This is an optimization exercise on Yosys and OpenROAD, whose aim is small area, not a production implementation.
At most, simulation tests tie the RTL to the original design; equivalence was not proved.
Not every run is shown, and edits may drop behaviour that the tests do not exercise.
The RTL of runs 1 to 7 was laid out without a check of its function.
No activity file was given, so power comes from the tool's default toggle rates.

--- flow/design.v: outline only ---
// module systolic_array_3x3: 3072 lines
// module pp: 3 lines
// module fa: 4 lines
// module ha: 4 lines
// module an: 3 lines
// module xr: 3 lines
// module xn: 3 lines
// module nd2: 3 lines
// module nd3: 3 lines
// module nd4: 3 lines
// module an4: 3 lines
module systolic_array_3x3(
    input clk,
    input rst,
    input [71:0] a,
    input [71:0] b,
    output [143:0] c
);
  // ...
==> flow/flow/run.sh <==
#!/bin/bash
# Own layout flow: the standard ORFS flow (standard.sh, unchanged
# synthesis) with three placement/clock-tree settings changed:
#  - the port buffers use the smallest buffer cell instead of the default;
#  - the clock tree is built from clkbuf_8 cells without dummy loads;
#  - buffers that timing-driven global placement adds as a trial are not kept.
# ORFS keeps each step's full log under orfs/logs/; make's own output goes to
# standard_flow.log in this folder.
set -euo pipefail
cat >> config.mk <<'EOM'
export BUFFER_PORTS_ARGS = -buffer_cell sky130_fd_sc_hd__buf_1
export CTS_ARGS = -sink_clustering_enable -repair_clock_nets -buf_list sky130_fd_sc_hd__clkbuf_8 -dont_use_dummy_load
export GPL_KEEP_OVERFLOW = 0
EOM
bash standard.sh > standard_flow.log 2>&1
==> flow/standard.sh <==
#!/bin/bash
# synth_recipe.tcl (not shown) runs the flow's synth.tcl, then flattens the netlist and writes it again
# the make line also repeats each setting of config.mk as NAME=value (left out here)
make -C /OpenROAD-flow-scripts/flow DESIGN_CONFIG=/design/flow/config.mk WORK_HOME=/design/flow/orfs CLKGATE_MAP_FILE= SYNTH_SCRIPT=/design/flow/synth_recipe.tcl "${@:-finish}"
==> flow/config.mk <==
export PLATFORM = sky130hd
export DESIGN_NAME = systolic_array_3x3
export DESIGN_NICKNAME = systolic_array_3x3
export VERILOG_FILES = /design/flow/design.v
export SDC_FILE = /design/flow/constraint.sdc
export NUM_CORES = 4
export LEC_CHECK = 0
export CAP_MARGIN = 20
export CORE_MARGIN = 2
export CORE_UTILIZATION = 40
export CTS_BUF_LIST = sky130_fd_sc_hd__clkbuf_8
export PLACE_DENSITY = 0.6
export SLEW_MARGIN = 20
export SYNTH_HIERARCHICAL = 1
export BUFFER_PORTS_ARGS = -buffer_cell sky130_fd_sc_hd__buf_1
export CTS_ARGS = -sink_clustering_enable -repair_clock_nets -buf_list sky130_fd_sc_hd__clkbuf_8 -dont_use_dummy_load
export GPL_KEEP_OVERFLOW = 0
==> flow/constraint.sdc <==
create_clock -name core_clock -period 8.0 [get_ports {clk}]
set_input_delay 1.6000 -clock core_clock [delete_from_list [all_inputs] [get_ports {clk}]]
set_output_delay 1.6000 -clock core_clock [all_outputs]
set_load 0.01 [all_outputs]
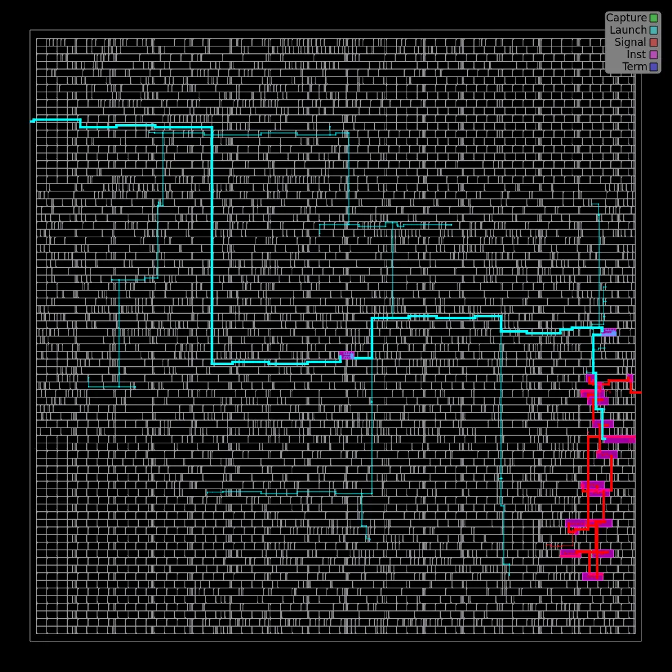
**Above:** run 1 (the worst timing path).
min cycle time layout: 7.79 ns
setup TNS: 0 ns
final core utilization: 44.8%
setup ws final: 0.207 ns

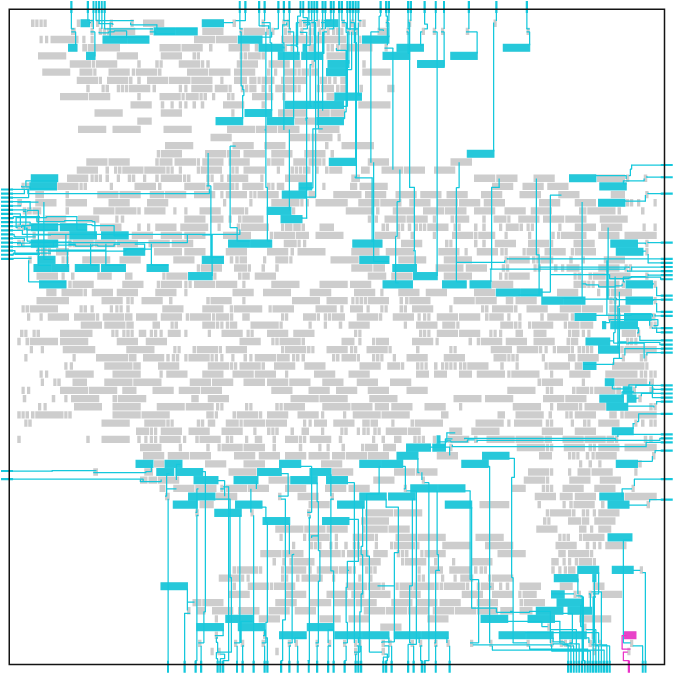
**Above:** run 1 (nets reached from selected ports).
(3 px per µm)
cyan -> c  # direction output, end cells 144, buffers 144, wire 5930 µm
magenta -> rst  # direction input, end cells 1, buffers 1, wire 15.4 µm

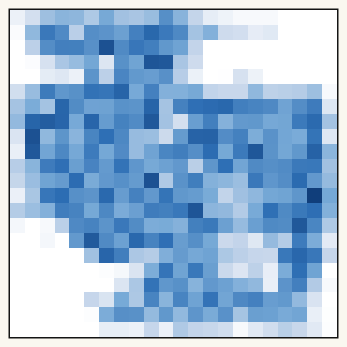
**Above:** run 1 (placement density heat map).
(1.5 px per µm) The die is cut into 22 by 22 equal tiles; white is low, dark blue is high, 0 to 100% covered.
emptiest ninth of the die = south-west
fullest tile = 95%
tiles over 75% full = 7.0%

==> results.ini, run 1 <==
[placement]
dp_hpwl_mm = 33.7
dpl-instance-area_um2 = 19300
place_congestion = 0.854

[clock_tree]
clk_pin_slew_ns = 0.10
cts_tree = built
clk_latency_ns = 0.56
clock_sinks = 176
h-tree-depth = 4
clockBufferDepth = 2

[worst_setup_path]
crit_type = flop to output port
r2r_slack_ns = 0.66
cp-end-kind = output port
worstPathArrival_ns = 6.19
cp_data_required_time_ns = 6.40
reg2regPathDepth = 18
worst-path-max-fanout = 4

[timing]
timing.fmax_ghz = 0.128
max-slew-margin-rel_pct = 53.6
hold_ws_ns = 0.421
final.period_utilization_pct = 97.4
setup_viol = 0
worstMarginPinSlew_ns = 0.695
finalMaxSlewViolations = 0
rsz0062_at_grt = no
hold_viol_final = 0

[cells_and_area]
final_cell_mix = 576 x nor2_1, 460 x fa_1, 183 x buf_1
num_antenna_cells = 0
layout.nets = 2376
fin_area_um2 = 20300
fillers = 4189
final_common_cell = nor2_1

[grt]
grt_pass1_wl_mm = 71.8
grt_max_degree = 95
gr-total-overflow = 0
grt.total_usage_pct = 20.2
grt_pass1_vias = 13015

[floorplan]
core_area_um2 = 45300
ioPinCount = 290
die_y_um = 218
start_util_pct = 40.4
die-area_um2 = 47500

[logic_synthesis]
ys_warn_count = 7
synth_cell_types = 11
synthesis.nets = 2173
ys_ff_latch = 176
synth_seq_area_share_pct = 24.8
netlist_area_um2 = 18300

[worst_hold_path]
hp-class = flop to flop
worstHoldPathCells = 0

[route]
dr_total_vias = 11311
routed_wl_mm = 44.4
via_per_inst = 5.00
remaining_drc_errors = 0
drt-initial-drc-count = 749
first_pass_iters = 5
antenna_left = 0

[power]
leakagePower_uw = 0.00923
totalPowerFinal_uw = 5740

[outcome]
status = complete, no violations

[flow_run]
max-cap-violations = 0

## run 1: per-stage QoR
step / cells / utilization [%] / setup TNS (ns) / worst slack, ns
2_1_floorplan: 1463 / - / 0 / 0.794
3_3_place_gp: 2191 / 42.6 / -35.29 / -0.602
3_5_place_dp: 2192 / 42.7 / 0 / 0.254
4_1_cts: 2255 / 44.4 / 0 / 0.00121
5_1_grt: 2264 / 44.8 / 0 / 0.00460
6_report: 2264 / 44.8 / 0 / 0.207
## run 1: cell type report
cell class                 count  area (µm²)  share of cell area, %
multi-input combinational   1173       13300                   65.5
sequential                   176        4620                   22.8
timing repair buffer         249        1190                   5.88
tap                          600         751                   3.70
clock buffer                  17         234                   1.15
inverter                      49         191                  0.944
## run 1: critical path, cell delays in order, from the launching register on
cell and delay [ns]:
dfstp_4 0.65, nor2_1 0.07, fa_1 0.57, fa_1 0.46, fa_1 0.44, fa_1 0.41, fa_2 0.36, fa_1 0.39
fa_2 0.36, fa_1 0.39, fa_1 0.39, fa_1 0.39, fa_2 0.38, nand3_1 0.11, xnor2_1 0.13, buf_2 0.16
## run 1: routing by layer
metal | global-route usage [%] | routed length [µm] | vias to the layer above
li1 | - | - | 4768
met1 | 25.6 | 17300 | 6113
met2 | 34.1 | 23100 | 368
met3 | 4.32 | 2670 | 62
met4 | 7.64 | 1300 | 0
met5 | 0 | 0 | -
## run 1: cells in the mapped netlist (all sizes together)
master | instances | area share, %
nand2 | 5 | 0.10
ha | 81 | 5.5
buf | 65 | 2.7
nor2 | 576 | 12
xnor2 | 10 | 0.48
dfrtp | 64 | 8.7
dfstp | 112 | 16
fa | 483 | 53
inv | 49 | 1.0
xor2 | 13 | 0.62
nand3 | 5 | 0.14
## run 1: power by group
| part | internal (µW) | leakage, µW | switching [µW] |
|---|---|---|---|
| Combinational | 1710 | 0.00717 | 2150 |
| Clock | 187 | 0.000122 | 318 |
| Sequential | 1200 | 0.00194 | 172 |
## run 1: kinds of logic (layout without fill, tap and decap cells)
family	count (synthesis)	after routing	synth area share [%]
DFF	176	176	24.8
adders and majority gates	564	564	58.4
xor gates and xnor gates	23	23	1.10
buffers and inverters	114	315	3.67
and+or+nand+nor	586	586	12.0
## run 1: timing repair
item | 4_1_cts | 5_1_grt
setup endpoints to repair | 19 | 18
gates resized for setup | 50 | 27
pin swaps | 5 | 6
gates cloned | 0 | 0
setup buffers | 46 | 9
## Run 2: large edit since run 1, in outline
flow/design.v: 3104 -> 3067 lines; modules unchanged: 4
  systolic_array_3x3: edited, 3072 -> 3053 lines
  removed: an, xn, nd2, nd3, nd4, an4
==> flow/run.sh (new file) <==
#!/bin/bash
# synth_recipe.tcl (not shown) runs the flow's synth.tcl, then flattens the netlist and writes it again
# the make line also repeats each setting of config.mk as NAME=value (left out here)
make -C /OpenROAD-flow-scripts/flow DESIGN_CONFIG=/design/flow/config.mk WORK_HOME=/design/flow/orfs CLKGATE_MAP_FILE= SYNTH_SCRIPT=/design/flow/synth_recipe.tcl finish
==> flow/config.mk (replaced) <==
export PLATFORM = sky130hd
export DESIGN_NAME = systolic_array_3x3
export DESIGN_NICKNAME = systolic_array_3x3
export VERILOG_FILES = /design/flow/design.v
export SDC_FILE = /design/flow/constraint.sdc
export NUM_CORES = 4
export LEC_CHECK = 0
export CAP_MARGIN = 20
export CORE_MARGIN = 2
export CORE_UTILIZATION = 40
export PLACE_DENSITY = 0.6
export SLEW_MARGIN = 20
export SYNTH_HIERARCHICAL = 1
removed: flow/flow/run.sh
removed: flow/standard.sh
==> run 2 against run 1 <==
  * The layout now fails its checks (setup timing)
  * Non-clock buffer count up 86
  * Register-to-register slack lost 0.17 ns
  * Flip-flop and latch count did not move
  * Routed wire length is 0.55% higher
  * Synthesized cell count rose by 3.7%
  * Die area up 0.40%
  * Synthesized area is 0.41% higher
  * Count of clock-buffer cells in the layout grew 1
  * Critical path type unchanged
==> results.ini, run 2 <==
[outcome]
status = complete, but fails checks
so.violations = setup timing

[logic_synthesis]
syn-instance-count = 1517
syn_area_per_cell_um2 = 12.1
yosysTopAreaCell = fa_1
synth_edf_count = 0  ; unchanged
yosysMostFrequentCell = nor2_1
synth_seq_area_share_pct = 24.0  ; -0.86 points
synth_ff_type = dfrtp_1
synth_cell_types = 7  ; -4
synth_top_cell_area_share_pct = 53.1  ; +0.33 points
synthesis.nets = 2227  ; +2.5%
ys_warn_count = 7  ; unchanged
netlist_area_um2 = 18400  ; +0.41%
ys_ff_latch = 176  ; unchanged
synth_area_leaders = fa_1 53%, dfrtp_1 24%, nor2_1 12%
yosys-top-cells-count = 576 x nor2_1, 488 x fa_1, 176 x dfrtp_1
async_reset_ff_share_pct = 100  ; unchanged

[grt]
grt_pass1_wl_mm = 73.6  ; +2.6%
grt_pass1_vias = 13632  ; +4.7%
grt.total_usage_pct = 20.5  ; +0.28 points
grt_max_degree = 113  ; +19%
gr-total-overflow = 0  ; unchanged
antenna_found_initial = 0

[route]
drt-initial-drc-count = 824  ; +10%
remaining_drc_errors = 0  ; unchanged
routed_wl_mm = 44.6  ; +0.55%
dr_total_vias = 11729  ; +3.7%
first_pass_iters = 5  ; unchanged
antenna_left = 0  ; unchanged
post_drt_wl_per_cell_um = 18.6
via_per_inst = 4.88  ; -2.3%

[placement]
port_buffers = 193
place_congestion = 0.894  ; +4.6%
dp.cells = 2354  ; +7.4%
dpl-instance-area_um2 = 21400  ; +11%
dp_hpwl_mm = 37.1  ; +10%

[worst_setup_path]
worst-path-max-fanout = 4  ; unchanged
cp-end-kind = output port
crit_type = flop to output port
worstPathArrival_ns = 6.46  ; +0.27 ns
reg2regPathDepth = 21  ; +3
cp_data_required_time_ns = 6.40  ; about the same
r2r_slack_ns = 0.49  ; -0.17 ns
worst_setup_path_start_kind = flop

[clock_tree]
h-tree-depth = 4  ; unchanged
clk_pin_slew_ns = 0.08  ; -0.02 ns
clock_sinks = 176  ; unchanged
clk_latency_ns = 0.46  ; -0.10 ns
clockBufferDepth = 2  ; unchanged
numCtsBuffers = 17
cts_root_buffer = clkbuf_16
hold_buffers = 0
cts_tree = built

[flow_run]
max-cap-violations = 0  ; unchanged

[cells_and_area]
synthToLayoutAreaGrowth_pct = 22.2
final_cell_mix = 551 x nor2_1, 418 x fa_1, 178 x clkdlybuf4s50_1
fin_area_um2 = 22500  ; +11%
num_antenna_cells = 0  ; unchanged
layout.nets = 2501  ; +5.3%
final_common_cell = nor2_1
drive_above_1_share_pct = 17.3

[power]
cellPowerDensity_nw_per_um2 = 320
leakagePower_uw = 0.0105  ; +14%
ir_worst_vdd_mv = 0.258

[timing]
final.period_utilization_pct = 101  ; +3.3 points
timing.fmax_ghz = 0.124  ; -3.3%
finalMaxSlewViolations = 0  ; unchanged
hold_viol_final = 0  ; unchanged
rsz0062_at_grt = yes
worstMarginPinSlew_ns = 0.886  ; +0.191 ns
fin_ws_ns = -0.0557  ; -0.263 ns
setup_viol = 1  ; +1
max-slew-margin-rel_pct = 40.9  ; -13 points
clock_skew_ns = 0.00961

[floorplan]
die_w_um = 218
ioPinCount = 290  ; unchanged
rows = 78
core_area_um2 = 45400  ; +0.22%
start_util_pct = 40.5  ; +0.078 points
die-area_um2 = 47700  ; +0.40%
die_y_um = 218  ; +0.20%

[worst_hold_path]
hp-class = flop to flop
worstHoldPathCells = 0  ; unchanged

==> run 2: area by class of cell <==
class                           count  area [µm²]
Sequential cell                   176        4410
Clock buffer                       18         429
Timing Repair Buffer              335        3080
Clock inverter                     14         148
Fill cell                        4114       22900
Multi-Input combinational cell   1148       13200
Tap cell                          600         751
Inverter                          113         434
==> run 2: repair_timing <==
| action | 4_1_cts | 5_1_grt |
|---|---|---|
| buffers inserted | 13 | 5 |
| resized for setup | 166 | 47 |
| setup endpoints to repair | 20 | 13 |
| gates cloned | 0 | 0 |
| pin swaps | 12 | 13 |
==> run 2: kinds of logic after synthesis <==
logic type,after synthesis,synth area share (%)
XOR/XNOR,8,0.381
AND/OR/NAND/NOR,576,11.8
buffers and inverters,193,5.57
flip-flops,176,24.0
adder cells (fa/ha/maj),564,58.3
==> run 2: per-stage QoR <==
stage / utilization [%] / total power [µW] / TNS (ns) / hold WS, ns / setup slack, ns
detailed placement: 47.2 / 6460 / -3.90 / 0.361 / -0.483
CTS: 49.2 / 7440 / -0.211 / 0.376 / -0.107
finish: 49.5 / 7200 / -0.0557 / 0.375 / -0.0557
floorplan: - / 4700 / 0 / 0.354 / 0.0845
global route: 49.5 / 8110 / -0.692 / 0.390 / -0.200
global placement: 47.2 / 6420 / -3.19 / 0.361 / -0.433
==> run 2: worst max-delay path, stage by stage (launching register included) <==
cell and delay, ns:
dfrtp_1 0.43, inv_2 0.14, nor2_2 0.07, fa_2 0.40, fa_1 0.45, fa_2 0.36, fa_2 0.35, fa_2 0.35
fa_2 0.34, fa_1 0.44, ha_2 0.20, fa_2 0.34, fa_2 0.34, fa_2 0.34, fa_2 0.35, fa_2 0.40
fa_2 0.57, buf_6 0.11
==> run 2: power by group <==
| group | total (µW) | internal [µW] | switching (µW) |
|---|---|---|---|
| logic | 5070 | 2600 | 2480 |
| clock network | 857 | 441 | 416 |
| registers | 1270 | 1180 | 92.4 |
| total | 7200 | 4210 | 2980 |
==> run 2: per-layer routing <==
layer	track usage (%)	routed length (µm)	vias to the layer above
li1	-	-	5009
met1	28.2	18700	6302
met2	33.4	22500	363
met3	3.10	2230	55
met4	6.85	1170	0
met5	0	0	-
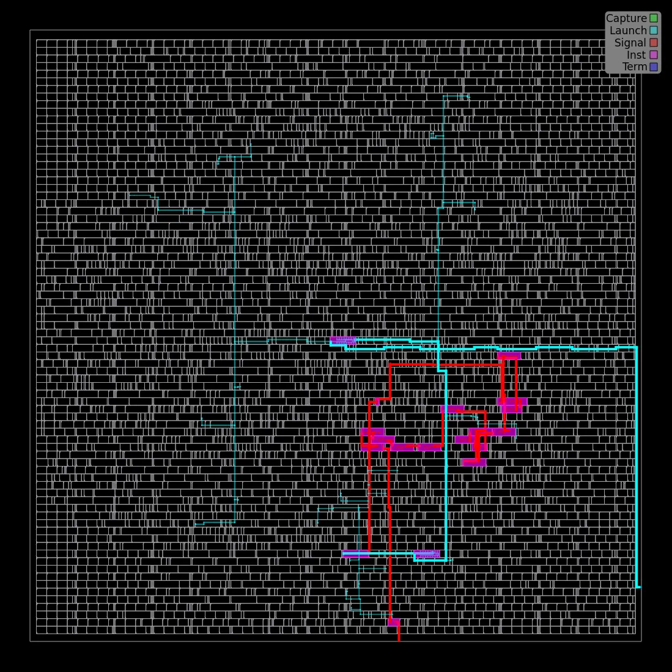
**Above:** run 2 (the worst timing path).
fin cells: 2404
min cycle time layout: 8.06 ns
setup TNS: -0.0557 ns

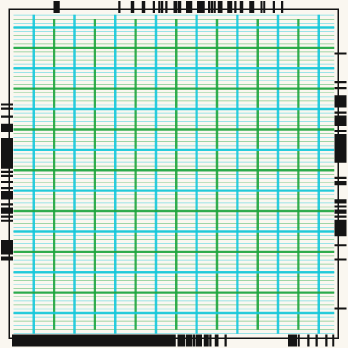
**Above:** run 2 (floorplan with the power grid).
(1.5 px per µm) Pins as bars on the die edge.
green -> VDD
cyan -> VSS
met4 straps = 15
met5 straps = 15

==> run 2 -> run 3 <==
--- a/flow/config.mk
+++ b/flow/config.mk
@@ -5,6 +5,7 @@
 export SDC_FILE = /design/flow/constraint.sdc
 export NUM_CORES = 4
 export LEC_CHECK = 0
+export ABC_AREA = 1
 export CAP_MARGIN = 20
 export CORE_MARGIN = 2
 export CORE_UTILIZATION = 40
==> run 3 against run 2 <==
  * Still fails the layout checks on setup timing
  * Cell area grew 0.53%
  * Sequential power hardly changed
  * Synthesized cell count rose by 2.1%
  * Power up 0.26%
  * Largest cell class unchanged
==> results.ini, run 3 <==
[grt]
grt_max_degree = 131  ; +16%
gr-total-overflow = 0  ; unchanged
grt.total_usage_pct = 20.2  ; -0.26 points
grt_pass1_vias = 13336  ; -2.2%
antenna_found_initial = 1  ; +1
grt_pass1_wl_mm = 72.3  ; -1.8%

[clock_tree]
clock_sinks = 176  ; unchanged
cts_root_buffer = clkbuf_16
clk_pin_slew_ns = 0.08  ; about the same
hold_buffers = 0  ; unchanged
numCtsBuffers = 17  ; unchanged
cts_tree = built
h-tree-depth = 4  ; unchanged

[cells_and_area]
synthToLayoutAreaGrowth_pct = 22.4  ; about the same
final_common_cell = nor2_1
layout.nets = 2539  ; +1.5%
drive_above_1_share_pct = 17.5  ; +0.19 points
fillers = 4124  ; +0.24%
final_cell_mix = 549 x nor2_1, 419 x fa_1, 178 x clkdlybuf4s50_1

[worst_setup_path]
r2r_slack_ns = 0.52  ; +0.03 ns
worstPathArrival_ns = 6.42  ; -0.04 ns
worst_setup_path_start_kind = flop
critical_path_depth = 17  ; unchanged
crit_top_cell = fa_2
cpMaxStageDelayCell = fa_2
path_delay_family = adder cells
reg2regPathDepth = 21  ; unchanged
crit_chain = inv_2 > nor2_2 > fa_2 > fa_1 > fa_2 > fa_2 > fa_2 > fa_2 > fa_1 > ha_2 > fa_2 > fa_2 > fa_2 > fa_2 > fa_2 > fa_2 > buf_6
worst-path-buf-inv = 2  ; unchanged
worst-path-max-fanout = 4  ; unchanged
cp_data_required_time_ns = 6.40  ; about the same

[route]
remaining_drc_errors = 0  ; unchanged
dr_wl_met2_mm = 22.6  ; +0.55%
wl_met3_mm = 3.25  ; +45%
drt-met1-wl_mm = 17.9  ; -4.4%
routed_wl_mm = 44.9  ; +0.67%
first_pass_iters = 5  ; unchanged
antenna_left = 0  ; unchanged
post_drt_wl_per_cell_um = 18.4  ; -0.89%
dr.max_layer_used = met4

[timing]
finalMaxSlewViolations = 0  ; unchanged
worstMarginPinSlew_ns = 0.946  ; +0.0600 ns
hold_viol_final = 0  ; unchanged
fin_ws_ns = -0.0200  ; +0.0357 ns
final.period_utilization_pct = 100  ; -0.45 points
clock_skew_ns = 0.0141  ; +0.00448 ns
rsz0062_at_grt = yes
setup_viol = 2  ; +1
timing.fmax_ghz = 0.125  ; +0.45%
hold_ws_ns = 0.366  ; -0.00837 ns
fin_crit_ns = 8.02  ; -0.0357 ns

[worst_hold_path]
hp-class = flop to flop

[logic_synthesis]
syn_area_per_cell_um2 = 11.9  ; -1.6%
synth_cell_types = 7  ; unchanged
synth_area_leaders = fa_1 53%, dfrtp_1 24%, nor2_1 12%
netlist_area_um2 = 18500  ; +0.44%
yosysTopAreaCell = fa_1
yosys-top-cells-count = 576 x nor2_1, 488 x fa_1, 176 x dfrtp_1
synth_seq_area_share_pct = 23.9  ; -0.10 points
synth_ff_type = dfrtp_1
synth_edf_count = 0  ; unchanged
syn-instance-count = 1549  ; +2.1%

[floorplan]
die-area_um2 = 47900  ; +0.43%
ioPinCount = 290  ; unchanged
start_util_pct = 40.6  ; +0.089 points
die_y_um = 219  ; +0.22%
die_w_um = 219  ; +0.22%
rows = 78  ; unchanged

[placement]
port_buffers = 193  ; unchanged
place_congestion = 0.914  ; +2.3%
dp_hpwl_mm = 37.2  ; +0.34%

[power]
totalPowerFinal_uw = 7220  ; +0.26%
leakagePower_uw = 0.0106  ; +0.74%
ir_worst_vdd_mv = 0.210  ; -18%

[outcome]
so.violations = setup timing
status = complete, but fails checks

[run 3: cell count changes after synthesis, sizes merged]
cell / change
nand2: +24
inv: +16
xor2: -8
[run 3: cell type report]
type	count	area (µm²)	area share, %
multi-input combinational	1164	13200	58.6
inverter	129	492	2.18
tap	600	751	3.32
sequential	176	4410	19.5
timing repair buffer	341	3130	13.9
clock inverter	15	138	0.609
clock buffer	17	425	1.88
[run 3: cell families after synthesis]
kind of cell / after synthesis / synth area share, %
and+or+nand+nor: 600 / 12.2
adders and majority gates: 564 / 58.1
buffers and inverters: 209 / 5.88
DFF: 176 / 23.9
[run 3: per-layer routing]
layer	vias to the layer above	GRT usage, %
met5	-	0
met4	0	5.97
met3	68	5.53
met2	438	33.3
met1	6358	26.4
li1	5106	-
[run 3: repair_timing]
action / CTS / global route
setup buffers: 11 / 11
setup endpoints to repair: 20 / 15
gates resized for setup: 166 / 46
pin swaps: 15 / 21
[run 3: where the power goes]
part / switching (µW) / total, µW / internal (µW)
clock network: 429 / 841 / 412
registers: 93.0 / 1270 / 1170
logic: 2500 / 5110 / 2610
[run 3: through the flow]
step / instances / cell area (µm²) / utilization (%) / setup slack (ns)
floorplan: 1549 / 18500 / - / 0.0845
detailed placement: 2388 / 21500 / 47.3 / -0.530
finish: 2442 / 22600 / 49.7 / -0.0200
global route: 2442 / 22600 / 49.7 / -0.212
CTS: 2431 / 22400 / 49.2 / -0.134
global placement: 2388 / 21500 / 47.3 / -0.434
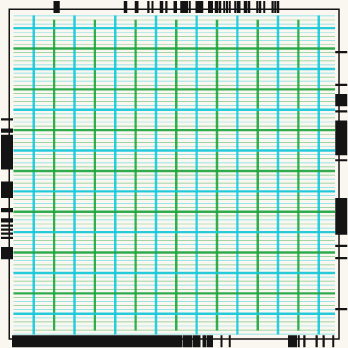
**Above:** run 3 (floorplan with the power grid).
(1.5 px per µm) Pins as bars on the die edge.
green -> VDD
cyan -> VSS
met1 rails = 79
rows = 78
signal pins = 290

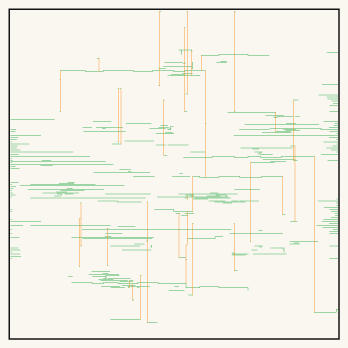
**Above:** run 3 (routed metal, one colour a layer).
(1.5 px per µm) Two of the layers only.
green -> met3  # wire length 3250 µm
orange -> met4  # wire length 1150 µm

==> run 3 -> run 4 <==
--- a/flow/config.mk
+++ b/flow/config.mk
@@ -5,10 +5,10 @@
 export SDC_FILE = /design/flow/constraint.sdc
 export NUM_CORES = 4
 export LEC_CHECK = 0
-export ABC_AREA = 1
 export CAP_MARGIN = 20
 export CORE_MARGIN = 2
 export CORE_UTILIZATION = 40
+export GPL_TIMING_DRIVEN = 1
 export PLACE_DENSITY = 0.6
 export SLEW_MARGIN = 20
 export SYNTH_HIERARCHICAL = 1
==> run 4 against run 3 <==
  * The layout still fails its checks (setup timing)
  * Utilization down 0.16 points
  * Flip-flop and latch count unchanged
  * Die area down 0.43%
  * Global-route usage up 0.26 points
  * First-iteration DRC count up 3.4%
  * Cell area down 0.53%
  * Clock skew down 0.0045 ns
  * Largest cell class unchanged
==> results.ini, run 4 <==
[logic_synthesis]
ys_ff_latch = 176
yosys-top-cells-count = 576 x nor2_1, 488 x fa_1, 176 x dfrtp_1
yosysTopAreaCell = fa_1
netlist_area_um2 = 18400  ; -0.43%
ys_warn_count = 7
synth_cell_types = 7  ; unchanged
synth_ff_type = dfrtp_1
yosysMostFrequentCell = nor2_1
synth_seq_area_share_pct = 24.0  ; +0.10 points
async_reset_ff_share_pct = 100
syn-instance-count = 1517  ; -2.1%
synth_area_leaders = fa_1 53%, dfrtp_1 24%, nor2_1 12%
syn_area_per_cell_um2 = 12.1  ; +1.7%
synthesis.nets = 2227
synth_edf_count = 0  ; unchanged
synth_top_cell_area_share_pct = 53.1

[placement]
dp.cells = 2354  ; -1.4%
dp_hpwl_mm = 37.1  ; -0.34%
place_congestion = 0.894  ; -2.2%
port_buffers = 193  ; unchanged

[route]
post_drt_wl_per_cell_um = 18.6  ; +0.90%
via_per_inst = 4.88
dr_total_vias = 11729
remaining_drc_errors = 0  ; unchanged
first_pass_iters = 5  ; unchanged
antenna_left = 0  ; unchanged
drt-initial-drc-count = 824
routed_wl_mm = 44.6  ; -0.67%

[floorplan]
core_area_um2 = 45400
die-area_um2 = 47700  ; -0.43%
ioPinCount = 290  ; unchanged
die_w_um = 218  ; -0.21%
start_util_pct = 40.5  ; -0.089 points
rows = 78  ; unchanged
die_y_um = 218  ; -0.21%

[clock_tree]
numCtsBuffers = 17  ; unchanged
clockBufferDepth = 2
cts_tree = built
clk_latency_ns = 0.46
clk_pin_slew_ns = 0.08  ; about the same

[worst_setup_path]
worstPathArrival_ns = 6.46  ; +0.04 ns
path_delay_family = adder cells
worst-path-buf-inv = 2  ; unchanged
r2r_slack_ns = 0.49  ; -0.03 ns
reg2regPathDepth = 21  ; unchanged
cp_data_required_time_ns = 6.40  ; about the same
crit_chain = inv_2 > nor2_2 > fa_2 > fa_1 > fa_2 > fa_2 > fa_2 > fa_2 > fa_1 > ha_2 > fa_2 > fa_2 > fa_2 > fa_2 > fa_2 > fa_2 > buf_6
cpMaxStageDelayCell = fa_2
crit_top_cell = fa_2
critical_path_depth = 17  ; unchanged
worst-path-max-fanout = 4  ; unchanged
cp-end-kind = output port
crit_type = flop to output port
worst_setup_path_start_kind = flop
cp_slowest_stage_delay_ns = 0.57

[cells_and_area]
num_antenna_cells = 0
layout.nets = 2501  ; -1.5%
synthToLayoutAreaGrowth_pct = 22.2  ; about the same
drive_above_1_share_pct = 17.3  ; -0.19 points
fin_cells = 2404  ; -1.6%
utilization_pct = 49.5  ; -0.16 points
final_common_cell = nor2_1
final_cell_mix = 551 x nor2_1, 418 x fa_1, 178 x clkdlybuf4s50_1
fillers = 4114  ; -0.24%

[grt]
grt_pass1_wl_mm = 73.6  ; +1.9%
grt_max_degree = 113  ; -14%
grt_pass1_vias = 13632  ; +2.2%
gr-total-overflow = 0  ; unchanged
grt.total_usage_pct = 20.5  ; +0.26 points
antenna_found_initial = 0  ; -1

[power]
leakagePower_uw = 0.0105  ; -0.73%
ir_worst_vdd_mv = 0.258  ; +23%
cellPowerDensity_nw_per_um2 = 320
totalPowerFinal_uw = 7200  ; -0.26%

[timing]
timing.fmax_ghz = 0.124  ; -0.44%
fin_crit_ns = 8.06  ; +0.0357 ns
worstMarginPinSlew_ns = 0.886  ; -0.0600 ns
final.period_utilization_pct = 101  ; +0.45 points
hold_viol_final = 0  ; unchanged
hold_ws_ns = 0.375  ; +0.00837 ns
setup_viol = 1  ; -1
clock_skew_ns = 0.00961  ; -0.00448 ns
finalMaxSlewViolations = 0  ; unchanged
max-slew-margin-rel_pct = 40.9
rsz0062_at_grt = yes
fin_ws_ns = -0.0557  ; -0.0357 ns

[worst_hold_path]
worstHoldPathCells = 0
hp-class = flop to flop

[outcome]
status = complete, but fails checks
so.violations = setup timing

[flow_run]
max-cap-violations = 0

## run 4: final cells by class
class	count	area, µm²	share of cell area (%)
tap	600	751	3.34
timing repair buffer	335	3080	13.7
multi-input combinational	1148	13200	58.8
clock buffer	18	429	1.91
clock inverter	14	148	0.657
sequential	176	4410	19.6
inverter	113	434	1.93
## run 4: metrics by stage
step	cell area, µm²	setup TNS [ns]	setup WS, ns
after floorplan	18400	0	0.0845
after global placement	21400	-3.19	-0.433
after detailed placement	21400	-3.90	-0.483
after CTS	22300	-0.211	-0.107
after global routing	22500	-0.692	-0.200
final	22500	-0.0557	-0.0557
## run 4: power by group
part	internal, µW	total [µW]	leakage, µW	switching (µW)
clock network	441	857	0.000280	416
logic	2600	5070	0.00821	2480
registers	1180	1270	0.00205	92.4
## run 4: timing repair
| item | CTS | global route |
|---|---|---|
| pin swaps | 12 | 13 |
| hold buffers | 0 | 0 |
| buffers inserted | 13 | 5 |
| resized for setup | 166 | 47 |
| endpoints found under the setup margin | 20 | 13 |
## run 4: cells by family (layout without fill, tap and decap cells)
family | count (synthesis) | after routing | synth area share (%)
AND/OR/NAND/NOR | 576 | 576 | 11.8
XOR/XNOR | 8 | 8 | 0.381
adder cells (fa/ha/maj) | 564 | 564 | 58.3
buffers and inverters | 193 | 480 | 5.57
flip-flops | 176 | 176 | 24.0
## run 4: per-layer routing
layer	up-vias	routed length, µm	track usage, %
li1	5009	-	-
met1	6302	18700	28.2
met2	363	22500	33.4
met3	55	2230	3.10
met4	0	1170	6.85
met5	-	0	0
## run 4: worst register-to-register path, cell delays in order (launching register included)
cell and delay (ns):
dfrtp_1 0.40, inv_2 0.11, buf_12 0.11, buf_4 0.14, buf_4 0.19, nor2_1 0.09, fa_1 0.50, fa_1 0.40
fa_1 0.41, fa_1 0.47, fa_1 0.44, fa_1 0.38, fa_1 0.38, fa_1 0.44, ha_1 0.21, fa_1 0.42
fa_1 0.43, fa_1 0.43, fa_1 0.43, fa_1 0.45, fa_1 0.41, xor2_1 0.17
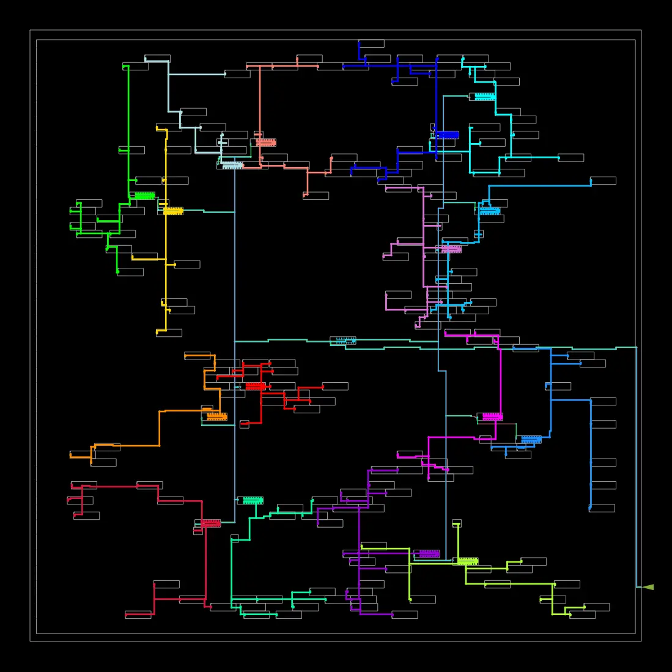
**Above:** run 4 (the clock tree on the layout).
clock root cell: clkbuf_16
CTS H-tree lvls: 4
CTS sink count: 176
Seq Cell Count: 176

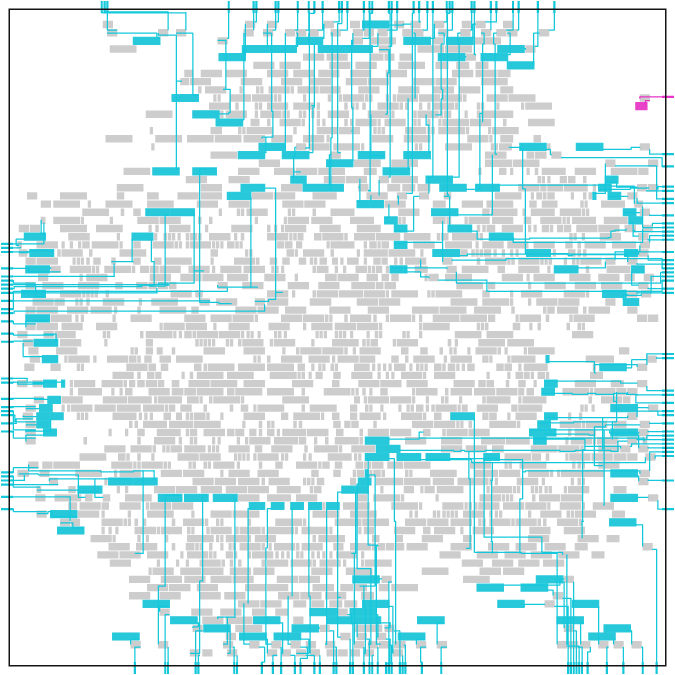
**Above:** run 4 (nets reached from selected ports).
(3 px per µm)
magenta -> rst  # direction input, end cells 1, buffers 1, wire 11.2 µm
cyan -> c  # direction output, end cells 139, buffers 144, wire 6180 µm

**Run 4: placement density heat map**

(1.5 px per µm) The die is cut into 22 by 22 equal tiles; white is low, dark blue is high, 0 to 100% covered.
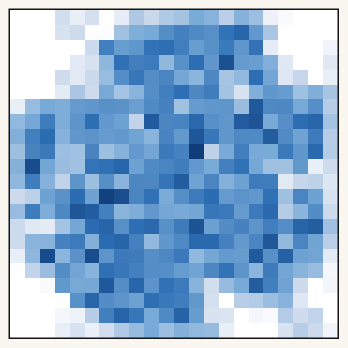

==> run 4 -> run 5 <==
--- a/flow/design.v
+++ b/flow/design.v
@@ -5,43 +5,42 @@
     input [71:0] b,
     output [143:0] c
 );
-reg [7:0] a00, a01, a02, a10, a11, a12, a20, b00, b10, b20, b01, b11, b21, b02;
-wire [7:0] a00n = ~a00, a01n = ~a01, a02n = ~a02, a10n = ~a10, a11n = ~a11, a12n = ~a12, a20n = ~a20, b00n = ~b00, b10n = ~b10, b20n = ~b20, b01n = ~b01, b11n = ~b11, b21n = ~b21, b02n = ~b02;
+reg [7:0] a00n, a01n, a02n, a10n, a11n, a12n, a20n, b00n, b10n, b20n, b01n, b11n, b21n, b02n;
 reg [15:0] c11, c12, c21, c22;
 wire [15:0] c00, c01, c02, c10, c20;
 wire [15:0] n11, n12, n21, n22;
 always @(posedge clk or posedge rst) begin
     if (rst) begin
-        a00 <= 8'd0;
-        a01 <= 8'd0;
-        a02 <= 8'd0;
-        a10 <= 8'd0;
-        a11 <= 8'd0;
-        a12 <= 8'd0;
-        a20 <= 8'd0;
-        b00 <= 8'd0;
-        b10 <= 8'd0;
-        b20 <= 8'd0;
-        b01 <= 8'd0;
-        b11 <= 8'd0;
-        b21 <= 8'd0;
-        b02 <= 8'd0;
+        a00n <= 8'hff;
+        a01n <= 8'hff;
+        a02n <= 8'hff;
+        a10n <= 8'hff;
+        a11n <= 8'hff;
+        a12n <= 8'hff;
+        a20n <= 8'hff;
+        b00n <= 8'hff;
+        b10n <= 8'hff;
+        b20n <= 8'hff;
+        b01n <= 8'hff;
+        b11n <= 8'hff;
+        b21n <= 8'hff;
+        b02n <= 8'hff;
         c11 <= 16'd0; c12 <= 16'd0; c21 <= 16'd0; c22 <= 16'd0;
     end else begin
-        a00 <= a[7:0];
-        a01 <= a[15:8];
-        a02 <= a[23:16];
-        a10 <= a00;
-        a11 <= a01;
-        a12 <= a02;
-        a20 <= a10;
-        b00 <= b[7:0];
-        b10 <= b[31:24];
-        b20 <= b[55:48];
-        b01 <= b00;
-        b11 <= b10;
-        b21 <= b20;
-        b02 <= b01;
+        a00n <= ~a[7:0];
+        a01n <= ~a[15:8];
+        a02n <= ~a[23:16];
+        a10n <= a00n;
+        a11n <= a01n;
+        a12n <= a02n;
+        a20n <= a10n;
+        b00n <= ~b[7:0];
+        b10n <= ~b[31:24];
+        b20n <= ~b[55:48];
+        b01n <= b00n;
+        b11n <= b10n;
+        b21n <= b20n;
+        b02n <= b01n;
         c11 <= n11; c12 <= n12; c21 <= n21; c22 <= n22;
     end
 end
--- a/flow/config.mk
+++ b/flow/config.mk
@@ -8,7 +8,6 @@
 export CAP_MARGIN = 20
 export CORE_MARGIN = 2
 export CORE_UTILIZATION = 40
-export GPL_TIMING_DRIVEN = 1
 export PLACE_DENSITY = 0.6
 export SLEW_MARGIN = 20
 export SYNTH_HIERARCHICAL = 1
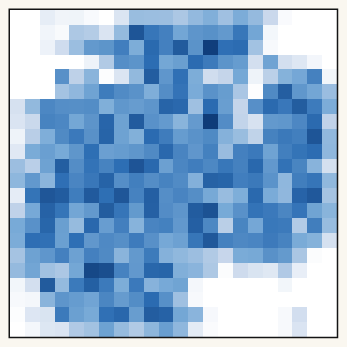
**Above:** run 5 (placement density heat map).
(1.5 px per µm) The die is cut into 22 by 22 equal tiles; white is low, dark blue is high, 0 to 100% covered.
emptiest ninth of the die = south-east
densest ninth of the die = centre
tiles over 75% full = 12%
fullest tile = 95%
nearly empty tiles = 14%
mean over tiles = 45%

==> run 5 against run 4 <==
  * The layout still fails its checks (setup timing)
  * Count of clock-buffer cells in the layout did not move
  * Cell count fell by 3.2%
  * Hold slack better by 0.028 ns
  * Non-clock buffer count decreased by 12
  * Synthesized cell count decreased by 4.2%
  * Utilization down 0.31 points
  * Sequential share of layout area grew 0.78 points
  * Register-to-register slack worse by 0.17 ns
  * Power increased by 1.8%
  * Worst setup slack gained 0.034 ns
  * Critical path type unchanged
  * Highest routed layer unchanged
==> results.ini, run 5 <==
[outcome]
status = complete, but fails checks
so.violations = setup timing

[grt]
gr-total-overflow = 0  ; unchanged
grt_pass1_wl_mm = 74.2  ; +0.80%
grt_max_degree = 68  ; -40%
grt_pass1_vias = 13582  ; -0.37%
grt.total_usage_pct = 21.0  ; +0.51 points
antenna_found_initial = 0  ; unchanged

[route]
drt-initial-drc-count = 811  ; -1.6%
dr_total_vias = 11693  ; -0.31%
first_pass_iters = 7  ; +2
remaining_drc_errors = 0  ; unchanged
antenna_left = 0  ; unchanged
post_drt_wl_per_cell_um = 19.7  ; +6.0%
via_per_inst = 5.02  ; +2.9%
routed_wl_mm = 45.8  ; +2.7%

[cells_and_area]
utilization_pct = 49.2  ; -0.31 points
drive_above_1_share_pct = 21.3  ; +4.0 points
final_common_cell = nor2_1
final_cell_mix = 569 x nor2_1, 418 x fa_1, 178 x clkdlybuf4s50_1
num_antenna_cells = 0  ; unchanged
fin_cells = 2328  ; -3.2%
fillers = 4003  ; -2.7%
layout.nets = 2425  ; -3.0%
synthToLayoutAreaGrowth_pct = 21.9

[worst_setup_path]
crit_top_cell = fa_2
crit_type = flop to output port
reg2regPathDepth = 20  ; -4.8%
crit_chain = buf_6 > nor2_1 > fa_1 > fa_2 > fa_2 > fa_2 > fa_2 > fa_1 > ha_2 > fa_2 > fa_2 > fa_2 > fa_2 > fa_2 > fa_2 > buf_6
worst-path-max-fanout = 6  ; +2
cp_slowest_stage_delay_ns = 0.61  ; +0.04 ns
cp-end-kind = output port
cp_data_required_time_ns = 6.40  ; about the same
worst_setup_path_start_kind = flop
cpMaxStageDelayCell = dfstp_2
r2r_slack_ns = 0.32  ; -0.17 ns
worstPathArrival_ns = 6.42  ; -0.04 ns

[clock_tree]
clock_sinks = 176  ; unchanged
h-tree-depth = 4  ; unchanged
clk_latency_ns = 0.49  ; +0.03 ns
cts_tree = built
clk_pin_slew_ns = 0.08  ; about the same
clockBufferDepth = 2  ; unchanged
cts_root_buffer = clkbuf_16
numCtsBuffers = 17  ; unchanged

[flow_run]
max-cap-violations = 0  ; unchanged

[logic_synthesis]
synth_area_leaders = fa_1 53%, dfstp_2 16%, nor2_1 12%
netlist_area_um2 = 18300  ; -0.54%
synth_edf_count = 0  ; unchanged
synth_top_cell_area_share_pct = 53.4  ; +0.29 points
synth_ff_type = dfstp_2
synth_seq_area_share_pct = 24.9  ; +0.90 points
syn-instance-count = 1453  ; -4.2%
synthesis.nets = 2163  ; -2.9%
yosysTopAreaCell = fa_1
syn_area_per_cell_um2 = 12.6  ; +3.8%
synth_cell_types = 8  ; +1
yosys-top-cells-count = 576 x nor2_1, 488 x fa_1, 112 x dfstp_2
async_reset_ff_share_pct = 100  ; unchanged
yosysMostFrequentCell = nor2_1
ys_ff_latch = 176  ; unchanged
ys_warn_count = 7  ; unchanged

[placement]
port_buffers = 193  ; unchanged
dp.cells = 2276  ; -3.3%
dp_hpwl_mm = 37.1  ; +0.13%
place_congestion = 0.881  ; -1.4%

[timing]
hold_viol_final = 0  ; unchanged
max-slew-margin-rel_pct = 49.9  ; +9.0 points
rsz0062_at_grt = yes
setup_viol = 3  ; +2
worstMarginPinSlew_ns = 0.751  ; -0.136 ns
clock_skew_ns = 0.0102  ; +0.000619 ns
timing.fmax_ghz = 0.125  ; +0.42%
fin_ws_ns = -0.0222  ; +0.0335 ns
finalMaxSlewViolations = 0  ; unchanged
fin_crit_ns = 8.02  ; -0.0335 ns
final.period_utilization_pct = 100  ; -0.42 points

[worst_hold_path]
hp-class = flop to flop
worstHoldPathCells = 0  ; unchanged

[power]
totalPowerFinal_uw = 7330  ; +1.8%
ir_worst_vdd_mv = 0.251  ; -2.6%
leakagePower_uw = 0.0101  ; -4.5%
cellPowerDensity_nw_per_um2 = 329  ; +2.7%

[floorplan]
die-area_um2 = 47400  ; -0.53%
core_area_um2 = 45300  ; -0.22%
rows = 78  ; unchanged
die_w_um = 218  ; -0.27%
start_util_pct = 40.4  ; -0.13 points
die_y_um = 218  ; -0.27%
ioPinCount = 290  ; unchanged

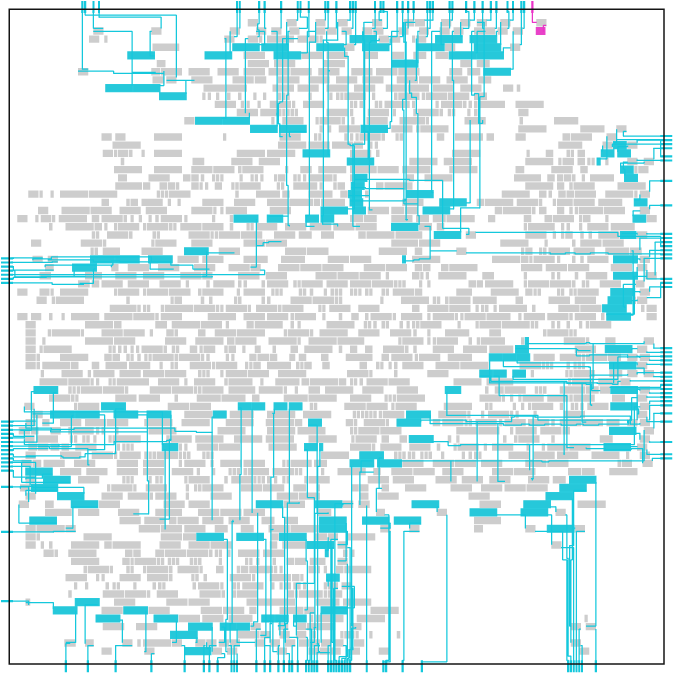
**Above:** run 5 (nets reached from selected ports).
(3 px per µm)
cyan -> c  # direction output, end cells 139, buffers 144, wire 6760 µm
magenta -> rst  # direction input, end cells 1, buffers 1, wire 8.20 µm

-- run 5: layout make-up --
type                    count  area [µm²]  area share (%)
multi-input cells        1148       13200            59.1
flip-flops and latches    176        4540            20.4
repair buffers            323        3030            13.6
well taps                 600         751            3.37
clock buffers              18         450            2.02
inverters                  49         189           0.848
clock inverters            14         145           0.651
-- run 5: cells by family (layout without fill, tap and decap cells) --
family,count (synthesis),count (layout),share of synthesized area (%)
DFF,176,176,24.9
adders and majority gates,564,564,58.6
xor gates and xnor gates,8,8,0.383
and+or+nand+nor,576,576,11.8
buffers and inverters,129,404,4.29
-- run 5: power by group --
group | total (µW) | switching (µW) | internal [µW]
combinational | 5110 | 2490 | 2620
clock | 877 | 420 | 457
sequential | 1340 | 142 | 1200
-- run 5: metal layers --
| metal | up-vias | global-route usage (%) | wire length [µm] |
|---|---|---|---|
| met2 | 492 | 34.1 | 23200 |
| met1 | 6259 | 27.3 | 18200 |
| met4 | 0 | 9.68 | 1740 |
| li1 | 4859 | - | - |
| met5 | - | 0 | 0 |
| met3 | 83 | 4.27 | 2760 |
-- run 5: repair_timing --
action                                  CTS  global route
pin swaps                                 9            24
setup buffers                             8            12
endpoints found under the setup margin   20            18
gates resized for setup                 134            36
hold buffers                              0             0
-- run 5: stage by stage --
| step | hold slack (ns) | worst slack (ns) | TNS (ns) | instance area (µm²) |
|---|---|---|---|---|
| final | 0.403 | -0.0222 | -0.0466 | 22300 |
| after global routing | 0.414 | -0.210 | -0.968 | 22300 |
| after CTS | 0.404 | -0.133 | -0.471 | 22100 |
| after detailed placement | 0.395 | -0.451 | -3.22 | 21200 |
| after global placement | 0.395 | -0.391 | -2.80 | 21200 |
| after floorplan | 0.396 | 0.0847 | 0 | 18300 |
-- run 5: worst max-delay path, delay by kind of cell (launching register included) --
family        cells  cell delay, ns
fa+ha+maj        13            5.01
buf+inv           2            0.26
flops             1            0.61
simple gates      1            0.06
==> run 5 -> run 6 <==
--- a/flow/design.v
+++ b/flow/design.v
@@ -1875,13 +1875,13 @@
 fa us147 (.a(p32), .b(p39), .ci(p46), .s(s147), .co(k148));
 fa us149 (.a(p53), .b(p60), .ci(k136), .s(s149), .co(k150));
 fa us151 (.a(k138), .b(s147), .ci(k140), .s(s151), .co(k152));
-fa us153 (.a(s149), .b(s151), .ci(k142), .s(s153), .co(k154));
+fa us153 (.a(s149), .b(k142), .ci(s151), .s(s153), .co(k154));
 fa us155 (.a(s153), .b(k144), .ci(k146), .s(s155), .co(k156));
 assign c00[10] = s155;
 fa us157 (.a(p40), .b(p47), .ci(p54), .s(s157), .co(k158));
 fa us159 (.a(p61), .b(k148), .ci(s157), .s(s159), .co(k160));
 fa us161 (.a(k150), .b(s159), .ci(k152), .s(s161), .co(k162));
-fa us163 (.a(k154), .b(s161), .ci(k156), .s(s163), .co(k164));
+fa us163 (.a(s161), .b(k154), .ci(k156), .s(s163), .co(k164));
 assign c00[11] = s163;
 fa us165 (.a(p48), .b(p55), .ci(p62), .s(s165), .co(k166));
 fa us167 (.a(k158), .b(s165), .ci(k160), .s(s167), .co(k168));
@@ -2011,13 +2011,13 @@
 fa us323 (.a(p208), .b(p215), .ci(p222), .s(s323), .co(k324));
 fa us325 (.a(p229), .b(p236), .ci(k312), .s(s325), .co(k326));
 fa us327 (.a(k314), .b(s323), .ci(k316), .s(s327), .co(k328));
-fa us329 (.a(s325), .b(s327), .ci(k318), .s(s329), .co(k330));
+fa us329 (.a(s325), .b(k318), .ci(s327), .s(s329), .co(k330));
 fa us331 (.a(s329), .b(k320), .ci(k322), .s(s331), .co(k332));
 assign c01[10] = s331;
 fa us333 (.a(p216), .b(p223), .ci(p230), .s(s333), .co(k334));
 fa us335 (.a(p237), .b(k324), .ci(s333), .s(s335), .co(k336));
 fa us337 (.a(k326), .b(s335), .ci(k328), .s(s337), .co(k338));
-fa us339 (.a(k330), .b(s337), .ci(k332), .s(s339), .co(k340));
+fa us339 (.a(s337), .b(k330), .ci(k332), .s(s339), .co(k340));
 assign c01[11] = s339;
 fa us341 (.a(p224), .b(p231), .ci(p238), .s(s341), .co(k342));
 fa us343 (.a(k334), .b(s341), .ci(k336), .s(s343), .co(k344));
@@ -2147,13 +2147,13 @@
 fa us499 (.a(p384), .b(p391), .ci(p398), .s(s499), .co(k500));
 fa us501 (.a(p405), .b(p412), .ci(k488), .s(s501), .co(k502));
 fa us503 (.a(k490), .b(s499), .ci(k492), .s(s503), .co(k504));
-fa us505 (.a(s501), .b(s503), .ci(k494), .s(s505), .co(k506));
+fa us505 (.a(s501), .b(k494), .ci(s503), .s(s505), .co(k506));
 fa us507 (.a(s505), .b(k496), .ci(k498), .s(s507), .co(k508));
 assign c02[10] = s507;
 fa us509 (.a(p392), .b(p399), .ci(p406), .s(s509), .co(k510));
 fa us511 (.a(p413), .b(k500), .ci(s509), .s(s511), .co(k512));
 fa us513 (.a(k502), .b(s511), .ci(k504), .s(s513), .co(k514));
-fa us515 (.a(k506), .b(s513), .ci(k508), .s(s515), .co(k516));
+fa us515 (.a(s513), .b(k506), .ci(k508), .s(s515), .co(k516));
 assign c02[11] = s515;
 fa us517 (.a(p400), .b(p407), .ci(p414), .s(s517), .co(k518));
 fa us519 (.a(k510), .b(s517), .ci(k512), .s(s519), .co(k520));
@@ -2283,13 +2283,13 @@
 fa us675 (.a(p560), .b(p567), .ci(p574), .s(s675), .co(k676));
 fa us677 (.a(p581), .b(p588), .ci(k664), .s(s677), .co(k678));
 fa us679 (.a(k666), .b(s675), .ci(k668), .s(s679), .co(k680));
-fa us681 (.a(s677), .b(s679), .ci(k670), .s(s681), .co(k682));
+fa us681 (.a(s677), .b(k670), .ci(s679), .s(s681), .co(k682));
 fa us683 (.a(s681), .b(k672), .ci(k674), .s(s683), .co(k684));
 assign c10[10] = s683;
 fa us685 (.a(p568), .b(p575), .ci(p582), .s(s685), .co(k686));
 fa us687 (.a(p589), .b(k676), .ci(s685), .s(s687), .co(k688));
 fa us689 (.a(k678), .b(s687), .ci(k680), .s(s689), .co(k690));
-fa us691 (.a(k682), .b(s689), .ci(k684), .s(s691), .co(k692));
+fa us691 (.a(s689), .b(k682), .ci(k684), .s(s691), .co(k692));
 assign c10[11] = s691;
 fa us693 (.a(p576), .b(p583), .ci(p590), .s(s693), .co(k694));
 fa us695 (.a(k686), .b(s693), .ci(k688), .s(s695), .co(k696));
@@ -2419,13 +2419,13 @@
 fa us851 (.a(p736), .b(p743), .ci(p750), .s(s851), .co(k852));
 fa us853 (.a(p757), .b(p764), .ci(k840), .s(s853), .co(k854));
 fa us855 (.a(k842), .b(s851), .ci(k844), .s(s855), .co(k856));
-fa us857 (.a(s853), .b(s855), .ci(k846), .s(s857), .co(k858));
+fa us857 (.a(s853), .b(k846), .ci(s855), .s(s857), .co(k858));
 fa us859 (.a(s857), .b(k848), .ci(k850), .s(s859), .co(k860));
 assign c20[10] = s859;
 fa us861 (.a(p744), .b(p751), .ci(p758), .s(s861), .co(k862));
 fa us863 (.a(p765), .b(k852), .ci(s861), .s(s863), .co(k864));
 fa us865 (.a(k854), .b(s863), .ci(k856), .s(s865), .co(k866));
-fa us867 (.a(k858), .b(s865), .ci(k860), .s(s867), .co(k868));
+fa us867 (.a(s865), .b(k858), .ci(k860), .s(s867), .co(k868));
 assign c20[11] = s867;
 fa us869 (.a(p752), .b(p759), .ci(p766), .s(s869), .co(k870));
 fa us871 (.a(k862), .b(s869), .ci(k864), .s(s871), .co(k872));
@@ -2518,7 +2518,7 @@
 fa us965 (.a(p885), .b(p892), .ci(p899), .s(s965), .co(k966));
 fa us967 (.a(p906), .b(p913), .ci(k958), .s(s967), .co(k968));
 fa us969 (.a(s965), .b(k960), .ci(s967), .s(s969), .co(k970));
-fa us971 (.a(s969), .b(c00[4]), .ci(k962), .s(s971), .co(k972));
+fa us971 (.a(s969), .b(k962), .ci(c00[4]), .s(s971), .co(k972));
 ha us973 (.a(k964), .b(s971), .s(s973), .co(k974));
 assign n11[4] = s973;
 fa us975 (.a(p886), .b(p893), .ci(p900), .s(s975), .co(k976));
@@ -2565,27 +2565,27 @@
 fa us1047 (.a(p912), .b(p919), .ci(p926), .s(s1047), .co(k1048));
 fa us1049 (.a(p933), .b(p940), .ci(k1034), .s(s1049), .co(k1050));
 fa us1051 (.a(k1036), .b(s1047), .ci(k1038), .s(s1051), .co(k1052));
-fa us1053 (.a(s1049), .b(s1051), .ci(k1040), .s(s1053), .co(k1054));
+fa us1053 (.a(s1049), .b(k1040), .ci(s1051), .s(s1053), .co(k1054));
 fa us1055 (.a(s1053), .b(k1042), .ci(c00[10]), .s(s1055), .co(k1056));
 fa us1057 (.a(k1044), .b(k1046), .ci(s1055), .s(s1057), .co(k1058));
 assign n11[10] = s1057;
 fa us1059 (.a(p920), .b(p927), .ci(p934), .s(s1059), .co(k1060));
 fa us1061 (.a(p941), .b(k1048), .ci(s1059), .s(s1061), .co(k1062));
 fa us1063 (.a(k1050), .b(s1061), .ci(k1052), .s(s1063), .co(k1064));
-fa us1065 (.a(k1054), .b(s1063), .ci(c00[11]), .s(s1065), .co(k1066));
-fa us1067 (.a(k1056), .b(k1058), .ci(s1065), .s(s1067), .co(k1068));
+fa us1065 (.a(s1063), .b(k1054), .ci(k1056), .s(s1065), .co(k1066));
+fa us1067 (.a(c00[11]), .b(s1065), .ci(k1058), .s(s1067), .co(k1068));
 assign n11[11] = s1067;
 fa us1069 (.a(p928), .b(p935), .ci(p942), .s(s1069), .co(k1070));
 fa us1071 (.a(k1060), .b(s1069), .ci(k1062), .s(s1071), .co(k1072));
-fa us1073 (.a(s1071), .b(k1064), .ci(c00[12]), .s(s1073), .co(k1074));
-fa us1075 (.a(k1066), .b(k1068), .ci(s1073), .s(s1075), .co(k1076));
+fa us1073 (.a(s1071), .b(k1064), .ci(k1066), .s(s1073), .co(k1074));
+fa us1075 (.a(c00[12]), .b(s1073), .ci(k1068), .s(s1075), .co(k1076));
 assign n11[12] = s1075;
 fa us1077 (.a(p936), .b(p943), .ci(k1070), .s(s1077), .co(k1078));
-fa us1079 (.a(s1077), .b(k1072), .ci(c00[13]), .s(s1079), .co(k1080));
-fa us1081 (.a(k1074), .b(k1076), .ci(s1079), .s(s1081), .co(k1082));
+fa us1079 (.a(s1077), .b(k1072), .ci(k1074), .s(s1079), .co(k1080));
+fa us1081 (.a(c00[13]), .b(s1079), .ci(k1076), .s(s1081), .co(k1082));
 assign n11[13] = s1081;
-fa us1083 (.a(p944), .b(k1078), .ci(c00[14]), .s(s1083), .co(k1084));
-fa us1085 (.a(k1080), .b(k1082), .ci(s1083), .s(s1085), .co(k1086));
+fa us1083 (.a(p944), .b(k1078), .ci(k1080), .s(s1083), .co(k1084));
+fa us1085 (.a(c00[14]), .b(s1083), .ci(k1082), .s(s1085), .co(k1086));
 assign n11[14] = s1085;
 xr us1087 (.a(c00[15]), .b(k1084), .y(s1087));
 xr us1088 (.a(s1087), .b(k1086), .y(s1088));
@@ -2671,7 +2671,7 @@
 fa us1173 (.a(p1093), .b(p1100), .ci(p1107), .s(s1173), .co(k1174));
 fa us1175 (.a(p1114), .b(p1121), .ci(k1166), .s(s1175), .co(k1176));
 fa us1177 (.a(s1173), .b(k1168), .ci(s1175), .s(s1177), .co(k1178));
-fa us1179 (.a(s1177), .b(c01[4]), .ci(k1170), .s(s1179), .co(k1180));
+fa us1179 (.a(s1177), .b(k1170), .ci(c01[4]), .s(s1179), .co(k1180));
 ha us1181 (.a(k1172), .b(s1179), .s(s1181), .co(k1182));
 assign n12[4] = s1181;
 fa us1183 (.a(p1094), .b(p1101), .ci(p1108), .s(s1183), .co(k1184));
@@ -2718,27 +2718,27 @@
 fa us1255 (.a(p1120), .b(p1127), .ci(p1134), .s(s1255), .co(k1256));
 fa us1257 (.a(p1141), .b(p1148), .ci(k1242), .s(s1257), .co(k1258));
 fa us1259 (.a(k1244), .b(s1255), .ci(k1246), .s(s1259), .co(k1260));
-fa us1261 (.a(s1257), .b(s1259), .ci(k1248), .s(s1261), .co(k1262));
+fa us1261 (.a(s1257), .b(k1248), .ci(s1259), .s(s1261), .co(k1262));
 fa us1263 (.a(s1261), .b(k1250), .ci(c01[10]), .s(s1263), .co(k1264));
 fa us1265 (.a(k1252), .b(k1254), .ci(s1263), .s(s1265), .co(k1266));
 assign n12[10] = s1265;
 fa us1267 (.a(p1128), .b(p1135), .ci(p1142), .s(s1267), .co(k1268));
 fa us1269 (.a(p1149), .b(k1256), .ci(s1267), .s(s1269), .co(k1270));
 fa us1271 (.a(k1258), .b(s1269), .ci(k1260), .s(s1271), .co(k1272));
-fa us1273 (.a(k1262), .b(s1271), .ci(c01[11]), .s(s1273), .co(k1274));
-fa us1275 (.a(k1264), .b(k1266), .ci(s1273), .s(s1275), .co(k1276));
+fa us1273 (.a(s1271), .b(k1262), .ci(k1264), .s(s1273), .co(k1274));
+fa us1275 (.a(c01[11]), .b(s1273), .ci(k1266), .s(s1275), .co(k1276));
 assign n12[11] = s1275;
 fa us1277 (.a(p1136), .b(p1143), .ci(p1150), .s(s1277), .co(k1278));
 fa us1279 (.a(k1268), .b(s1277), .ci(k1270), .s(s1279), .co(k1280));
-fa us1281 (.a(s1279), .b(k1272), .ci(c01[12]), .s(s1281), .co(k1282));
-fa us1283 (.a(k1274), .b(k1276), .ci(s1281), .s(s1283), .co(k1284));
+fa us1281 (.a(s1279), .b(k1272), .ci(k1274), .s(s1281), .co(k1282));
+fa us1283 (.a(c01[12]), .b(s1281), .ci(k1276), .s(s1283), .co(k1284));
 assign n12[12] = s1283;
 fa us1285 (.a(p1144), .b(p1151), .ci(k1278), .s(s1285), .co(k1286));
-fa us1287 (.a(s1285), .b(k1280), .ci(c01[13]), .s(s1287), .co(k1288));
-fa us1289 (.a(k1282), .b(k1284), .ci(s1287), .s(s1289), .co(k1290));
+fa us1287 (.a(s1285), .b(k1280), .ci(k1282), .s(s1287), .co(k1288));
+fa us1289 (.a(c01[13]), .b(s1287), .ci(k1284), .s(s1289), .co(k1290));
 assign n12[13] = s1289;
-fa us1291 (.a(p1152), .b(k1286), .ci(c01[14]), .s(s1291), .co(k1292));
-fa us1293 (.a(k1288), .b(k1290), .ci(s1291), .s(s1293), .co(k1294));
+fa us1291 (.a(p1152), .b(k1286), .ci(k1288), .s(s1291), .co(k1292));
+fa us1293 (.a(c01[14]), .b(s1291), .ci(k1290), .s(s1293), .co(k1294));
 assign n12[14] = s1293;
 xr us1295 (.a(c01[15]), .b(k1292), .y(s1295));
 xr us1296 (.a(s1295), .b(k1294), .y(s1296));
@@ -2824,7 +2824,7 @@
 fa us1381 (.a(p1301), .b(p1308), .ci(p1315), .s(s1381), .co(k1382));
 fa us1383 (.a(p1322), .b(p1329), .ci(k1374), .s(s1383), .co(k1384));
 fa us1385 (.a(s1381), .b(k1376), .ci(s1383), .s(s1385), .co(k1386));
-fa us1387 (.a(s1385), .b(c10[4]), .ci(k1378), .s(s1387), .co(k1388));
+fa us1387 (.a(s1385), .b(k1378), .ci(c10[4]), .s(s1387), .co(k1388));
 ha us1389 (.a(k1380), .b(s1387), .s(s1389), .co(k1390));
 assign n21[4] = s1389;
 fa us1391 (.a(p1302), .b(p1309), .ci(p1316), .s(s1391), .co(k1392));
@@ -2871,27 +2871,27 @@
 fa us1463 (.a(p1328), .b(p1335), .ci(p1342), .s(s1463), .co(k1464));
 fa us1465 (.a(p1349), .b(p1356), .ci(k1450), .s(s1465), .co(k1466));
 fa us1467 (.a(k1452), .b(s1463), .ci(k1454), .s(s1467), .co(k1468));
-fa us1469 (.a(s1465), .b(s1467), .ci(k1456), .s(s1469), .co(k1470));
+fa us1469 (.a(s1465), .b(k1456), .ci(s1467), .s(s1469), .co(k1470));
 fa us1471 (.a(s1469), .b(k1458), .ci(c10[10]), .s(s1471), .co(k1472));
 fa us1473 (.a(k1460), .b(k1462), .ci(s1471), .s(s1473), .co(k1474));
 assign n21[10] = s1473;
 fa us1475 (.a(p1336), .b(p1343), .ci(p1350), .s(s1475), .co(k1476));
 fa us1477 (.a(p1357), .b(k1464), .ci(s1475), .s(s1477), .co(k1478));
 fa us1479 (.a(k1466), .b(s1477), .ci(k1468), .s(s1479), .co(k1480));
-fa us1481 (.a(k1470), .b(s1479), .ci(c10[11]), .s(s1481), .co(k1482));
-fa us1483 (.a(k1472), .b(k1474), .ci(s1481), .s(s1483), .co(k1484));
+fa us1481 (.a(s1479), .b(k1470), .ci(k1472), .s(s1481), .co(k1482));
+fa us1483 (.a(c10[11]), .b(s1481), .ci(k1474), .s(s1483), .co(k1484));
 assign n21[11] = s1483;
 fa us1485 (.a(p1344), .b(p1351), .ci(p1358), .s(s1485), .co(k1486));
 fa us1487 (.a(k1476), .b(s1485), .ci(k1478), .s(s1487), .co(k1488));
-fa us1489 (.a(s1487), .b(k1480), .ci(c10[12]), .s(s1489), .co(k1490));
-fa us1491 (.a(k1482), .b(k1484), .ci(s1489), .s(s1491), .co(k1492));
+fa us1489 (.a(s1487), .b(k1480), .ci(k1482), .s(s1489), .co(k1490));
+fa us1491 (.a(c10[12]), .b(s1489), .ci(k1484), .s(s1491), .co(k1492));
 assign n21[12] = s1491;
 fa us1493 (.a(p1352), .b(p1359), .ci(k1486), .s(s1493), .co(k1494));
-fa us1495 (.a(s1493), .b(k1488), .ci(c10[13]), .s(s1495), .co(k1496));
-fa us1497 (.a(k1490), .b(k1492), .ci(s1495), .s(s1497), .co(k1498));
+fa us1495 (.a(s1493), .b(k1488), .ci(k1490), .s(s1495), .co(k1496));
+fa us1497 (.a(c10[13]), .b(s1495), .ci(k1492), .s(s1497), .co(k1498));
 assign n21[13] = s1497;
-fa us1499 (.a(p1360), .b(k1494), .ci(c10[14]), .s(s1499), .co(k1500));
-fa us1501 (.a(k1496), .b(k1498), .ci(s1499), .s(s1501), .co(k1502));
+fa us1499 (.a(p1360), .b(k1494), .ci(k1496), .s(s1499), .co(k1500));
+fa us1501 (.a(c10[14]), .b(s1499), .ci(k1498), .s(s1501), .co(k1502));
 assign n21[14] = s1501;
 xr us1503 (.a(c10[15]), .b(k1500), .y(s1503));
 xr us1504 (.a(s1503), .b(k1502), .y(s1504));
@@ -3017,8 +3017,8 @@
 fa us1659 (.a(p1542), .b(p1549), .ci(p1556), .s(s1659), .co(k1660));
 fa us1661 (.a(p1563), .b(k1642), .ci(k1644), .s(s1661), .co(k1662));
 fa us1663 (.a(s1657), .b(s1659), .ci(k1646), .s(s1663), .co(k1664));
-fa us1665 (.a(k1648), .b(s1661), .ci(k1650), .s(s1665), .co(k1666));
-fa us1667 (.a(s1663), .b(k1652), .ci(s1665), .s(s1667), .co(k1668));
+fa us1665 (.a(k1648), .b(s1661), .ci(s1663), .s(s1665), .co(k1666));
+fa us1667 (.a(k1650), .b(s1665), .ci(k1652), .s(s1667), .co(k1668));
 fa us1669 (.a(s1667), .b(k1654), .ci(k1656), .s(s1669), .co(k1670));
 assign n22[9] = s1669;
 fa us1671 (.a(c11[10]), .b(p1536), .ci(p1543), .s(s1671), .co(k1672));
@@ -3026,18 +3026,18 @@
 fa us1675 (.a(k1658), .b(k1660), .ci(s1671), .s(s1675), .co(k1676));
 fa us1677 (.a(s1673), .b(k1662), .ci(s1675), .s(s1677), .co(k1678));
 fa us1679 (.a(k1664), .b(s1677), .ci(k1666), .s(s1679), .co(k1680));
-fa us1681 (.a(k1668), .b(s1679), .ci(k1670), .s(s1681), .co(k1682));
+fa us1681 (.a(s1679), .b(k1668), .ci(k1670), .s(s1681), .co(k1682));
 assign n22[10] = s1681;
 fa us1683 (.a(c11[11]), .b(p1544), .ci(p1551), .s(s1683), .co(k1684));
 fa us1685 (.a(p1558), .b(p1565), .ci(k1672), .s(s1685), .co(k1686));
 fa us1687 (.a(k1674), .b(s1683), .ci(k1676), .s(s1687), .co(k1688));
-fa us1689 (.a(s1685), .b(s1687), .ci(k1678), .s(s1689), .co(k1690));
+fa us1689 (.a(s1685), .b(k1678), .ci(s1687), .s(s1689), .co(k1690));
 fa us1691 (.a(s1689), .b(k1680), .ci(k1682), .s(s1691), .co(k1692));
 assign n22[11] = s1691;
 fa us1693 (.a(c11[12]), .b(p1552), .ci(p1559), .s(s1693), .co(k1694));
 fa us1695 (.a(p1566), .b(k1684), .ci(s1693), .s(s1695), .co(k1696));
 fa us1697 (.a(k1686), .b(s1695), .ci(k1688), .s(s1697), .co(k1698));
-fa us1699 (.a(k1690), .b(s1697), .ci(k1692), .s(s1699), .co(k1700));
+fa us1699 (.a(s1697), .b(k1690), .ci(k1692), .s(s1699), .co(k1700));
 assign n22[12] = s1699;
 fa us1701 (.a(c11[13]), .b(p1560), .ci(p1567), .s(s1701), .co(k1702));
 fa us1703 (.a(k1694), .b(s1701), .ci(k1696), .s(s1703), .co(k1704));
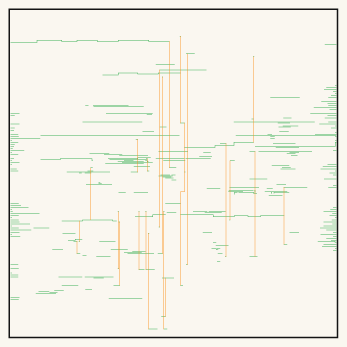
**Above:** run 6 (routed metal, one colour a layer).
(1.5 px per µm) Two of the layers only.
orange -> met4  # wire length 1310 µm
green -> met3  # wire length 2440 µm

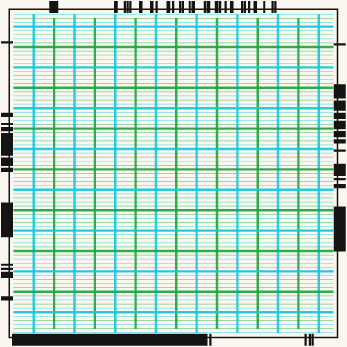
**Above:** run 6 (floorplan with the power grid).
(1.5 px per µm) Pins as bars on the die edge.
cyan -> VSS
green -> VDD
signal pins = 290
rows = 78

==> run 6 against run 5 <==
  * Combinational power is 2% lower
  * Cell area shrank 0.92%
  * Highest routed layer unchanged
  * Global-route usage is 0.51 points lower
  * Flip-flop and latch count is the same
  * Still fails the layout checks on setup timing
  * Routed wire length shrank 3.2%
  * Cell count decreased by 0.52%
==> results.ini, run 6 <==
[worst_setup_path]
crit_chain = nor2_2 > fa_2 > fa_2 > fa_2 > fa_2 > fa_2 > fa_2 > fa_1 > ha_2 > fa_2 > fa_2 > fa_2 > fa_2 > fa_2 > fa_2 > buf_6
crit_type = flop to output port
crit_top_cell = fa_2
path_delay_family = adder cells
cp_data_required_time_ns = 6.40  ; about the same
cp_slowest_stage_delay_ns = 0.60  ; about the same
r2r_slack_ns = 0.57  ; +0.25 ns
worst_setup_path_start_kind = flop
worst-path-buf-inv = 1  ; -1
cpMaxStageDelayCell = dfstp_2
worst-path-max-fanout = 3  ; -3
worstPathArrival_ns = 6.41  ; about the same

[cells_and_area]
final_common_cell = nor2_1
drive_above_1_share_pct = 20.5  ; -0.78 points
final_cell_mix = 569 x nor2_1, 421 x fa_1, 178 x clkdlybuf4s50_1
fin_area_um2 = 22100  ; -0.92%
layout.nets = 2413  ; -0.49%

[power]
p_clk_share_pct = 12.5  ; +0.5 points
switching_power_uw = 2980  ; -2.3%
swShare_pct = 41.0  ; -0.54 points
power_frac_seq_pct = 18.6  ; +0.3 points
power_frac_comb_pct = 68.9  ; -0.8 points
cellPowerDensity_nw_per_um2 = 329  ; about the same
totalPowerFinal_uw = 7260  ; -0.98%
leakagePower_uw = 0.00998  ; -0.77%
ir_worst_vdd_mv = 0.328  ; +30%
cellInternalPower_uw = 4280  ; about the same

[floorplan]
die_y_um = 218  ; unchanged
die_w_um = 218  ; unchanged
core_area_um2 = 45300  ; unchanged
die-area_um2 = 47400  ; unchanged
start_util_pct = 40.4  ; unchanged
ioPinCount = 290  ; unchanged

[worst_hold_path]
worstHoldPathCells = 0  ; unchanged
hp-class = flop to flop

[logic_synthesis]
synthesis.nets = 2163  ; unchanged
syn_area_per_cell_um2 = 12.6  ; unchanged
synth_ff_type = dfstp_2
synth_top_cell_area_share_pct = 53.4  ; unchanged
synth_area_leaders = fa_1 53%, dfstp_2 16%, nor2_1 12%
yosys-top-cells-count = 576 x nor2_1, 488 x fa_1, 112 x dfstp_2
yosysTopAreaCell = fa_1
synth_cell_types = 8  ; unchanged
synth_edf_count = 0  ; unchanged
yosysMostFrequentCell = nor2_1
ys_ff_latch = 176  ; unchanged
netlist_area_um2 = 18300  ; unchanged
async_reset_ff_share_pct = 100  ; unchanged
synth_seq_area_share_pct = 24.9  ; unchanged

[timing]
finalMaxSlewViolations = 0  ; unchanged
final.period_utilization_pct = 100  ; -0.11 points
fin_ws_ns = -0.0130  ; +0.00919 ns
fin_tns_setup_ns = -0.0130  ; +0.0336 ns
hold_viol_final = 0  ; unchanged
fin_crit_ns = 8.01  ; -0.00919 ns
max-slew-margin-rel_pct = 46.3  ; -3.6 points
worstMarginPinSlew_ns = 0.805  ; +0.0542 ns
clock_skew_ns = 0.0169  ; +0.00666 ns
timing.fmax_ghz = 0.125  ; +0.11%
setup_viol = 1  ; -2
rsz0062_at_grt = yes

[outcome]
status = complete, but fails checks
so.violations = setup timing

[route]
first_pass_iters = 5  ; -2
remaining_drc_errors = 0  ; unchanged
dr_total_vias = 11414  ; -2.4%
drt-initial-drc-count = 787  ; -3.0%
post_drt_wl_per_cell_um = 19.1  ; -2.7%

[clock_tree]
clock_sinks = 176  ; unchanged
cts_root_buffer = clkbuf_16
cts_tree = built
clockBufferDepth = 2  ; unchanged
clk_pin_slew_ns = 0.07  ; about the same
h-tree-depth = 4  ; unchanged
clk_latency_ns = 0.49  ; about the same

[grt]
gr-total-overflow = 0  ; unchanged
grt_max_degree = 135  ; +99%
grt_pass1_wl_mm = 72.5  ; -2.3%
grt_pass1_vias = 13221  ; -2.7%
antenna_found_initial = 0  ; unchanged
grt.total_usage_pct = 20.5  ; -0.51 points

[flow_run]
max-cap-violations = 0  ; unchanged

[placement]
dp_hpwl_mm = 36.2  ; -2.6%
port_buffers = 193  ; unchanged
place_congestion = 0.873  ; -0.89%
dpl-instance-area_um2 = 21200  ; +0.17%

## run 6: cell counts after synthesis
No cell type changed its count.
## run 6: metal layers
metal	vias to the layer above	part of all wire [%]	global-route usage (%)
li1	4832	-	-
met4	0	3.0	7.44
met3	53	5.5	3.47
met2	415	50	33.9
met5	-	0	0
met1	6114	41	27.3
## run 6: timing repair
item | CTS | global route
resized for setup | 125 | 19
pin swaps | 6 | 11
endpoints found under the hold margin | 0 | 0
endpoints found under the setup margin | 20 | 13
hold buffers | 0 | 0
buffers inserted | 3 | 2
## run 6: through the flow
stage	cells	util (%)	hold slack (ns)
floorplan	1453	-	0.396
detailed placement	2279	46.9	0.409
CTS	2314	48.7	0.422
global route	2316	48.8	0.426
global placement	2279	46.9	0.411
finish	2316	48.8	0.415
## run 6: area by class of cell
type	instances	area [µm²]
fill	4071	23200
multi-input combinational	1148	13200
sequential	176	4540
timing repair buffer	311	2840
tap	600	751
clock buffer	18	429
inverter	49	189
clock inverter	14	178
## run 6: worst reg2reg max path, cell delays in order (launching register included)
cell     delay (ns)
dfstp_2        0.56
buf_4          0.12
buf_8          0.09
buf_4          0.17
nor2_1         0.08
fa_1           0.57
fa_1           0.44
fa_1           0.47
fa_1           0.42
fa_1           0.39
fa_1           0.39
fa_1           0.39
fa_1           0.44
ha_1           0.21
fa_1           0.42
fa_1           0.41
fa_1           0.40
fa_1           0.40
fa_1           0.39
fa_1           0.39
xor2_1         0.18
## run 6: cells by family (layout without fill, tap and decap cells)
logic type,count (synthesis),count (layout),synth area share (%)
AND/OR/NAND/NOR,576,576,11.8
adder cells (fa/ha/maj),564,564,58.6
flip-flops,176,176,24.9
buffers and inverters,129,392,4.29
XOR/XNOR,8,8,0.383
## run 6: power groups by stage
stage          Clock [µW]  Combinational, µW  Sequential [µW]
2_1_floorplan           0               3270             1420
3_3_place_gp            0               4920             1370
3_5_place_dp            0               5040             1370
4_1_cts               942               5150             1360
5_1_grt               974               5710             1370
6_report              906               5000             1350
--- run 7: outline of the changes from run 6 ---
flow/design.v: 3066 -> 3067 lines; modules unchanged: 4
  systolic_array_3x3: edited, 3052 -> 3053 lines
==> run 7 against run 6 <==
  * Now clean on timing, DRC and antenna
  * Power fell by 7.9%
  * Cell area rose by 2.0%
  * Via count rose by 3.0%
  * Worst setup slack improved by 0.059 ns
  * Critical path depth rose by 2
  * Hold slack got worse by 0.042 ns
  * Routed wire length rose by 0.88%
  * Non-clock buffer count rose by 44
  * Clock power rose by 6.0%
  * Sequential power fell by 7%
  * Utilization rose by 0.88 points
  * Clock skew fell by 0.0045 ns
  * Critical path type unchanged
  * Largest cell class unchanged
  * Largest power group unchanged
  * Highest routed layer unchanged
==> results.ini, run 7 <==
[outcome]
status = complete, no violations

[route]
dr_total_vias = 11755  ; +3.0%
dr.max_layer_used = met4
remaining_drc_errors = 0  ; unchanged
drt-met1-wl_mm = 18.8  ; +2.5%
dr_wl_met2_mm = 22.6  ; +1.9%
first_pass_iters = 5  ; unchanged
wl_met3_mm = 2.37  ; -3.0%

[clock_tree]
clk_latency_ns = 0.46  ; -0.03 ns
h-tree-depth = 4  ; unchanged
cts_root_buffer = clkbuf_16
cts_tree = built
clk_pin_slew_ns = 0.07  ; about the same
clockBufferDepth = 2  ; unchanged
clock_sinks = 176  ; unchanged

[power]
ir_worst_vdd_mv = 0.187  ; -43%
cellPowerDensity_nw_per_um2 = 297  ; -9.7%
leakagePower_uw = 0.0107  ; +7.3%

[timing]
timing.fmax_ghz = 0.126  ; +0.74%
setup_viol = 0  ; -1
worstMarginPinSlew_ns = 0.868  ; +0.0631 ns
fin_tns_setup_ns = 0  ; +0.0130 ns
final.period_utilization_pct = 99.4  ; -0.73 points
fin_crit_ns = 7.95  ; -0.0586 ns
hold_viol_final = 0  ; unchanged
rsz0062_at_grt = yes
max-slew-margin-rel_pct = 42.1  ; -4.2 points

[placement]
place_congestion = 0.914  ; +4.7%
dpl-instance-area_um2 = 21500  ; +1.4%
port_buffers = 193  ; unchanged
dp_hpwl_mm = 37.6  ; +4.0%

[logic_synthesis]
synth_top_cell_area_share_pct = 53.1  ; -0.29 points
yosysTopAreaCell = fa_1
yosysMostFrequentCell = nor2_1
synth_ff_type = dfrtp_1
synth_area_leaders = fa_1 53%, dfrtp_1 24%, nor2_1 12%
yosys-top-cells-count = 576 x nor2_1, 488 x fa_1, 176 x dfrtp_1
async_reset_ff_share_pct = 100  ; unchanged
netlist_area_um2 = 18400  ; +0.55%
syn_area_per_cell_um2 = 12.1  ; -3.7%
synth_seq_area_share_pct = 24.0  ; -0.90 points

[floorplan]
die-area_um2 = 47700  ; +0.53%
core_area_um2 = 45400  ; +0.22%
start_util_pct = 40.5  ; +0.13 points
die_w_um = 218  ; +0.27%
die_y_um = 218  ; +0.27%
ioPinCount = 290  ; unchanged

[cells_and_area]
final_cell_mix = 570 x nor2_1, 427 x fa_1, 178 x clkdlybuf4s50_1
fin_area_um2 = 22500  ; +2.0%
fillers = 4099  ; +0.69%
drive_above_1_share_pct = 16.1  ; -4.4 points
final_common_cell = nor2_1
layout.nets = 2521  ; +4.5%

[worst_setup_path]
worst-path-max-fanout = 5  ; +2
crit_type = flop to output port

[grt]
grt_max_degree = 119  ; -12%
grt_pass1_vias = 13877  ; +5.0%
antenna_found_initial = 2  ; +2
gr-total-overflow = 0  ; unchanged

[flow_run]
max-cap-violations = 0  ; unchanged

[worst_hold_path]
worstHoldPathCells = 0  ; unchanged
hp-class = flop to flop

## run 7: kinds of logic (layout without fill, tap and decap cells)
family,Yosys count,in the layout,share of synthesized area [%]
AND/OR/NAND/NOR,576,576,11.8
adder cells (fa/ha/maj),564,564,58.3
XOR/XNOR,8,8,0.381
buffers and inverters,193,500,5.57
flip-flops,176,176,24.0
## run 7: what timing repair did
action,4_1_cts,5_1_grt
endpoints found under the setup margin,20,12
gates resized for setup,114,23
hold endpoints to repair,0,0
buffers inserted,15,9
pin swaps,10,20
## run 7: layer usage
metal / vias up / track usage, %
met5: - / 0
met4: 0 / 5.31
met3: 59 / 3.44
met2: 374 / 34.4
met1: 6277 / 28.6
li1: 5045 / -
## run 7: final cells by class
cell class                 instances  area, µm²  share of cell area [%]
clock buffer                      17        425                    1.89
inverter                         113        437                    1.94
multi-input combinational       1148      13100                    58.3
sequential                       176       4410                    19.6
tap                              600        751                    3.33
clock inverter                    15        230                    1.02
timing repair buffer             355       3150                    14.0
## run 7: through the flow
stage | setup WS [ns] | utilization (%) | std cells | hold WS (ns) | power (µW)
global route | -0.130 | 49.6 | 2424 | 0.388 | 7440
floorplan | 0.144 | - | 1517 | 0.354 | 4310
finish | 0.0456 | 49.6 | 2424 | 0.373 | 6690
global placement | -0.370 | 47.4 | 2368 | 0.362 | 5770
detailed placement | -0.455 | 47.4 | 2368 | 0.364 | 5830
CTS | -0.0307 | 49.4 | 2415 | 0.372 | 6910
## run 7: worst max-delay path, cell delays in order, from the launching register on
cell	delay, ns
dfrtp_1	0.42
inv_2	0.14
buf_4	0.12
buf_4	0.11
nor2_2	0.03
ha_1	0.31
fa_1	0.50
fa_1	0.44
fa_2	0.37
fa_2	0.34
fa_2	0.34
fa_2	0.35
fa_2	0.34
fa_2	0.35
fa_2	0.34
fa_2	0.34
fa_2	0.34
fa_2	0.58
buf_6	0.11
## run 7: where the power goes
part	switching, µW	internal [µW]
combinational	2150	2320
clock	401	559
sequential	95.6	1170
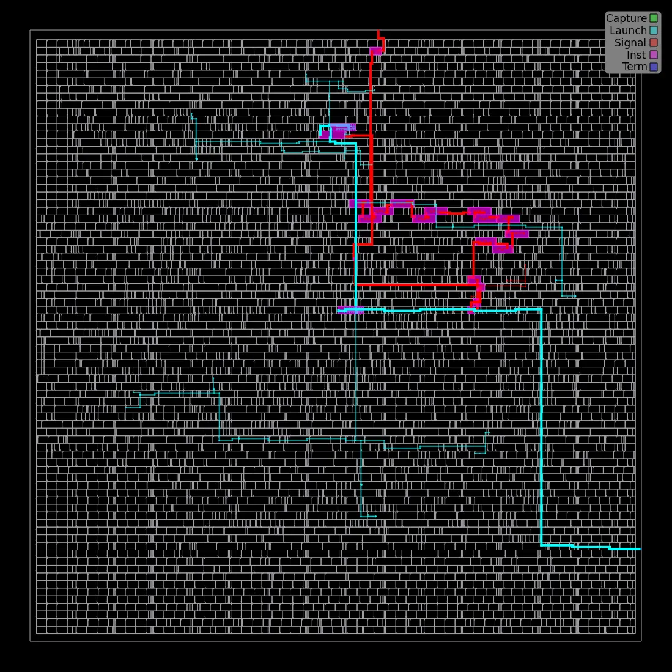
**Above:** run 7 (the worst timing path).
final core utilization: 49.6%
fin cells: 2424

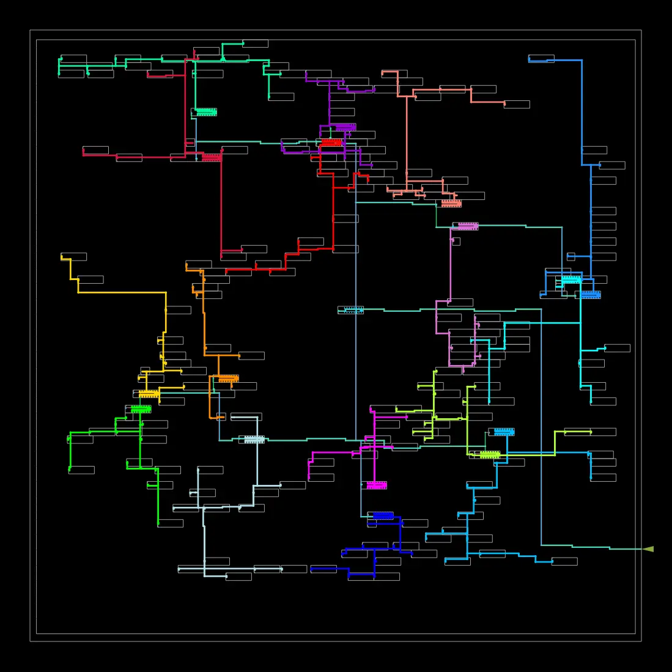
**Above:** run 7 (the clock tree on the layout).
CTS Buf Count: 17

**Run 7: floorplan with the power grid**

(1.5 px per µm) Pins as bars on the die edge.
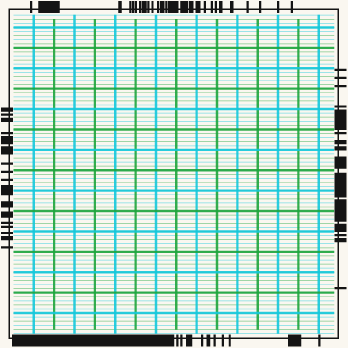

==> run 7 -> run 8 <==
--- a/flow/design.v
+++ b/flow/design.v
@@ -5,43 +5,42 @@
     input [71:0] b,
     output [143:0] c
 );
-reg [7:0] a00, a01, a02, a10, a11, a12, a20, b00, b10, b20, b01, b11, b21, b02;
-wire [7:0] a00n = ~a00, a01n = ~a01, a02n = ~a02, a10n = ~a10, a11n = ~a11, a12n = ~a12, a20n = ~a20, b00n = ~b00, b10n = ~b10, b20n = ~b20, b01n = ~b01, b11n = ~b11, b21n = ~b21, b02n = ~b02;
+reg [7:0] a00n, a01n, a02n, a10n, a11n, a12n, a20n, b00n, b10n, b20n, b01n, b11n, b21n, b02n;
 reg [15:0] c11, c12, c21, c22;
 wire [15:0] c00, c01, c02, c10, c20;
 wire [15:0] n11, n12, n21, n22;
 always @(posedge clk or posedge rst) begin
     if (rst) begin
-        a00 <= 8'd0;
-        a01 <= 8'd0;
-        a02 <= 8'd0;
-        a10 <= 8'd0;
-        a11 <= 8'd0;
-        a12 <= 8'd0;
-        a20 <= 8'd0;
-        b00 <= 8'd0;
-        b10 <= 8'd0;
-        b20 <= 8'd0;
-        b01 <= 8'd0;
-        b11 <= 8'd0;
-        b21 <= 8'd0;
-        b02 <= 8'd0;
+        a00n <= 8'hff;
+        a01n <= 8'hff;
+        a02n <= 8'hff;
+        a10n <= 8'hff;
+        a11n <= 8'hff;
+        a12n <= 8'hff;
+        a20n <= 8'hff;
+        b00n <= 8'hff;
+        b10n <= 8'hff;
+        b20n <= 8'hff;
+        b01n <= 8'hff;
+        b11n <= 8'hff;
+        b21n <= 8'hff;
+        b02n <= 8'hff;
         c11 <= 16'd0; c12 <= 16'd0; c21 <= 16'd0; c22 <= 16'd0;
     end else begin
-        a00 <= a[7:0];
-        a01 <= a[15:8];
-        a02 <= a[23:16];
-        a10 <= a00;
-        a11 <= a01;
-        a12 <= a02;
-        a20 <= a10;
-        b00 <= b[7:0];
-        b10 <= b[31:24];
-        b20 <= b[55:48];
-        b01 <= b00;
-        b11 <= b10;
-        b21 <= b20;
-        b02 <= b01;
+        a00n <= ~a[7:0];
+        a01n <= ~a[15:8];
+        a02n <= ~a[23:16];
+        a10n <= a00n;
+        a11n <= a01n;
+        a12n <= a02n;
+        a20n <= a10n;
+        b00n <= ~b[7:0];
+        b10n <= ~b[31:24];
+        b20n <= ~b[55:48];
+        b01n <= b00n;
+        b11n <= b10n;
+        b21n <= b20n;
+        b02n <= b01n;
         c11 <= n11; c12 <= n12; c21 <= n21; c22 <= n22;
     end
 end
==> flow/flow/run.sh (new file) <==
#!/bin/bash
# Own layout flow: the standard ORFS flow (standard.sh, unchanged synthesis),
# with the port buffers made from the smallest buffer cell instead of the
# default, and the clock tree built without dummy loads. Each tool's output goes
# to a log file in this work folder (ORFS also keeps its per-step logs under
# orfs/logs/).
set -euo pipefail
cat >> config.mk <<'EOM'
export BUFFER_PORTS_ARGS = -buffer_cell sky130_fd_sc_hd__buf_1
EOM
bash standard.sh > standard_flow.log 2>&1
==> flow/standard.sh (new file) <==
#!/bin/bash
# synth_recipe.tcl (not shown) runs the flow's synth.tcl, then flattens the netlist and writes it again
# the make line also repeats each setting of config.mk as NAME=value (left out here)
make -C /OpenROAD-flow-scripts/flow DESIGN_CONFIG=/design/flow/config.mk WORK_HOME=/design/flow/orfs CLKGATE_MAP_FILE= SYNTH_SCRIPT=/design/flow/synth_recipe.tcl "${@:-finish}"
--- a/flow/config.mk
+++ b/flow/config.mk
@@ -11,3 +11,4 @@
 export PLACE_DENSITY = 0.6
 export SLEW_MARGIN = 20
 export SYNTH_HIERARCHICAL = 1
+export BUFFER_PORTS_ARGS = -buffer_cell sky130_fd_sc_hd__buf_1
removed: flow/run.sh
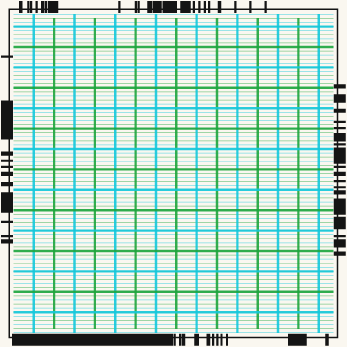
**Above:** run 8 (floorplan with the power grid).
(1.5 px per µm) Pins as bars on the die edge.
green -> VDD
cyan -> VSS
met5 straps = 15
rows = 78
signal pins = 290
met1 rails = 79

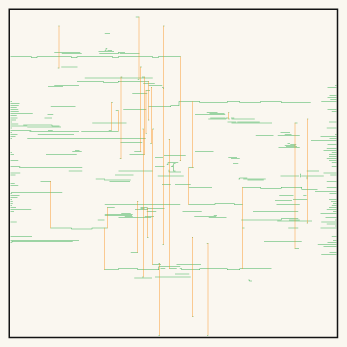
**Above:** run 8 (routed metal, one colour a layer).
(1.5 px per µm) Two of the layers only.
green -> met3  # wire length 2640 µm
orange -> met4  # wire length 1410 µm

==> run 8 against run 7 <==
  * The layout now fails its checks (setup timing)
  * Sequential power is 6% higher
  * Clock power is 6.9% lower
  * Non-clock buffer count is 74 lower
  * Cell area is 8.2% lower
  * Register-to-register slack better by 0.07 ns
  * Sequential share of layout area is 2.4 points higher
  * Flip-flop and latch count stayed put
  * Power is 7.3% lower
  * First-iteration DRC count is 4.5% lower
  * Synthesized cell count is 4.2% lower
  * Global-route usage is 0.19 points lower
  * Largest cell class unchanged
  * Highest routed layer unchanged
==> results.ini, run 8 <==
[logic_synthesis]
synthesis.nets = 2163
ys_ff_latch = 176
yosys-top-cells-count = 576 x nor2_1, 488 x fa_1, 112 x dfstp_2
synth_seq_area_share_pct = 24.9  ; +0.90 points
synth_area_leaders = fa_1 53%, dfstp_2 16%, nor2_1 12%
ys_warn_count = 7
synth_ff_type = dfstp_2
syn_area_per_cell_um2 = 12.6  ; +3.8%
synth_edf_count = 0
syn-instance-count = 1453
yosysMostFrequentCell = nor2_1
synth_top_cell_area_share_pct = 53.4  ; +0.29 points
netlist_area_um2 = 18300  ; -0.54%
async_reset_ff_share_pct = 100  ; unchanged
yosysTopAreaCell = fa_1

[worst_setup_path]
cp_slowest_stage_delay_ns = 0.59  ; about the same
worst-path-max-fanout = 4  ; -1
cpMaxStageDelayCell = fa_2
cp_data_required_time_ns = 6.40
cp-end-kind = output port
reg2regPathDepth = 19
crit_chain = nor2_1 > ha_1 > fa_2 > fa_2 > fa_2 > fa_2 > fa_2 > fa_2 > fa_2 > fa_2 > fa_2 > fa_2 > fa_2 > fa_2 > fa_2 > buf_6
crit_top_cell = fa_2
worstPathArrival_ns = 6.42
worst_setup_path_start_kind = flop
r2r_slack_ns = 0.82
crit_type = flop to output port

[placement]
dp_hpwl_mm = 36.4  ; -3.3%
place_congestion = 0.861  ; -5.8%
port_buffers = 193  ; unchanged
dp.cells = 2243  ; -5.3%

[worst_hold_path]
hp-class = flop to flop
worstHoldPathCells = 0  ; unchanged

[timing]
fin_crit_ns = 8.02  ; +0.0698 ns
final.period_utilization_pct = 100  ; +0.87 points
timing.fmax_ghz = 0.125  ; -0.87%
finalMaxSlewViolations = 0
fin_ws_ns = -0.0242  ; -0.0698 ns
hold_viol_final = 0  ; unchanged
max-slew-margin-rel_pct = 44.2  ; +2.1 points
setup_viol = 1  ; +1
worstMarginPinSlew_ns = 0.837  ; -0.0313 ns
rsz0062_at_grt = yes
hold_ws_ns = 0.414  ; +0.0410 ns
clock_skew_ns = 0.0218

[route]
routed_wl_mm = 44.9
drt-initial-drc-count = 739
antenna_left = 0
dr_total_vias = 11502  ; -2.2%
remaining_drc_errors = 0  ; unchanged
post_drt_wl_per_cell_um = 19.7
first_pass_iters = 5  ; unchanged

[clock_tree]
clk_latency_ns = 0.50  ; +0.04 ns
clk_pin_slew_ns = 0.07  ; about the same
cts_tree = built
clockBufferDepth = 2  ; unchanged
clock_sinks = 176  ; unchanged
hold_buffers = 0
numCtsBuffers = 17  ; unchanged
cts_root_buffer = clkbuf_16
h-tree-depth = 4  ; unchanged

[cells_and_area]
final_cell_mix = 573 x nor2_1, 428 x fa_1, 187 x buf_1
drive_above_1_share_pct = 18.0  ; +1.9 points
fillers = 4211  ; +2.7%
fin_cells = 2286  ; -5.7%
synthToLayoutAreaGrowth_pct = 13.2
layout.nets = 2383  ; -5.5%
final_common_cell = nor2_1
num_antenna_cells = 0

[power]
switching_power_uw = 2760  ; +4.5%
totalPowerFinal_uw = 6200  ; -7.3%
swShare_pct = 44.6  ; +5.0 points
p_clk_share_pct = 14.4  ; about the same
power_frac_comb_pct = 64.0  ; -2.8 points
cellInternalPower_uw = 3440  ; -15%
cellPowerDensity_nw_per_um2 = 300  ; +0.95%
ir_worst_vdd_mv = 0.252  ; +35%
power_frac_seq_pct = 21.6  ; +2.7 points
leakagePower_uw = 0.00937  ; -12%

[flow_run]
max-cap-violations = 0  ; unchanged

[floorplan]
ioPinCount = 290  ; unchanged
start_util_pct = 40.4  ; -0.13 points
die_y_um = 218  ; -0.27%
rows = 78
core_area_um2 = 45300  ; -0.22%
die-area_um2 = 47400  ; -0.53%
die_w_um = 218  ; -0.27%

[grt]
antenna_found_initial = 0  ; -2
grt_max_degree = 119  ; unchanged
grt_pass1_wl_mm = 72.4
grt.total_usage_pct = 20.6
grt_pass1_vias = 13155  ; -5.2%
gr-total-overflow = 0  ; unchanged

[outcome]
so.violations = setup timing
status = complete, but fails checks

run 8: cell count changes after synthesis, sizes merged:
| cell | before | now |
|---|---|---|
| inv | 113 | 49 |
| dfrtp | 176 | 64 |
| dfstp | 0 | 112 |
run 8: kinds of logic after synthesis:
family / count (synthesis) / synth area share [%]
adder cells (fa/ha/maj): 564 / 58.6
flip-flops: 176 / 24.9
XOR/XNOR: 8 / 0.383
AND/OR/NAND/NOR: 576 / 11.8
buffers and inverters: 129 / 4.29
run 8: routing by layer:
| layer | vias up | routed length, µm | global-route usage, % |
|---|---|---|---|
| li1 | 4772 | - | - |
| met1 | 6264 | 18200 | 27.5 |
| met2 | 401 | 22700 | 33.3 |
| met3 | 65 | 2640 | 4.14 |
| met4 | 0 | 1410 | 7.82 |
| met5 | - | 0 | 0 |
run 8: power groups by stage:
stage	sequential, µW	combinational, µW	clock [µW]
finish	1340	3970	894
global route	1360	4630	961
CTS	1350	4140	928
detailed placement	1360	3990	0
global placement	1360	3910	0
floorplan	1410	2920	0
run 8: worst max-delay path: cells and delay by family (launching register included):
| kind | cells | cell delay (ns) |
|---|---|---|
| flops | 1 | 0.58 |
| buf+inv | 1 | 0.11 |
| fa+ha+maj | 14 | 5.18 |
| simple gates | 1 | 0.06 |
run 8: area by class of cell:
class	count	area [µm²]	share of cell area, %
Multi-Input combinational cell	1148	13100	63.4
Sequential cell	176	4540	22.0
Timing Repair Buffer	281	1480	7.13
Tap cell	600	751	3.63
Clock buffer	19	475	2.30
Inverter	49	191	0.925
Clock inverter	13	134	0.647
run 8: what timing repair did:
| action | 4_1_cts | 5_1_grt |
|---|---|---|
| setup endpoints to repair | 15 | 9 |
| pin swaps | 14 | 17 |
| buffers inserted | 8 | 3 |
| gates resized for setup | 71 | 21 |
| cloned | 0 | 0 |
run 8: per-stage QoR:
| step | setup slack [ns] | TNS (ns) | utilization [%] | area (µm²) |
|---|---|---|---|---|
| after floorplan | 0.139 | 0 | - | 18300 |
| after CTS | -0.110 | -0.110 | 45.5 | 20600 |
| final | -0.0242 | -0.0242 | 45.7 | 20700 |
| after global placement | 0.00955 | 0 | 43.6 | 19700 |
| after detailed placement | -0.0738 | -0.0738 | 43.6 | 19700 |
| after global routing | -0.186 | -0.367 | 45.7 | 20700 |
==> run 8 -> run 9 <==
--- a/flow/config.mk
+++ b/flow/config.mk
@@ -8,6 +8,8 @@
 export CAP_MARGIN = 20
 export CORE_MARGIN = 2
 export CORE_UTILIZATION = 40
+export CTS_CLUSTER_DIAMETER = 300
+export CTS_CLUSTER_SIZE = 50
 export PLACE_DENSITY = 0.6
 export SLEW_MARGIN = 20
 export SYNTH_HIERARCHICAL = 1
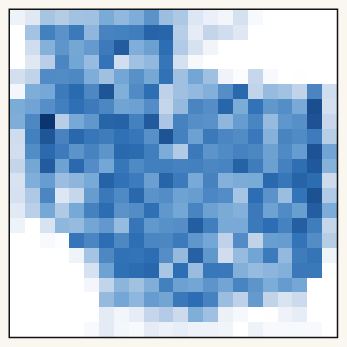
**Above:** run 9 (placement density heat map).
(1.5 px per µm) The die is cut into 22 by 22 equal tiles; white is low, dark blue is high, 0 to 100% covered.
tiles over 75% full = 9.1%
mean over tiles = 42%
nearly empty tiles = 17%
emptiest ninth of the die = south-west
fullest tile = 98%

==> run 9 against run 8 <==
  * The layout still fails its checks (setup timing)
  * Sequential share of layout area unchanged
  * Non-clock buffer count unchanged
  * Count of clock-buffer cells in the layout unchanged
  * Worst setup slack unchanged
  * Synthesized cell count unchanged
  * Cell area unchanged
  * Cell count unchanged
  * Critical path type unchanged
==> results.ini, run 9 <==
[outcome]
status = complete, but fails checks
so.violations = setup timing

[route]
antenna_left = 0  ; unchanged
via_per_inst = 5.03
post_drt_wl_per_cell_um = 19.7  ; unchanged
remaining_drc_errors = 0  ; unchanged
first_pass_iters = 5  ; unchanged
drt-initial-drc-count = 739  ; unchanged
routed_wl_mm = 44.9  ; unchanged
dr_total_vias = 11502  ; unchanged

[power]
totalPowerFinal_uw = 6200  ; unchanged
cellPowerDensity_nw_per_um2 = 300  ; unchanged
ir_worst_vdd_mv = 0.252  ; unchanged
leakagePower_uw = 0.00937  ; unchanged

[floorplan]
ioPinCount = 290  ; unchanged
start_util_pct = 40.4  ; unchanged
die-area_um2 = 47400  ; unchanged
die_y_um = 218  ; unchanged
die_w_um = 218  ; unchanged
rows = 78  ; unchanged
core_area_um2 = 45300  ; unchanged

[timing]
clock_skew_ns = 0.0218  ; unchanged
rsz0062_at_grt = yes
final.period_utilization_pct = 100  ; unchanged
timing.fmax_ghz = 0.125  ; unchanged
worstMarginPinSlew_ns = 0.837  ; unchanged
max-slew-margin-rel_pct = 44.2  ; unchanged
hold_viol_final = 0  ; unchanged
fin_crit_ns = 8.02  ; unchanged
fin_ws_ns = -0.0242  ; unchanged
hold_ws_ns = 0.414  ; unchanged
setup_viol = 1  ; unchanged
finalMaxSlewViolations = 0  ; unchanged

[cells_and_area]
synthToLayoutAreaGrowth_pct = 13.2  ; unchanged
fillers = 4211  ; unchanged
utilization_pct = 45.7  ; unchanged
final_common_cell = nor2_1
seqCellArea_um2 = 4540  ; unchanged
num_antenna_cells = 0  ; unchanged
final_cell_mix = 573 x nor2_1, 428 x fa_1, 187 x buf_1
layout.nets = 2383  ; unchanged
drive_above_1_share_pct = 18.0  ; unchanged
multiInputGateArea_um2 = 13100  ; unchanged

[grt]
gr-total-overflow = 0  ; unchanged
antenna_found_initial = 0  ; unchanged
grt_pass1_wl_mm = 72.4  ; unchanged
grt_pass1_vias = 13155  ; unchanged
grt_max_degree = 119  ; unchanged
grt.total_usage_pct = 20.6  ; unchanged

[placement]
dp_hpwl_mm = 36.4  ; unchanged
port_buffers = 193  ; unchanged
place_congestion = 0.861  ; unchanged

[worst_setup_path]
cp_slowest_stage_delay_ns = 0.59  ; about the same
critical_path_depth = 16  ; unchanged
cp-end-kind = output port
reg2regPathDepth = 19  ; unchanged
worst-path-buf-inv = 1  ; unchanged
path_delay_family = adder cells
crit_type = flop to output port
worst-path-max-fanout = 4  ; unchanged
worstPathArrival_ns = 6.42  ; about the same
r2r_slack_ns = 0.82  ; about the same
crit_chain = nor2_1 > ha_1 > fa_2 > fa_2 > fa_2 > fa_2 > fa_2 > fa_2 > fa_2 > fa_2 > fa_2 > fa_2 > fa_2 > fa_2 > fa_2 > buf_6
crit_top_cell = fa_2
cpMaxStageDelayCell = fa_2
cp_data_required_time_ns = 6.40  ; about the same
worst_setup_path_start_kind = flop

[clock_tree]
clock_sinks = 176  ; unchanged
clk_latency_ns = 0.50  ; about the same
clk_pin_slew_ns = 0.07  ; about the same
h-tree-depth = 4  ; unchanged
clockBufferDepth = 2  ; unchanged
numCtsBuffers = 17  ; unchanged
cts_root_buffer = clkbuf_16
cts_tree = built

[logic_synthesis]
async_reset_ff_share_pct = 100  ; unchanged
synth_ff_type = dfstp_2
synth_cell_types = 8
synth_edf_count = 0  ; unchanged
synth_area_leaders = fa_1 53%, dfstp_2 16%, nor2_1 12%
yosysTopAreaCell = fa_1
synth_seq_area_share_pct = 24.9  ; unchanged
synthesis.nets = 2163  ; unchanged
yosys-top-cells-count = 576 x nor2_1, 488 x fa_1, 112 x dfstp_2
yosysMostFrequentCell = nor2_1
ys_warn_count = 7  ; unchanged
syn_area_per_cell_um2 = 12.6  ; unchanged
synth_top_cell_area_share_pct = 53.4  ; unchanged
netlist_area_um2 = 18300  ; unchanged
ys_ff_latch = 176  ; unchanged
syn-instance-count = 1453  ; unchanged

[flow_run]
max-cap-violations = 0  ; unchanged

[worst_hold_path]
worstHoldPathCells = 0  ; unchanged
hp-class = flop to flop

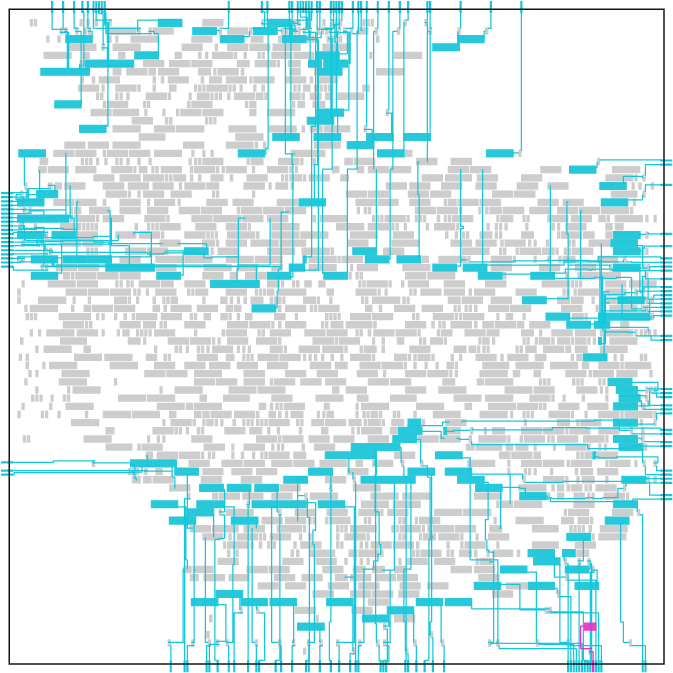
**Above:** run 9 (nets reached from selected ports).
(3 px per µm)
cyan -> c  # direction output, end cells 139, buffers 144, wire 6540 µm
magenta -> rst  # direction input, end cells 1, buffers 1, wire 17.9 µm

-- run 9: cell counts after synthesis --
Identical to the previous run, type by type.
-- run 9: cells by family after synthesis --
family	share of synthesized area [%]
adders and majority gates	58.6
DFF	24.9
buffers and inverters	4.29
and+or+nand+nor	11.8
xor gates and xnor gates	0.383
-- run 9: metal layers --
metal	up-vias	part of all wire (%)	track usage (%)
met2	401	50	33.3
met5	-	0	0
li1	4772	-	-
met3	65	5.9	4.14
met1	6264	41	27.5
met4	0	3.1	7.82
-- run 9: stage by stage --
stage	setup slack [ns]	std cells	setup TNS (ns)	cell area (µm²)
2_1_floorplan	0.139	1453	0	18300
3_3_place_gp	0.00955	2243	0	19700
3_5_place_dp	-0.0738	2243	-0.0738	19700
4_1_cts	-0.110	2283	-0.110	20600
5_1_grt	-0.186	2286	-0.367	20700
6_report	-0.0242	2286	-0.0242	20700
-- run 9: report_power, final --
| part | switching [µW] | internal (µW) | leakage (µW) |
|---|---|---|---|
| clock network | 419 | 475 | 0.000299 |
| logic | 2200 | 1770 | 0.00714 |
| registers | 145 | 1190 | 0.00193 |
| total | 2760 | 3440 | 0.00937 |
-- run 9: layout make-up --
class | instances | area share [%]
Clock buffer | 19 | 2.30
Clock inverter | 13 | 0.647
Inverter | 49 | 0.925
Multi-Input combinational cell | 1148 | 63.4
Sequential cell | 176 | 22.0
Tap cell | 600 | 3.63
Timing Repair Buffer | 281 | 7.13
-- run 9: repair_timing --
action	CTS	global route
setup endpoints to repair	15	9
pin swaps	14	17
gates resized for setup	71	21
hold buffers	0	0
buffers inserted	8	3
==> run 9 -> run 10 <==
--- a/flow/config.mk
+++ b/flow/config.mk
@@ -8,8 +8,9 @@
 export CAP_MARGIN = 20
 export CORE_MARGIN = 2
 export CORE_UTILIZATION = 40
-export CTS_CLUSTER_DIAMETER = 300
-export CTS_CLUSTER_SIZE = 50
+export CTS_BUF_LIST = sky130_fd_sc_hd__clkbuf_8
+export CTS_CLUSTER_DIAMETER = 150
+export CTS_CLUSTER_SIZE = 30
 export PLACE_DENSITY = 0.6
 export SLEW_MARGIN = 20
 export SYNTH_HIERARCHICAL = 1
==> run 10 against run 9 <==
  * Still fails the layout checks on setup timing
  * Synthesized cell count did not move
  * Register-to-register slack worse by 0.04 ns
  * Worst setup slack lost 0.082 ns
  * Utilization decreased by 0.18 points
==> results.ini, run 10 <==
[timing]
timing.fmax_ghz = 0.123  ; -1.0%
setup_viol = 4  ; +3
final.period_utilization_pct = 101  ; +1.0 points
clock_skew_ns = 0.0272  ; +0.00546 ns
max-slew-margin-rel_pct = 44.3  ; +0.050 points
fin_tns_setup_ns = -0.203  ; -0.179 ns
hold_viol_final = 0  ; unchanged
finalMaxSlewViolations = 0  ; unchanged
rsz0062_at_grt = yes
worstMarginPinSlew_ns = 0.836  ; -0.000752 ns
fin_ws_ns = -0.107  ; -0.0825 ns

[logic_synthesis]
ys_ff_latch = 176  ; unchanged
yosys-top-cells-count = 576 x nor2_1, 488 x fa_1, 112 x dfstp_2
netlist_area_um2 = 18300  ; unchanged
syn-instance-count = 1453  ; unchanged
synthesis.nets = 2163  ; unchanged
yosysMostFrequentCell = nor2_1
synth_top_cell_area_share_pct = 53.4  ; unchanged
ys_warn_count = 7  ; unchanged
synth_edf_count = 0  ; unchanged
synth_ff_type = dfstp_2
synth_cell_types = 8  ; unchanged
async_reset_ff_share_pct = 100  ; unchanged
synth_area_leaders = fa_1 53%, dfstp_2 16%, nor2_1 12%
yosysTopAreaCell = fa_1
syn_area_per_cell_um2 = 12.6  ; unchanged
synth_seq_area_share_pct = 24.9  ; unchanged

[cells_and_area]
final_cell_mix = 568 x nor2_1, 424 x fa_1, 183 x buf_1
seqCellArea_um2 = 4540  ; unchanged
layout.nets = 2390  ; +0.29%
synthToLayoutAreaGrowth_pct = 12.7
drive_above_1_share_pct = 19.1  ; +1.1 points
final_common_cell = nor2_1
multiInputGateArea_um2 = 13100  ; +0.21%
fillers = 4205  ; -0.14%
num_antenna_cells = 0  ; unchanged

[worst_setup_path]
cp_slowest_stage_delay_ns = 0.59  ; about the same
cp_data_required_time_ns = 6.40  ; about the same
crit_type = flop to output port
worst_setup_path_start_kind = flop
reg2regPathDepth = 19  ; unchanged
r2r_slack_ns = 0.78  ; -0.04 ns
crit_chain = buf_6 > nor2_1 > ha_1 > fa_1 > fa_1 > fa_2 > fa_2 > fa_2 > fa_2 > fa_2 > fa_2 > fa_2 > fa_2 > fa_2 > fa_2 > buf_6
worst-path-max-fanout = 4  ; unchanged
cpMaxStageDelayCell = fa_2
crit_top_cell = fa_2
cp-end-kind = output port
worstPathArrival_ns = 6.51  ; +0.09 ns

[placement]
port_buffers = 193  ; unchanged
post-place-ws_ns = -0.0738  ; unchanged
place_congestion = 0.861  ; unchanged
dp_hpwl_mm = 36.4  ; unchanged

[clock_tree]
clock_sinks = 176  ; unchanged
h-tree-depth = 4  ; unchanged
clockBufferDepth = 2  ; unchanged
clk_pin_slew_ns = 0.11  ; +0.04 ns
clk_latency_ns = 0.58  ; +0.08 ns
numCtsBuffers = 17  ; unchanged
cts_tree = built
cts_root_buffer = clkbuf_8

[route]
remaining_drc_errors = 0  ; unchanged
drt-initial-drc-count = 723  ; -2.2%
routed_wl_mm = 45.2  ; +0.47%
antenna_left = 0  ; unchanged
dr_total_vias = 11508  ; +0.052%
post_drt_wl_per_cell_um = 19.7  ; +0.16%
via_per_inst = 5.02  ; -0.25%
first_pass_iters = 5  ; unchanged

[floorplan]
die_w_um = 218  ; unchanged
start_util_pct = 40.4  ; unchanged
die_y_um = 218  ; unchanged
ioPinCount = 290  ; unchanged
rows = 78  ; unchanged
die-area_um2 = 47400  ; unchanged
core_area_um2 = 45300  ; unchanged

[power]
cellPowerDensity_nw_per_um2 = 293  ; -2.3%
leakagePower_uw = 0.00933  ; -0.41%
ir_worst_vdd_mv = 0.251  ; -0.34%

[grt]
grt_max_degree = 119  ; unchanged
grt_pass1_vias = 13127  ; -0.21%
gr-total-overflow = 0  ; unchanged
grt.total_usage_pct = 20.6  ; about the same
grt_pass1_wl_mm = 72.4  ; about the same
antenna_found_initial = 0  ; unchanged

[outcome]
status = complete, but fails checks
so.violations = setup timing

[worst_hold_path]
worstHoldPathCells = 0  ; unchanged
hp-class = flop to flop

[flow_run]
max-cap-violations = 0  ; unchanged

run 10: cell counts after synthesis:
No cell type changed its count.
run 10: layout make-up:
type,instances,share of cell area [%]
Timing Repair Buffer,288,7.51
Inverter,49,0.929
Clock inverter,15,0.941
Clock buffer,17,1.14
Tap cell,600,3.64
Multi-Input combinational cell,1148,63.8
Sequential cell,176,22.1
run 10: layer usage:
layer	GRT usage (%)	routed length (µm)
met2	33.3	22600
met1	27.5	18200
met4	7.41	1480
met3	4.39	2860
met5	0	0
run 10: logic make-up (layout without fill, tap and decap cells):
group,count (synthesis),count (layout),share of synthesized area [%]
simple gates,576,576,11.8
fa+ha+maj,564,564,58.6
flops,176,176,24.9
buf+inv,129,369,4.29
xor+xnor,8,8,0.383
run 10: worst max-delay path, delay by kind of cell, from the launching register on:
kind | cells | cell delay [ns]
adder cells (fa/ha/maj) | 13 | 5.08
flip-flops | 1 | 0.58
buffers and inverters | 2 | 0.24
AND/OR/NAND/NOR | 1 | 0.04
run 10: what timing repair did:
action,in CTS,in global routing
setup buffers,14,4
pin swaps,20,12
endpoints found under the setup margin,15,10
gates cloned,0,0
gates resized for setup,82,26
hold buffers,0,0
run 10: metrics by stage:
stage               area (µm²)  cells  util [%]  hold slack, ns  power (µW)
floorplan                18300   1453         -           0.396        4330
global placement         19700   2243      43.6           0.401        5280
detailed placement       19700   2243      43.6           0.404        5350
CTS                      20500   2289      45.3           0.417        6240
global route             20600   2293      45.5           0.428        6780
finish                   20600   2293      45.5           0.415        6030
run 10: power breakdown:
part | total [µW] | switching, µW | internal, µW
clock network | 712 | 394 | 318
registers | 1340 | 145 | 1190
logic | 3980 | 2200 | 1780
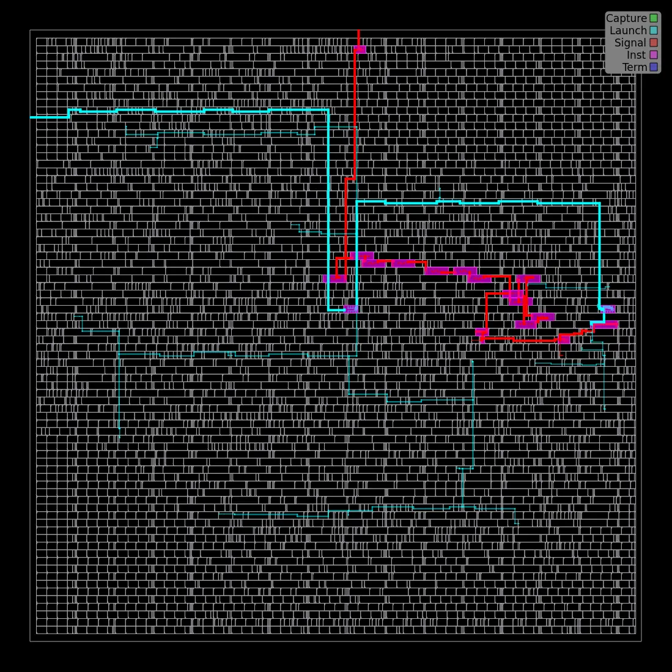
**Above:** run 10 (the worst timing path).
min cycle time layout: 8.11 ns
final core utilization: 45.5%
fin cells: 2293

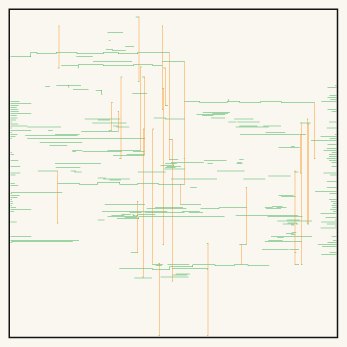
**Above:** run 10 (routed metal, one colour a layer).
(1.5 px per µm) Two of the layers only.
orange -> met4  # wire length 1480 µm
green -> met3  # wire length 2860 µm

**Run 10: nets reached from selected ports**

(3 px per µm)
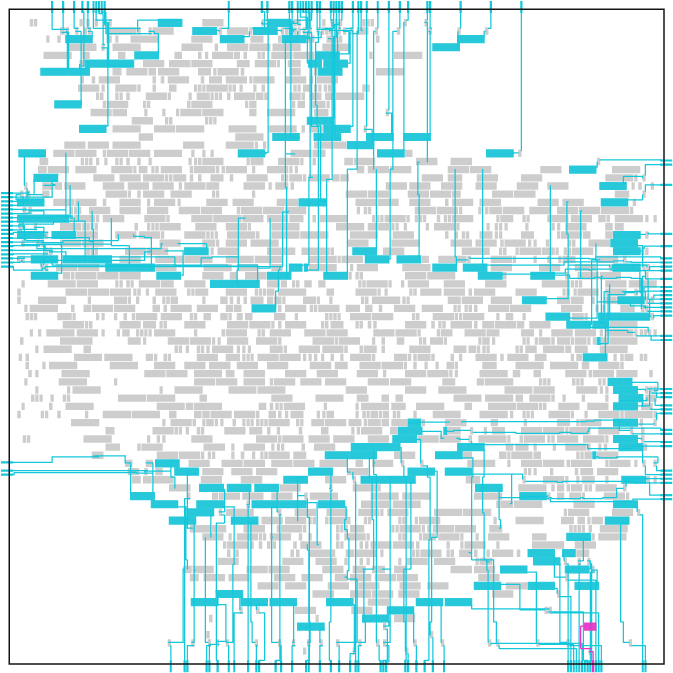

==> run 10 -> run 11 <==
==> flow/run.sh (new file) <==
#!/bin/bash
# synth_recipe.tcl (not shown) runs the flow's synth.tcl, then flattens the netlist and writes it again
# the make line also repeats each setting of config.mk as NAME=value (left out here)
make -C /OpenROAD-flow-scripts/flow DESIGN_CONFIG=/design/flow/config.mk WORK_HOME=/design/flow/orfs CLKGATE_MAP_FILE= SYNTH_SCRIPT=/design/flow/synth_recipe.tcl finish
--- a/flow/config.mk
+++ b/flow/config.mk
@@ -8,10 +8,6 @@
 export CAP_MARGIN = 20
 export CORE_MARGIN = 2
 export CORE_UTILIZATION = 40
-export CTS_BUF_LIST = sky130_fd_sc_hd__clkbuf_8
-export CTS_CLUSTER_DIAMETER = 150
-export CTS_CLUSTER_SIZE = 30
 export PLACE_DENSITY = 0.6
 export SLEW_MARGIN = 20
 export SYNTH_HIERARCHICAL = 1
-export BUFFER_PORTS_ARGS = -buffer_cell sky130_fd_sc_hd__buf_1
removed: flow/flow/run.sh
removed: flow/standard.sh
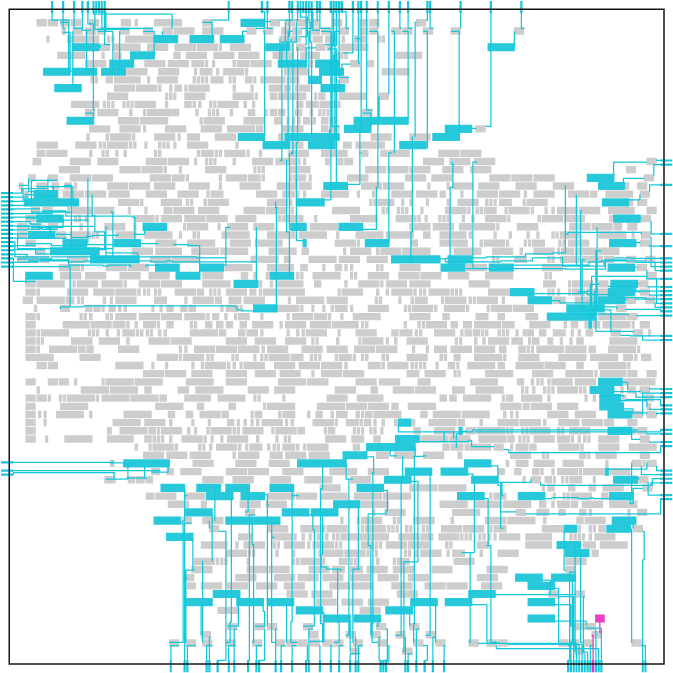
**Above:** run 11 (nets reached from selected ports).
(3 px per µm)
magenta -> rst  # direction input, end cells 1, buffers 1, wire 14.4 µm
cyan -> c  # direction output, end cells 139, buffers 144, wire 6480 µm

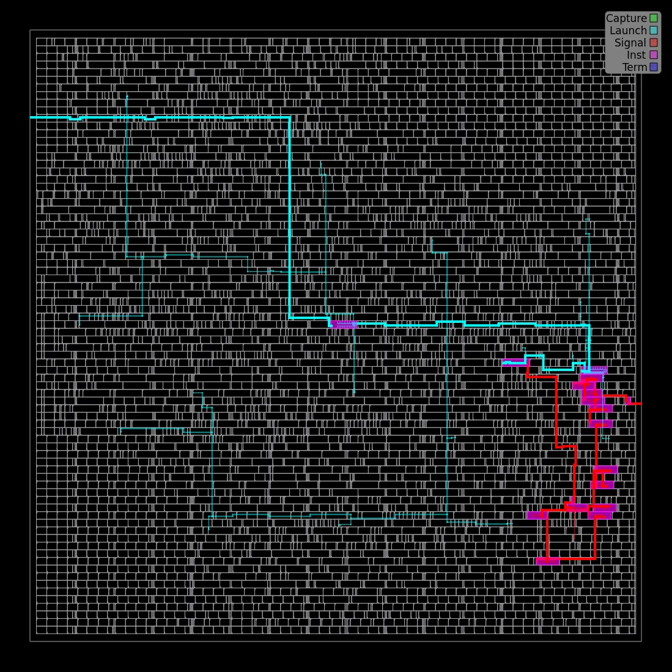
**Above:** run 11 (the worst timing path).
min cycle time layout: 7.96 ns
setup TNS: 0 ns
final core utilization: 48.8%
setup ws final: 0.0420 ns
fin cells: 2331

==> run 11 against run 10 <==
  * Count of clock-buffer cells in the layout grew 1
  * Sequential share of layout area decreased by 1.5 points
  * Combinational power grew 13%
  * The run now finishes clean
  * Utilization is 3.3 points higher
  * Register-to-register slack about the same
  * Critical path type unchanged
  * Routed wire length grew 0.80%
  * Sequential power about the same
  * Die area is the same
  * Cell area rose by 7.4%
  * Via count is 0.83% higher
  * Synthesized area unchanged
==> results.ini, run 11 <==
[timing]
clock_skew_ns = 0.0130  ; -0.0143 ns
max-slew-margin-rel_pct = 52.6  ; +8.4 points
setup_viol = 0  ; -4
hold_ws_ns = 0.403  ; -0.0126 ns
finalMaxSlewViolations = 0  ; unchanged
hold_viol_final = 0  ; unchanged
timing.fmax_ghz = 0.126  ; +1.9%
rsz0062_at_grt = yes
worstMarginPinSlew_ns = 0.710  ; -0.126 ns
final.period_utilization_pct = 99.5  ; -1.9 points

[power]
p_clk_share_pct = 13.2  ; +1.4 points
totalPowerFinal_uw = 6730  ; +12%
swShare_pct = 40.3  ; -5.1 points
power_frac_comb_pct = 67.0  ; +1.0 points
ir_worst_vdd_mv = 0.337  ; +34%
cellInternalPower_uw = 4020  ; +22%
leakagePower_uw = 0.0101  ; +8.2%
power_frac_seq_pct = 19.8  ; -2.4 points
cellPowerDensity_nw_per_um2 = 304  ; +3.9%
switching_power_uw = 2710  ; -1.1%

[grt]
gr-total-overflow = 0  ; unchanged
grt_max_degree = 76  ; -36%
grt_pass1_wl_mm = 73.6  ; +1.5%
antenna_found_initial = 0  ; unchanged
grt_pass1_vias = 13414  ; +2.2%
grt.total_usage_pct = 20.8  ; +0.24 points

[worst_setup_path]
cp_data_required_time_ns = 6.40  ; about the same
crit_type = flop to output port
r2r_slack_ns = 0.78  ; about the same
cp-end-kind = output port
reg2regPathDepth = 19  ; unchanged
worst_setup_path_start_kind = flop
worst-path-max-fanout = 4  ; unchanged
worstPathArrival_ns = 6.36  ; -0.15 ns

[logic_synthesis]
yosys-top-cells-count = 576 x nor2_1, 488 x fa_1, 112 x dfstp_2
synth_top_cell_area_share_pct = 53.4  ; unchanged
yosysMostFrequentCell = nor2_1
syn_area_per_cell_um2 = 12.6  ; unchanged
synth_cell_types = 8  ; unchanged
netlist_area_um2 = 18300  ; unchanged
synthesis.nets = 2163  ; unchanged
synth_seq_area_share_pct = 24.9  ; unchanged
synth_area_leaders = fa_1 53%, dfstp_2 16%, nor2_1 12%
ys_ff_latch = 176  ; unchanged
async_reset_ff_share_pct = 100  ; unchanged
synth_edf_count = 0  ; unchanged
yosysTopAreaCell = fa_1
ys_warn_count = 7  ; unchanged
synth_ff_type = dfstp_2
syn-instance-count = 1453  ; unchanged

[floorplan]
ioPinCount = 290  ; unchanged
die_y_um = 218  ; unchanged
start_util_pct = 40.4  ; unchanged
core_area_um2 = 45300  ; unchanged
rows = 78  ; unchanged
die-area_um2 = 47400  ; unchanged
die_w_um = 218  ; unchanged

[cells_and_area]
drive_above_1_share_pct = 20.5  ; +1.3 points
layout.nets = 2428  ; +1.6%
multiInputGateArea_um2 = 13100  ; -0.19%
final_cell_mix = 574 x nor2_1, 425 x fa_1, 178 x clkdlybuf4s50_1
seqCellArea_um2 = 4540  ; unchanged
synthToLayoutAreaGrowth_pct = 21.0
num_antenna_cells = 0  ; unchanged
final_common_cell = nor2_1
fillers = 4098  ; -2.5%

[worst_hold_path]
hp-class = flop to flop
worstHoldPathCells = 0  ; unchanged

[route]
routed_wl_mm = 45.5  ; +0.80%
remaining_drc_errors = 0  ; unchanged
via_per_inst = 4.98  ; -0.82%
antenna_left = 0  ; unchanged
post_drt_wl_per_cell_um = 19.5  ; -0.84%
dr_total_vias = 11603  ; +0.83%
drt-initial-drc-count = 816  ; +13%
first_pass_iters = 6  ; +1

[outcome]
status = complete, no violations

[clock_tree]
cts_tree = built
numCtsBuffers = 17  ; unchanged
hold_buffers = 0  ; unchanged
clock_sinks = 176  ; unchanged
clk_latency_ns = 0.49  ; -0.09 ns
h-tree-depth = 4  ; unchanged
clk_pin_slew_ns = 0.07  ; -0.04 ns
cts_root_buffer = clkbuf_16
clockBufferDepth = 2  ; unchanged

[placement]
post-place-ws_ns = -0.393  ; -0.319 ns
place_congestion = 0.877  ; +1.9%
dp_hpwl_mm = 37.1  ; +2.0%
port_buffers = 193  ; unchanged

[flow_run]
max-cap-violations = 0  ; unchanged

-- run 11: cell types whose count changed in the layout (fill, tap and decap cells not counted), sizes merged --
cell           change
clkinv             +5
clkbuf             +2
bufinv             -1
dlygate4sd2        +5
buf              -146
inv                -4
clkdlybuf4s50    +178
clkinvlp           -1
-- run 11: per-layer routing --
metal / routed length, µm / track usage, %
met4: 1440 / 8.62
met3: 3010 / 4.20
met1: 18200 / 27.6
met5: 0 / 0
met2: 22900 / 33.6
-- run 11: area by class of cell --
type / instances / share of cell area, %
sequential: 176 / 20.5
multi-input combinational: 1148 / 59.3
clock buffer: 18 / 2.04
inverter: 49 / 0.854
tap: 600 / 3.39
timing repair buffer: 326 / 13.2
clock inverter: 14 / 0.667
-- run 11: critical path, stage by stage (launching register included) --
cell     delay [ns]
dfstp_2        0.59
nor2_1         0.08
fa_1           0.57
fa_1           0.46
fa_2           0.40
fa_2           0.35
fa_2           0.35
fa_2           0.35
fa_2           0.36
fa_2           0.35
fa_2           0.35
fa_2           0.34
fa_2           0.35
fa_2           0.35
fa_1           0.49
buf_2          0.13
-- run 11: cells by family (layout without fill, tap and decap cells) --
kind of cell | after synthesis | in the layout | synth area share, %
xor+xnor | 8 | 8 | 0.383
simple gates | 576 | 576 | 11.8
flops | 176 | 176 | 24.9
buf+inv | 129 | 407 | 4.29
fa+ha+maj | 564 | 564 | 58.6
-- run 11: through the flow --
stage,area (µm²),cells
floorplan,18300,1453
global placement,21300,2287
detailed placement,21300,2287
CTS,22100,2327
global route,22100,2331
finish,22100,2331
-- run 11: what timing repair did --
| action | CTS | global route |
|---|---|---|
| setup endpoints to repair | 20 | 10 |
| resized for setup | 104 | 14 |
| hold endpoints to repair | 0 | 0 |
| buffers inserted | 8 | 4 |
| pin swaps | 15 | 13 |
-- run 11: power by group through the flow --
stage	Combinational (µW)	Sequential, µW	Clock (µW)
2_1_floorplan	2920	1410	0
3_3_place_gp	4530	1360	0
3_5_place_dp	4580	1350	0
4_1_cts	4710	1340	919
5_1_grt	5180	1350	949
6_report	4510	1330	888
## Run 12: large edit since run 11, in outline
flow/design.v: 3066 -> 3139 lines; modules unchanged: 4
  systolic_array_3x3: edited, 3052 -> 3122 lines
  an: new, 3 lines
==> module an as of run 12 <==
module an(input a, input b, output y);
    assign y = a & b;
endmodule
==> flow/flow/run.sh (new file) <==
#!/bin/bash
# Own layout flow: the standard ORFS flow (standard.sh, unchanged synthesis),
# with the port buffers made from the smallest buffer cell instead of the
# default, and the clock tree built without dummy loads. Each tool's output goes
# to a log file in this work folder (ORFS also keeps its per-step logs under
# orfs/logs/).
set -euo pipefail
cat >> config.mk <<'EOM'
export BUFFER_PORTS_ARGS = -buffer_cell sky130_fd_sc_hd__buf_1
EOM
bash standard.sh > standard_flow.log 2>&1
==> flow/standard.sh (new file) <==
#!/bin/bash
# synth_recipe.tcl (not shown) runs the flow's synth.tcl, then flattens the netlist and writes it again
# the make line also repeats each setting of config.mk as NAME=value (left out here)
make -C /OpenROAD-flow-scripts/flow DESIGN_CONFIG=/design/flow/config.mk WORK_HOME=/design/flow/orfs CLKGATE_MAP_FILE= SYNTH_SCRIPT=/design/flow/synth_recipe.tcl "${@:-finish}"
--- a/flow/config.mk
+++ b/flow/config.mk
@@ -6,8 +6,11 @@
 export NUM_CORES = 4
 export LEC_CHECK = 0
+export ABC_AREA = 1
 export CAP_MARGIN = 20
 export CORE_MARGIN = 2
 export CORE_UTILIZATION = 40
+export GPL_TIMING_DRIVEN = 0
 export PLACE_DENSITY = 0.6
 export SLEW_MARGIN = 20
 export SYNTH_HIERARCHICAL = 1
+export BUFFER_PORTS_ARGS = -buffer_cell sky130_fd_sc_hd__buf_1
removed: flow/run.sh
==> run 12 against run 11 <==
  * Cell area shrank 4.9%
  * Utilization fell by 3.7 points
  * Sequential power is 5% higher
  * Count of clock-buffer cells in the layout rose by 1
  * Synthesized cell count is 14% higher
  * Synthesized area is 3.2% higher
  * Fmax up 5.9%
  * Non-clock buffer count shrank 76
  * Clock power rose by 3.7%
  * Critical path depth is 2 higher
  * Global-route usage fell by 1.4 points
  * Routed wire length is 2.5% lower
==> results.ini, run 12 <==
[flow_run]
max-cap-violations = 0  ; unchanged

[logic_synthesis]
synth_edf_count = 0  ; unchanged
synth_seq_area_share_pct = 24.1  ; -0.77 points
yosys-top-cells-count = 576 x nor2_1, 483 x fa_1, 150 x inv_1
yosysMostFrequentCell = nor2_1
ys_warn_count = 7  ; unchanged
netlist_area_um2 = 18900  ; +3.2%
synth_ff_type = dfstp_2
syn_area_per_cell_um2 = 11.4  ; -9.4%
synth_cell_types = 8  ; unchanged

[grt]
grt_max_degree = 98  ; +29%
grt_util_met3_pct = 3.78  ; -0.41 points
grt.total_usage_pct = 19.4  ; -1.4 points
antenna_found_initial = 0  ; unchanged
top_usage_layer = met2
grtUsageMet2_pct = 32.7  ; -0.90 points
gr-total-overflow = 0  ; unchanged
grtUsageMet1_pct = 25.2  ; -2.4 points
grt_pass1_vias = 13790  ; +2.8%

[placement]
dp.cells = 2457  ; +7.4%
port_buffers = 193  ; unchanged
dp_hpwl_mm = 35.0  ; -5.6%

[worst_setup_path]
worst-path-max-fanout = 17  ; +13
cp_data_required_time_ns = 6.40  ; about the same
crit_type = flop to output port
worst_setup_path_start_kind = flop
cp-end-kind = output port
reg2regPathDepth = 18  ; -1

[clock_tree]
clk_pin_slew_ns = 0.08  ; about the same
h-tree-depth = 4  ; unchanged
numCtsBuffers = 17  ; unchanged
clk_latency_ns = 0.49  ; about the same
cts-resized-gates = 0  ; -100%
clockBufferDepth = 2  ; unchanged
cts_tree = built
clock_sinks = 176  ; unchanged

[floorplan]
start_util_pct = 40.5  ; +0.16 points
rows = 79  ; +1.3%
die_w_um = 221  ; +1.6%
core_area_um2 = 46600  ; +2.8%
ioPinCount = 290  ; unchanged
die-area_um2 = 48900  ; +3.1%

[timing]
final.period_utilization_pct = 94.0  ; -5.5 points
clock_skew_ns = 0.0174  ; +0.00443 ns
worstMarginPinSlew_ns = 0.525  ; -0.185 ns
finalMaxSlewViolations = 0  ; unchanged
fin_ws_ns = 0.484  ; +0.442 ns
fin_crit_ns = 7.52  ; -0.442 ns
timing.fmax_ghz = 0.133  ; +5.9%
hold_viol_final = 0  ; unchanged
setup_viol = 0  ; unchanged
rsz0062_at_grt = no

[cells_and_area]
drive_above_1_share_pct = 10.7  ; -9.7 points
layout.nets = 2579  ; +6.2%
fin_cells = 2489  ; +6.8%
synthToLayoutAreaGrowth_pct = 11.5
final_cell_mix = 576 x nor2_1, 483 x fa_1, 193 x buf_1
final_common_cell = nor2_1

[route]
first_pass_iters = 5  ; -1
dr_total_vias = 12238  ; +5.5%
via_per_inst = 4.92  ; -1.2%
antenna_left = 0  ; unchanged
remaining_drc_errors = 0  ; unchanged
routed_wl_mm = 44.4  ; -2.5%

[power]
cellInternalPower_uw = 3630  ; -9.6%
p_clk_share_pct = 14.1  ; +0.9 points
power_frac_seq_pct = 21.4  ; +1.6 points
cellPowerDensity_nw_per_um2 = 310  ; +1.8%
leakagePower_uw = 0.0101  ; -0.38%
switching_power_uw = 2880  ; +6.3%

[outcome]
status = complete, no violations

-- run 12: changes by cell type after synthesis, sizes merged --
cell	previous run	this run
nand2	0	134
inv	49	150
buf	80	55
xor2	8	0
fa	488	483
ha	76	81
-- run 12: final cells by class --
cell class	count	area, µm²
tap	607	759
timing repair buffer	195	779
inverter	150	571
buffer	55	413
fill	4337	25500
clock buffer	19	464
sequential	176	4540
multi-input combinational	1274	13300
clock inverter	13	161
-- run 12: cells by family after synthesis --
group                      count (synthesis)  share of synthesized area (%)
adders and majority gates                564                           56.6
buffers and inverters                    205                           5.17
DFF                                      176                           24.1
and+or+nand+nor                          710                           14.1
-- run 12: routing by layer --
metal	vias up	wire length [µm]
li1	5299	-
met1	6526	18200
met2	353	22900
met3	60	2300
met4	0	1040
met5	-	0
-- run 12: metrics by stage --
step | total power, µW | hold slack [ns] | TNS, ns | instance area (µm²)
2_1_floorplan | 4360 | 0.396 | 0 | 18900
3_3_place_gp | 5720 | 0.431 | -42.69 | 20400
3_5_place_dp | 5760 | 0.432 | 0 | 20400
4_1_cts | 6750 | 0.422 | 0 | 21000
5_1_grt | 7340 | 0.433 | 0 | 21000
6_report | 6510 | 0.433 | 0 | 21000
-- run 12: critical path: stages, from the launching register on --
cell and delay [ns]:
dfstp_2 0.83, nor2_1 0.10, ha_1 0.31, fa_1 0.39, fa_1 0.42, fa_1 0.39, fa_1 0.39, fa_1 0.38
fa_1 0.39, fa_1 0.39, fa_1 0.39, fa_1 0.48, nand2_1 0.11, inv_1 0.05, inv_1 0.04, nand2_1 0.04
nand2_1 0.13, buf_1 0.17
-- run 12: power by group through the flow --
stage	sequential [µW]	combinational (µW)	clock [µW]
2_1_floorplan	1400	2960	0
4_1_cts	1400	4390	956
6_report	1390	4200	921
5_1_grt	1420	4930	991
3_3_place_gp	1420	4300	0
3_5_place_dp	1410	4340	0
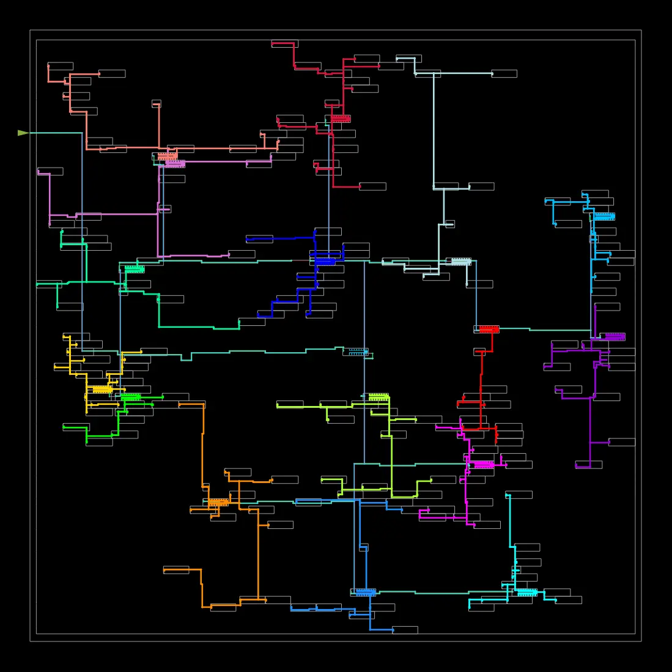
**Above:** run 12 (the clock tree on the layout).

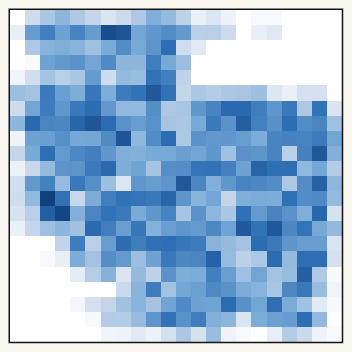
**Above:** run 12 (placement density heat map).
(1.5 px per µm) The die is cut into 22 by 22 equal tiles; white is low, dark blue is high, 0 to 100% covered.
tiles over 75% full = 7.6%
fullest tile = 94%
nearly empty tiles = 16%
mean over tiles = 42%

Setup slack of run 12, layout unchanged: 0.484 ns with ideal ports, 0.427 ns with driving cells assumed (clock clkbuf_16, inputs buf_2), 0.681 ns with port delays also shifted by the 0.540 ns mid clock arrival.
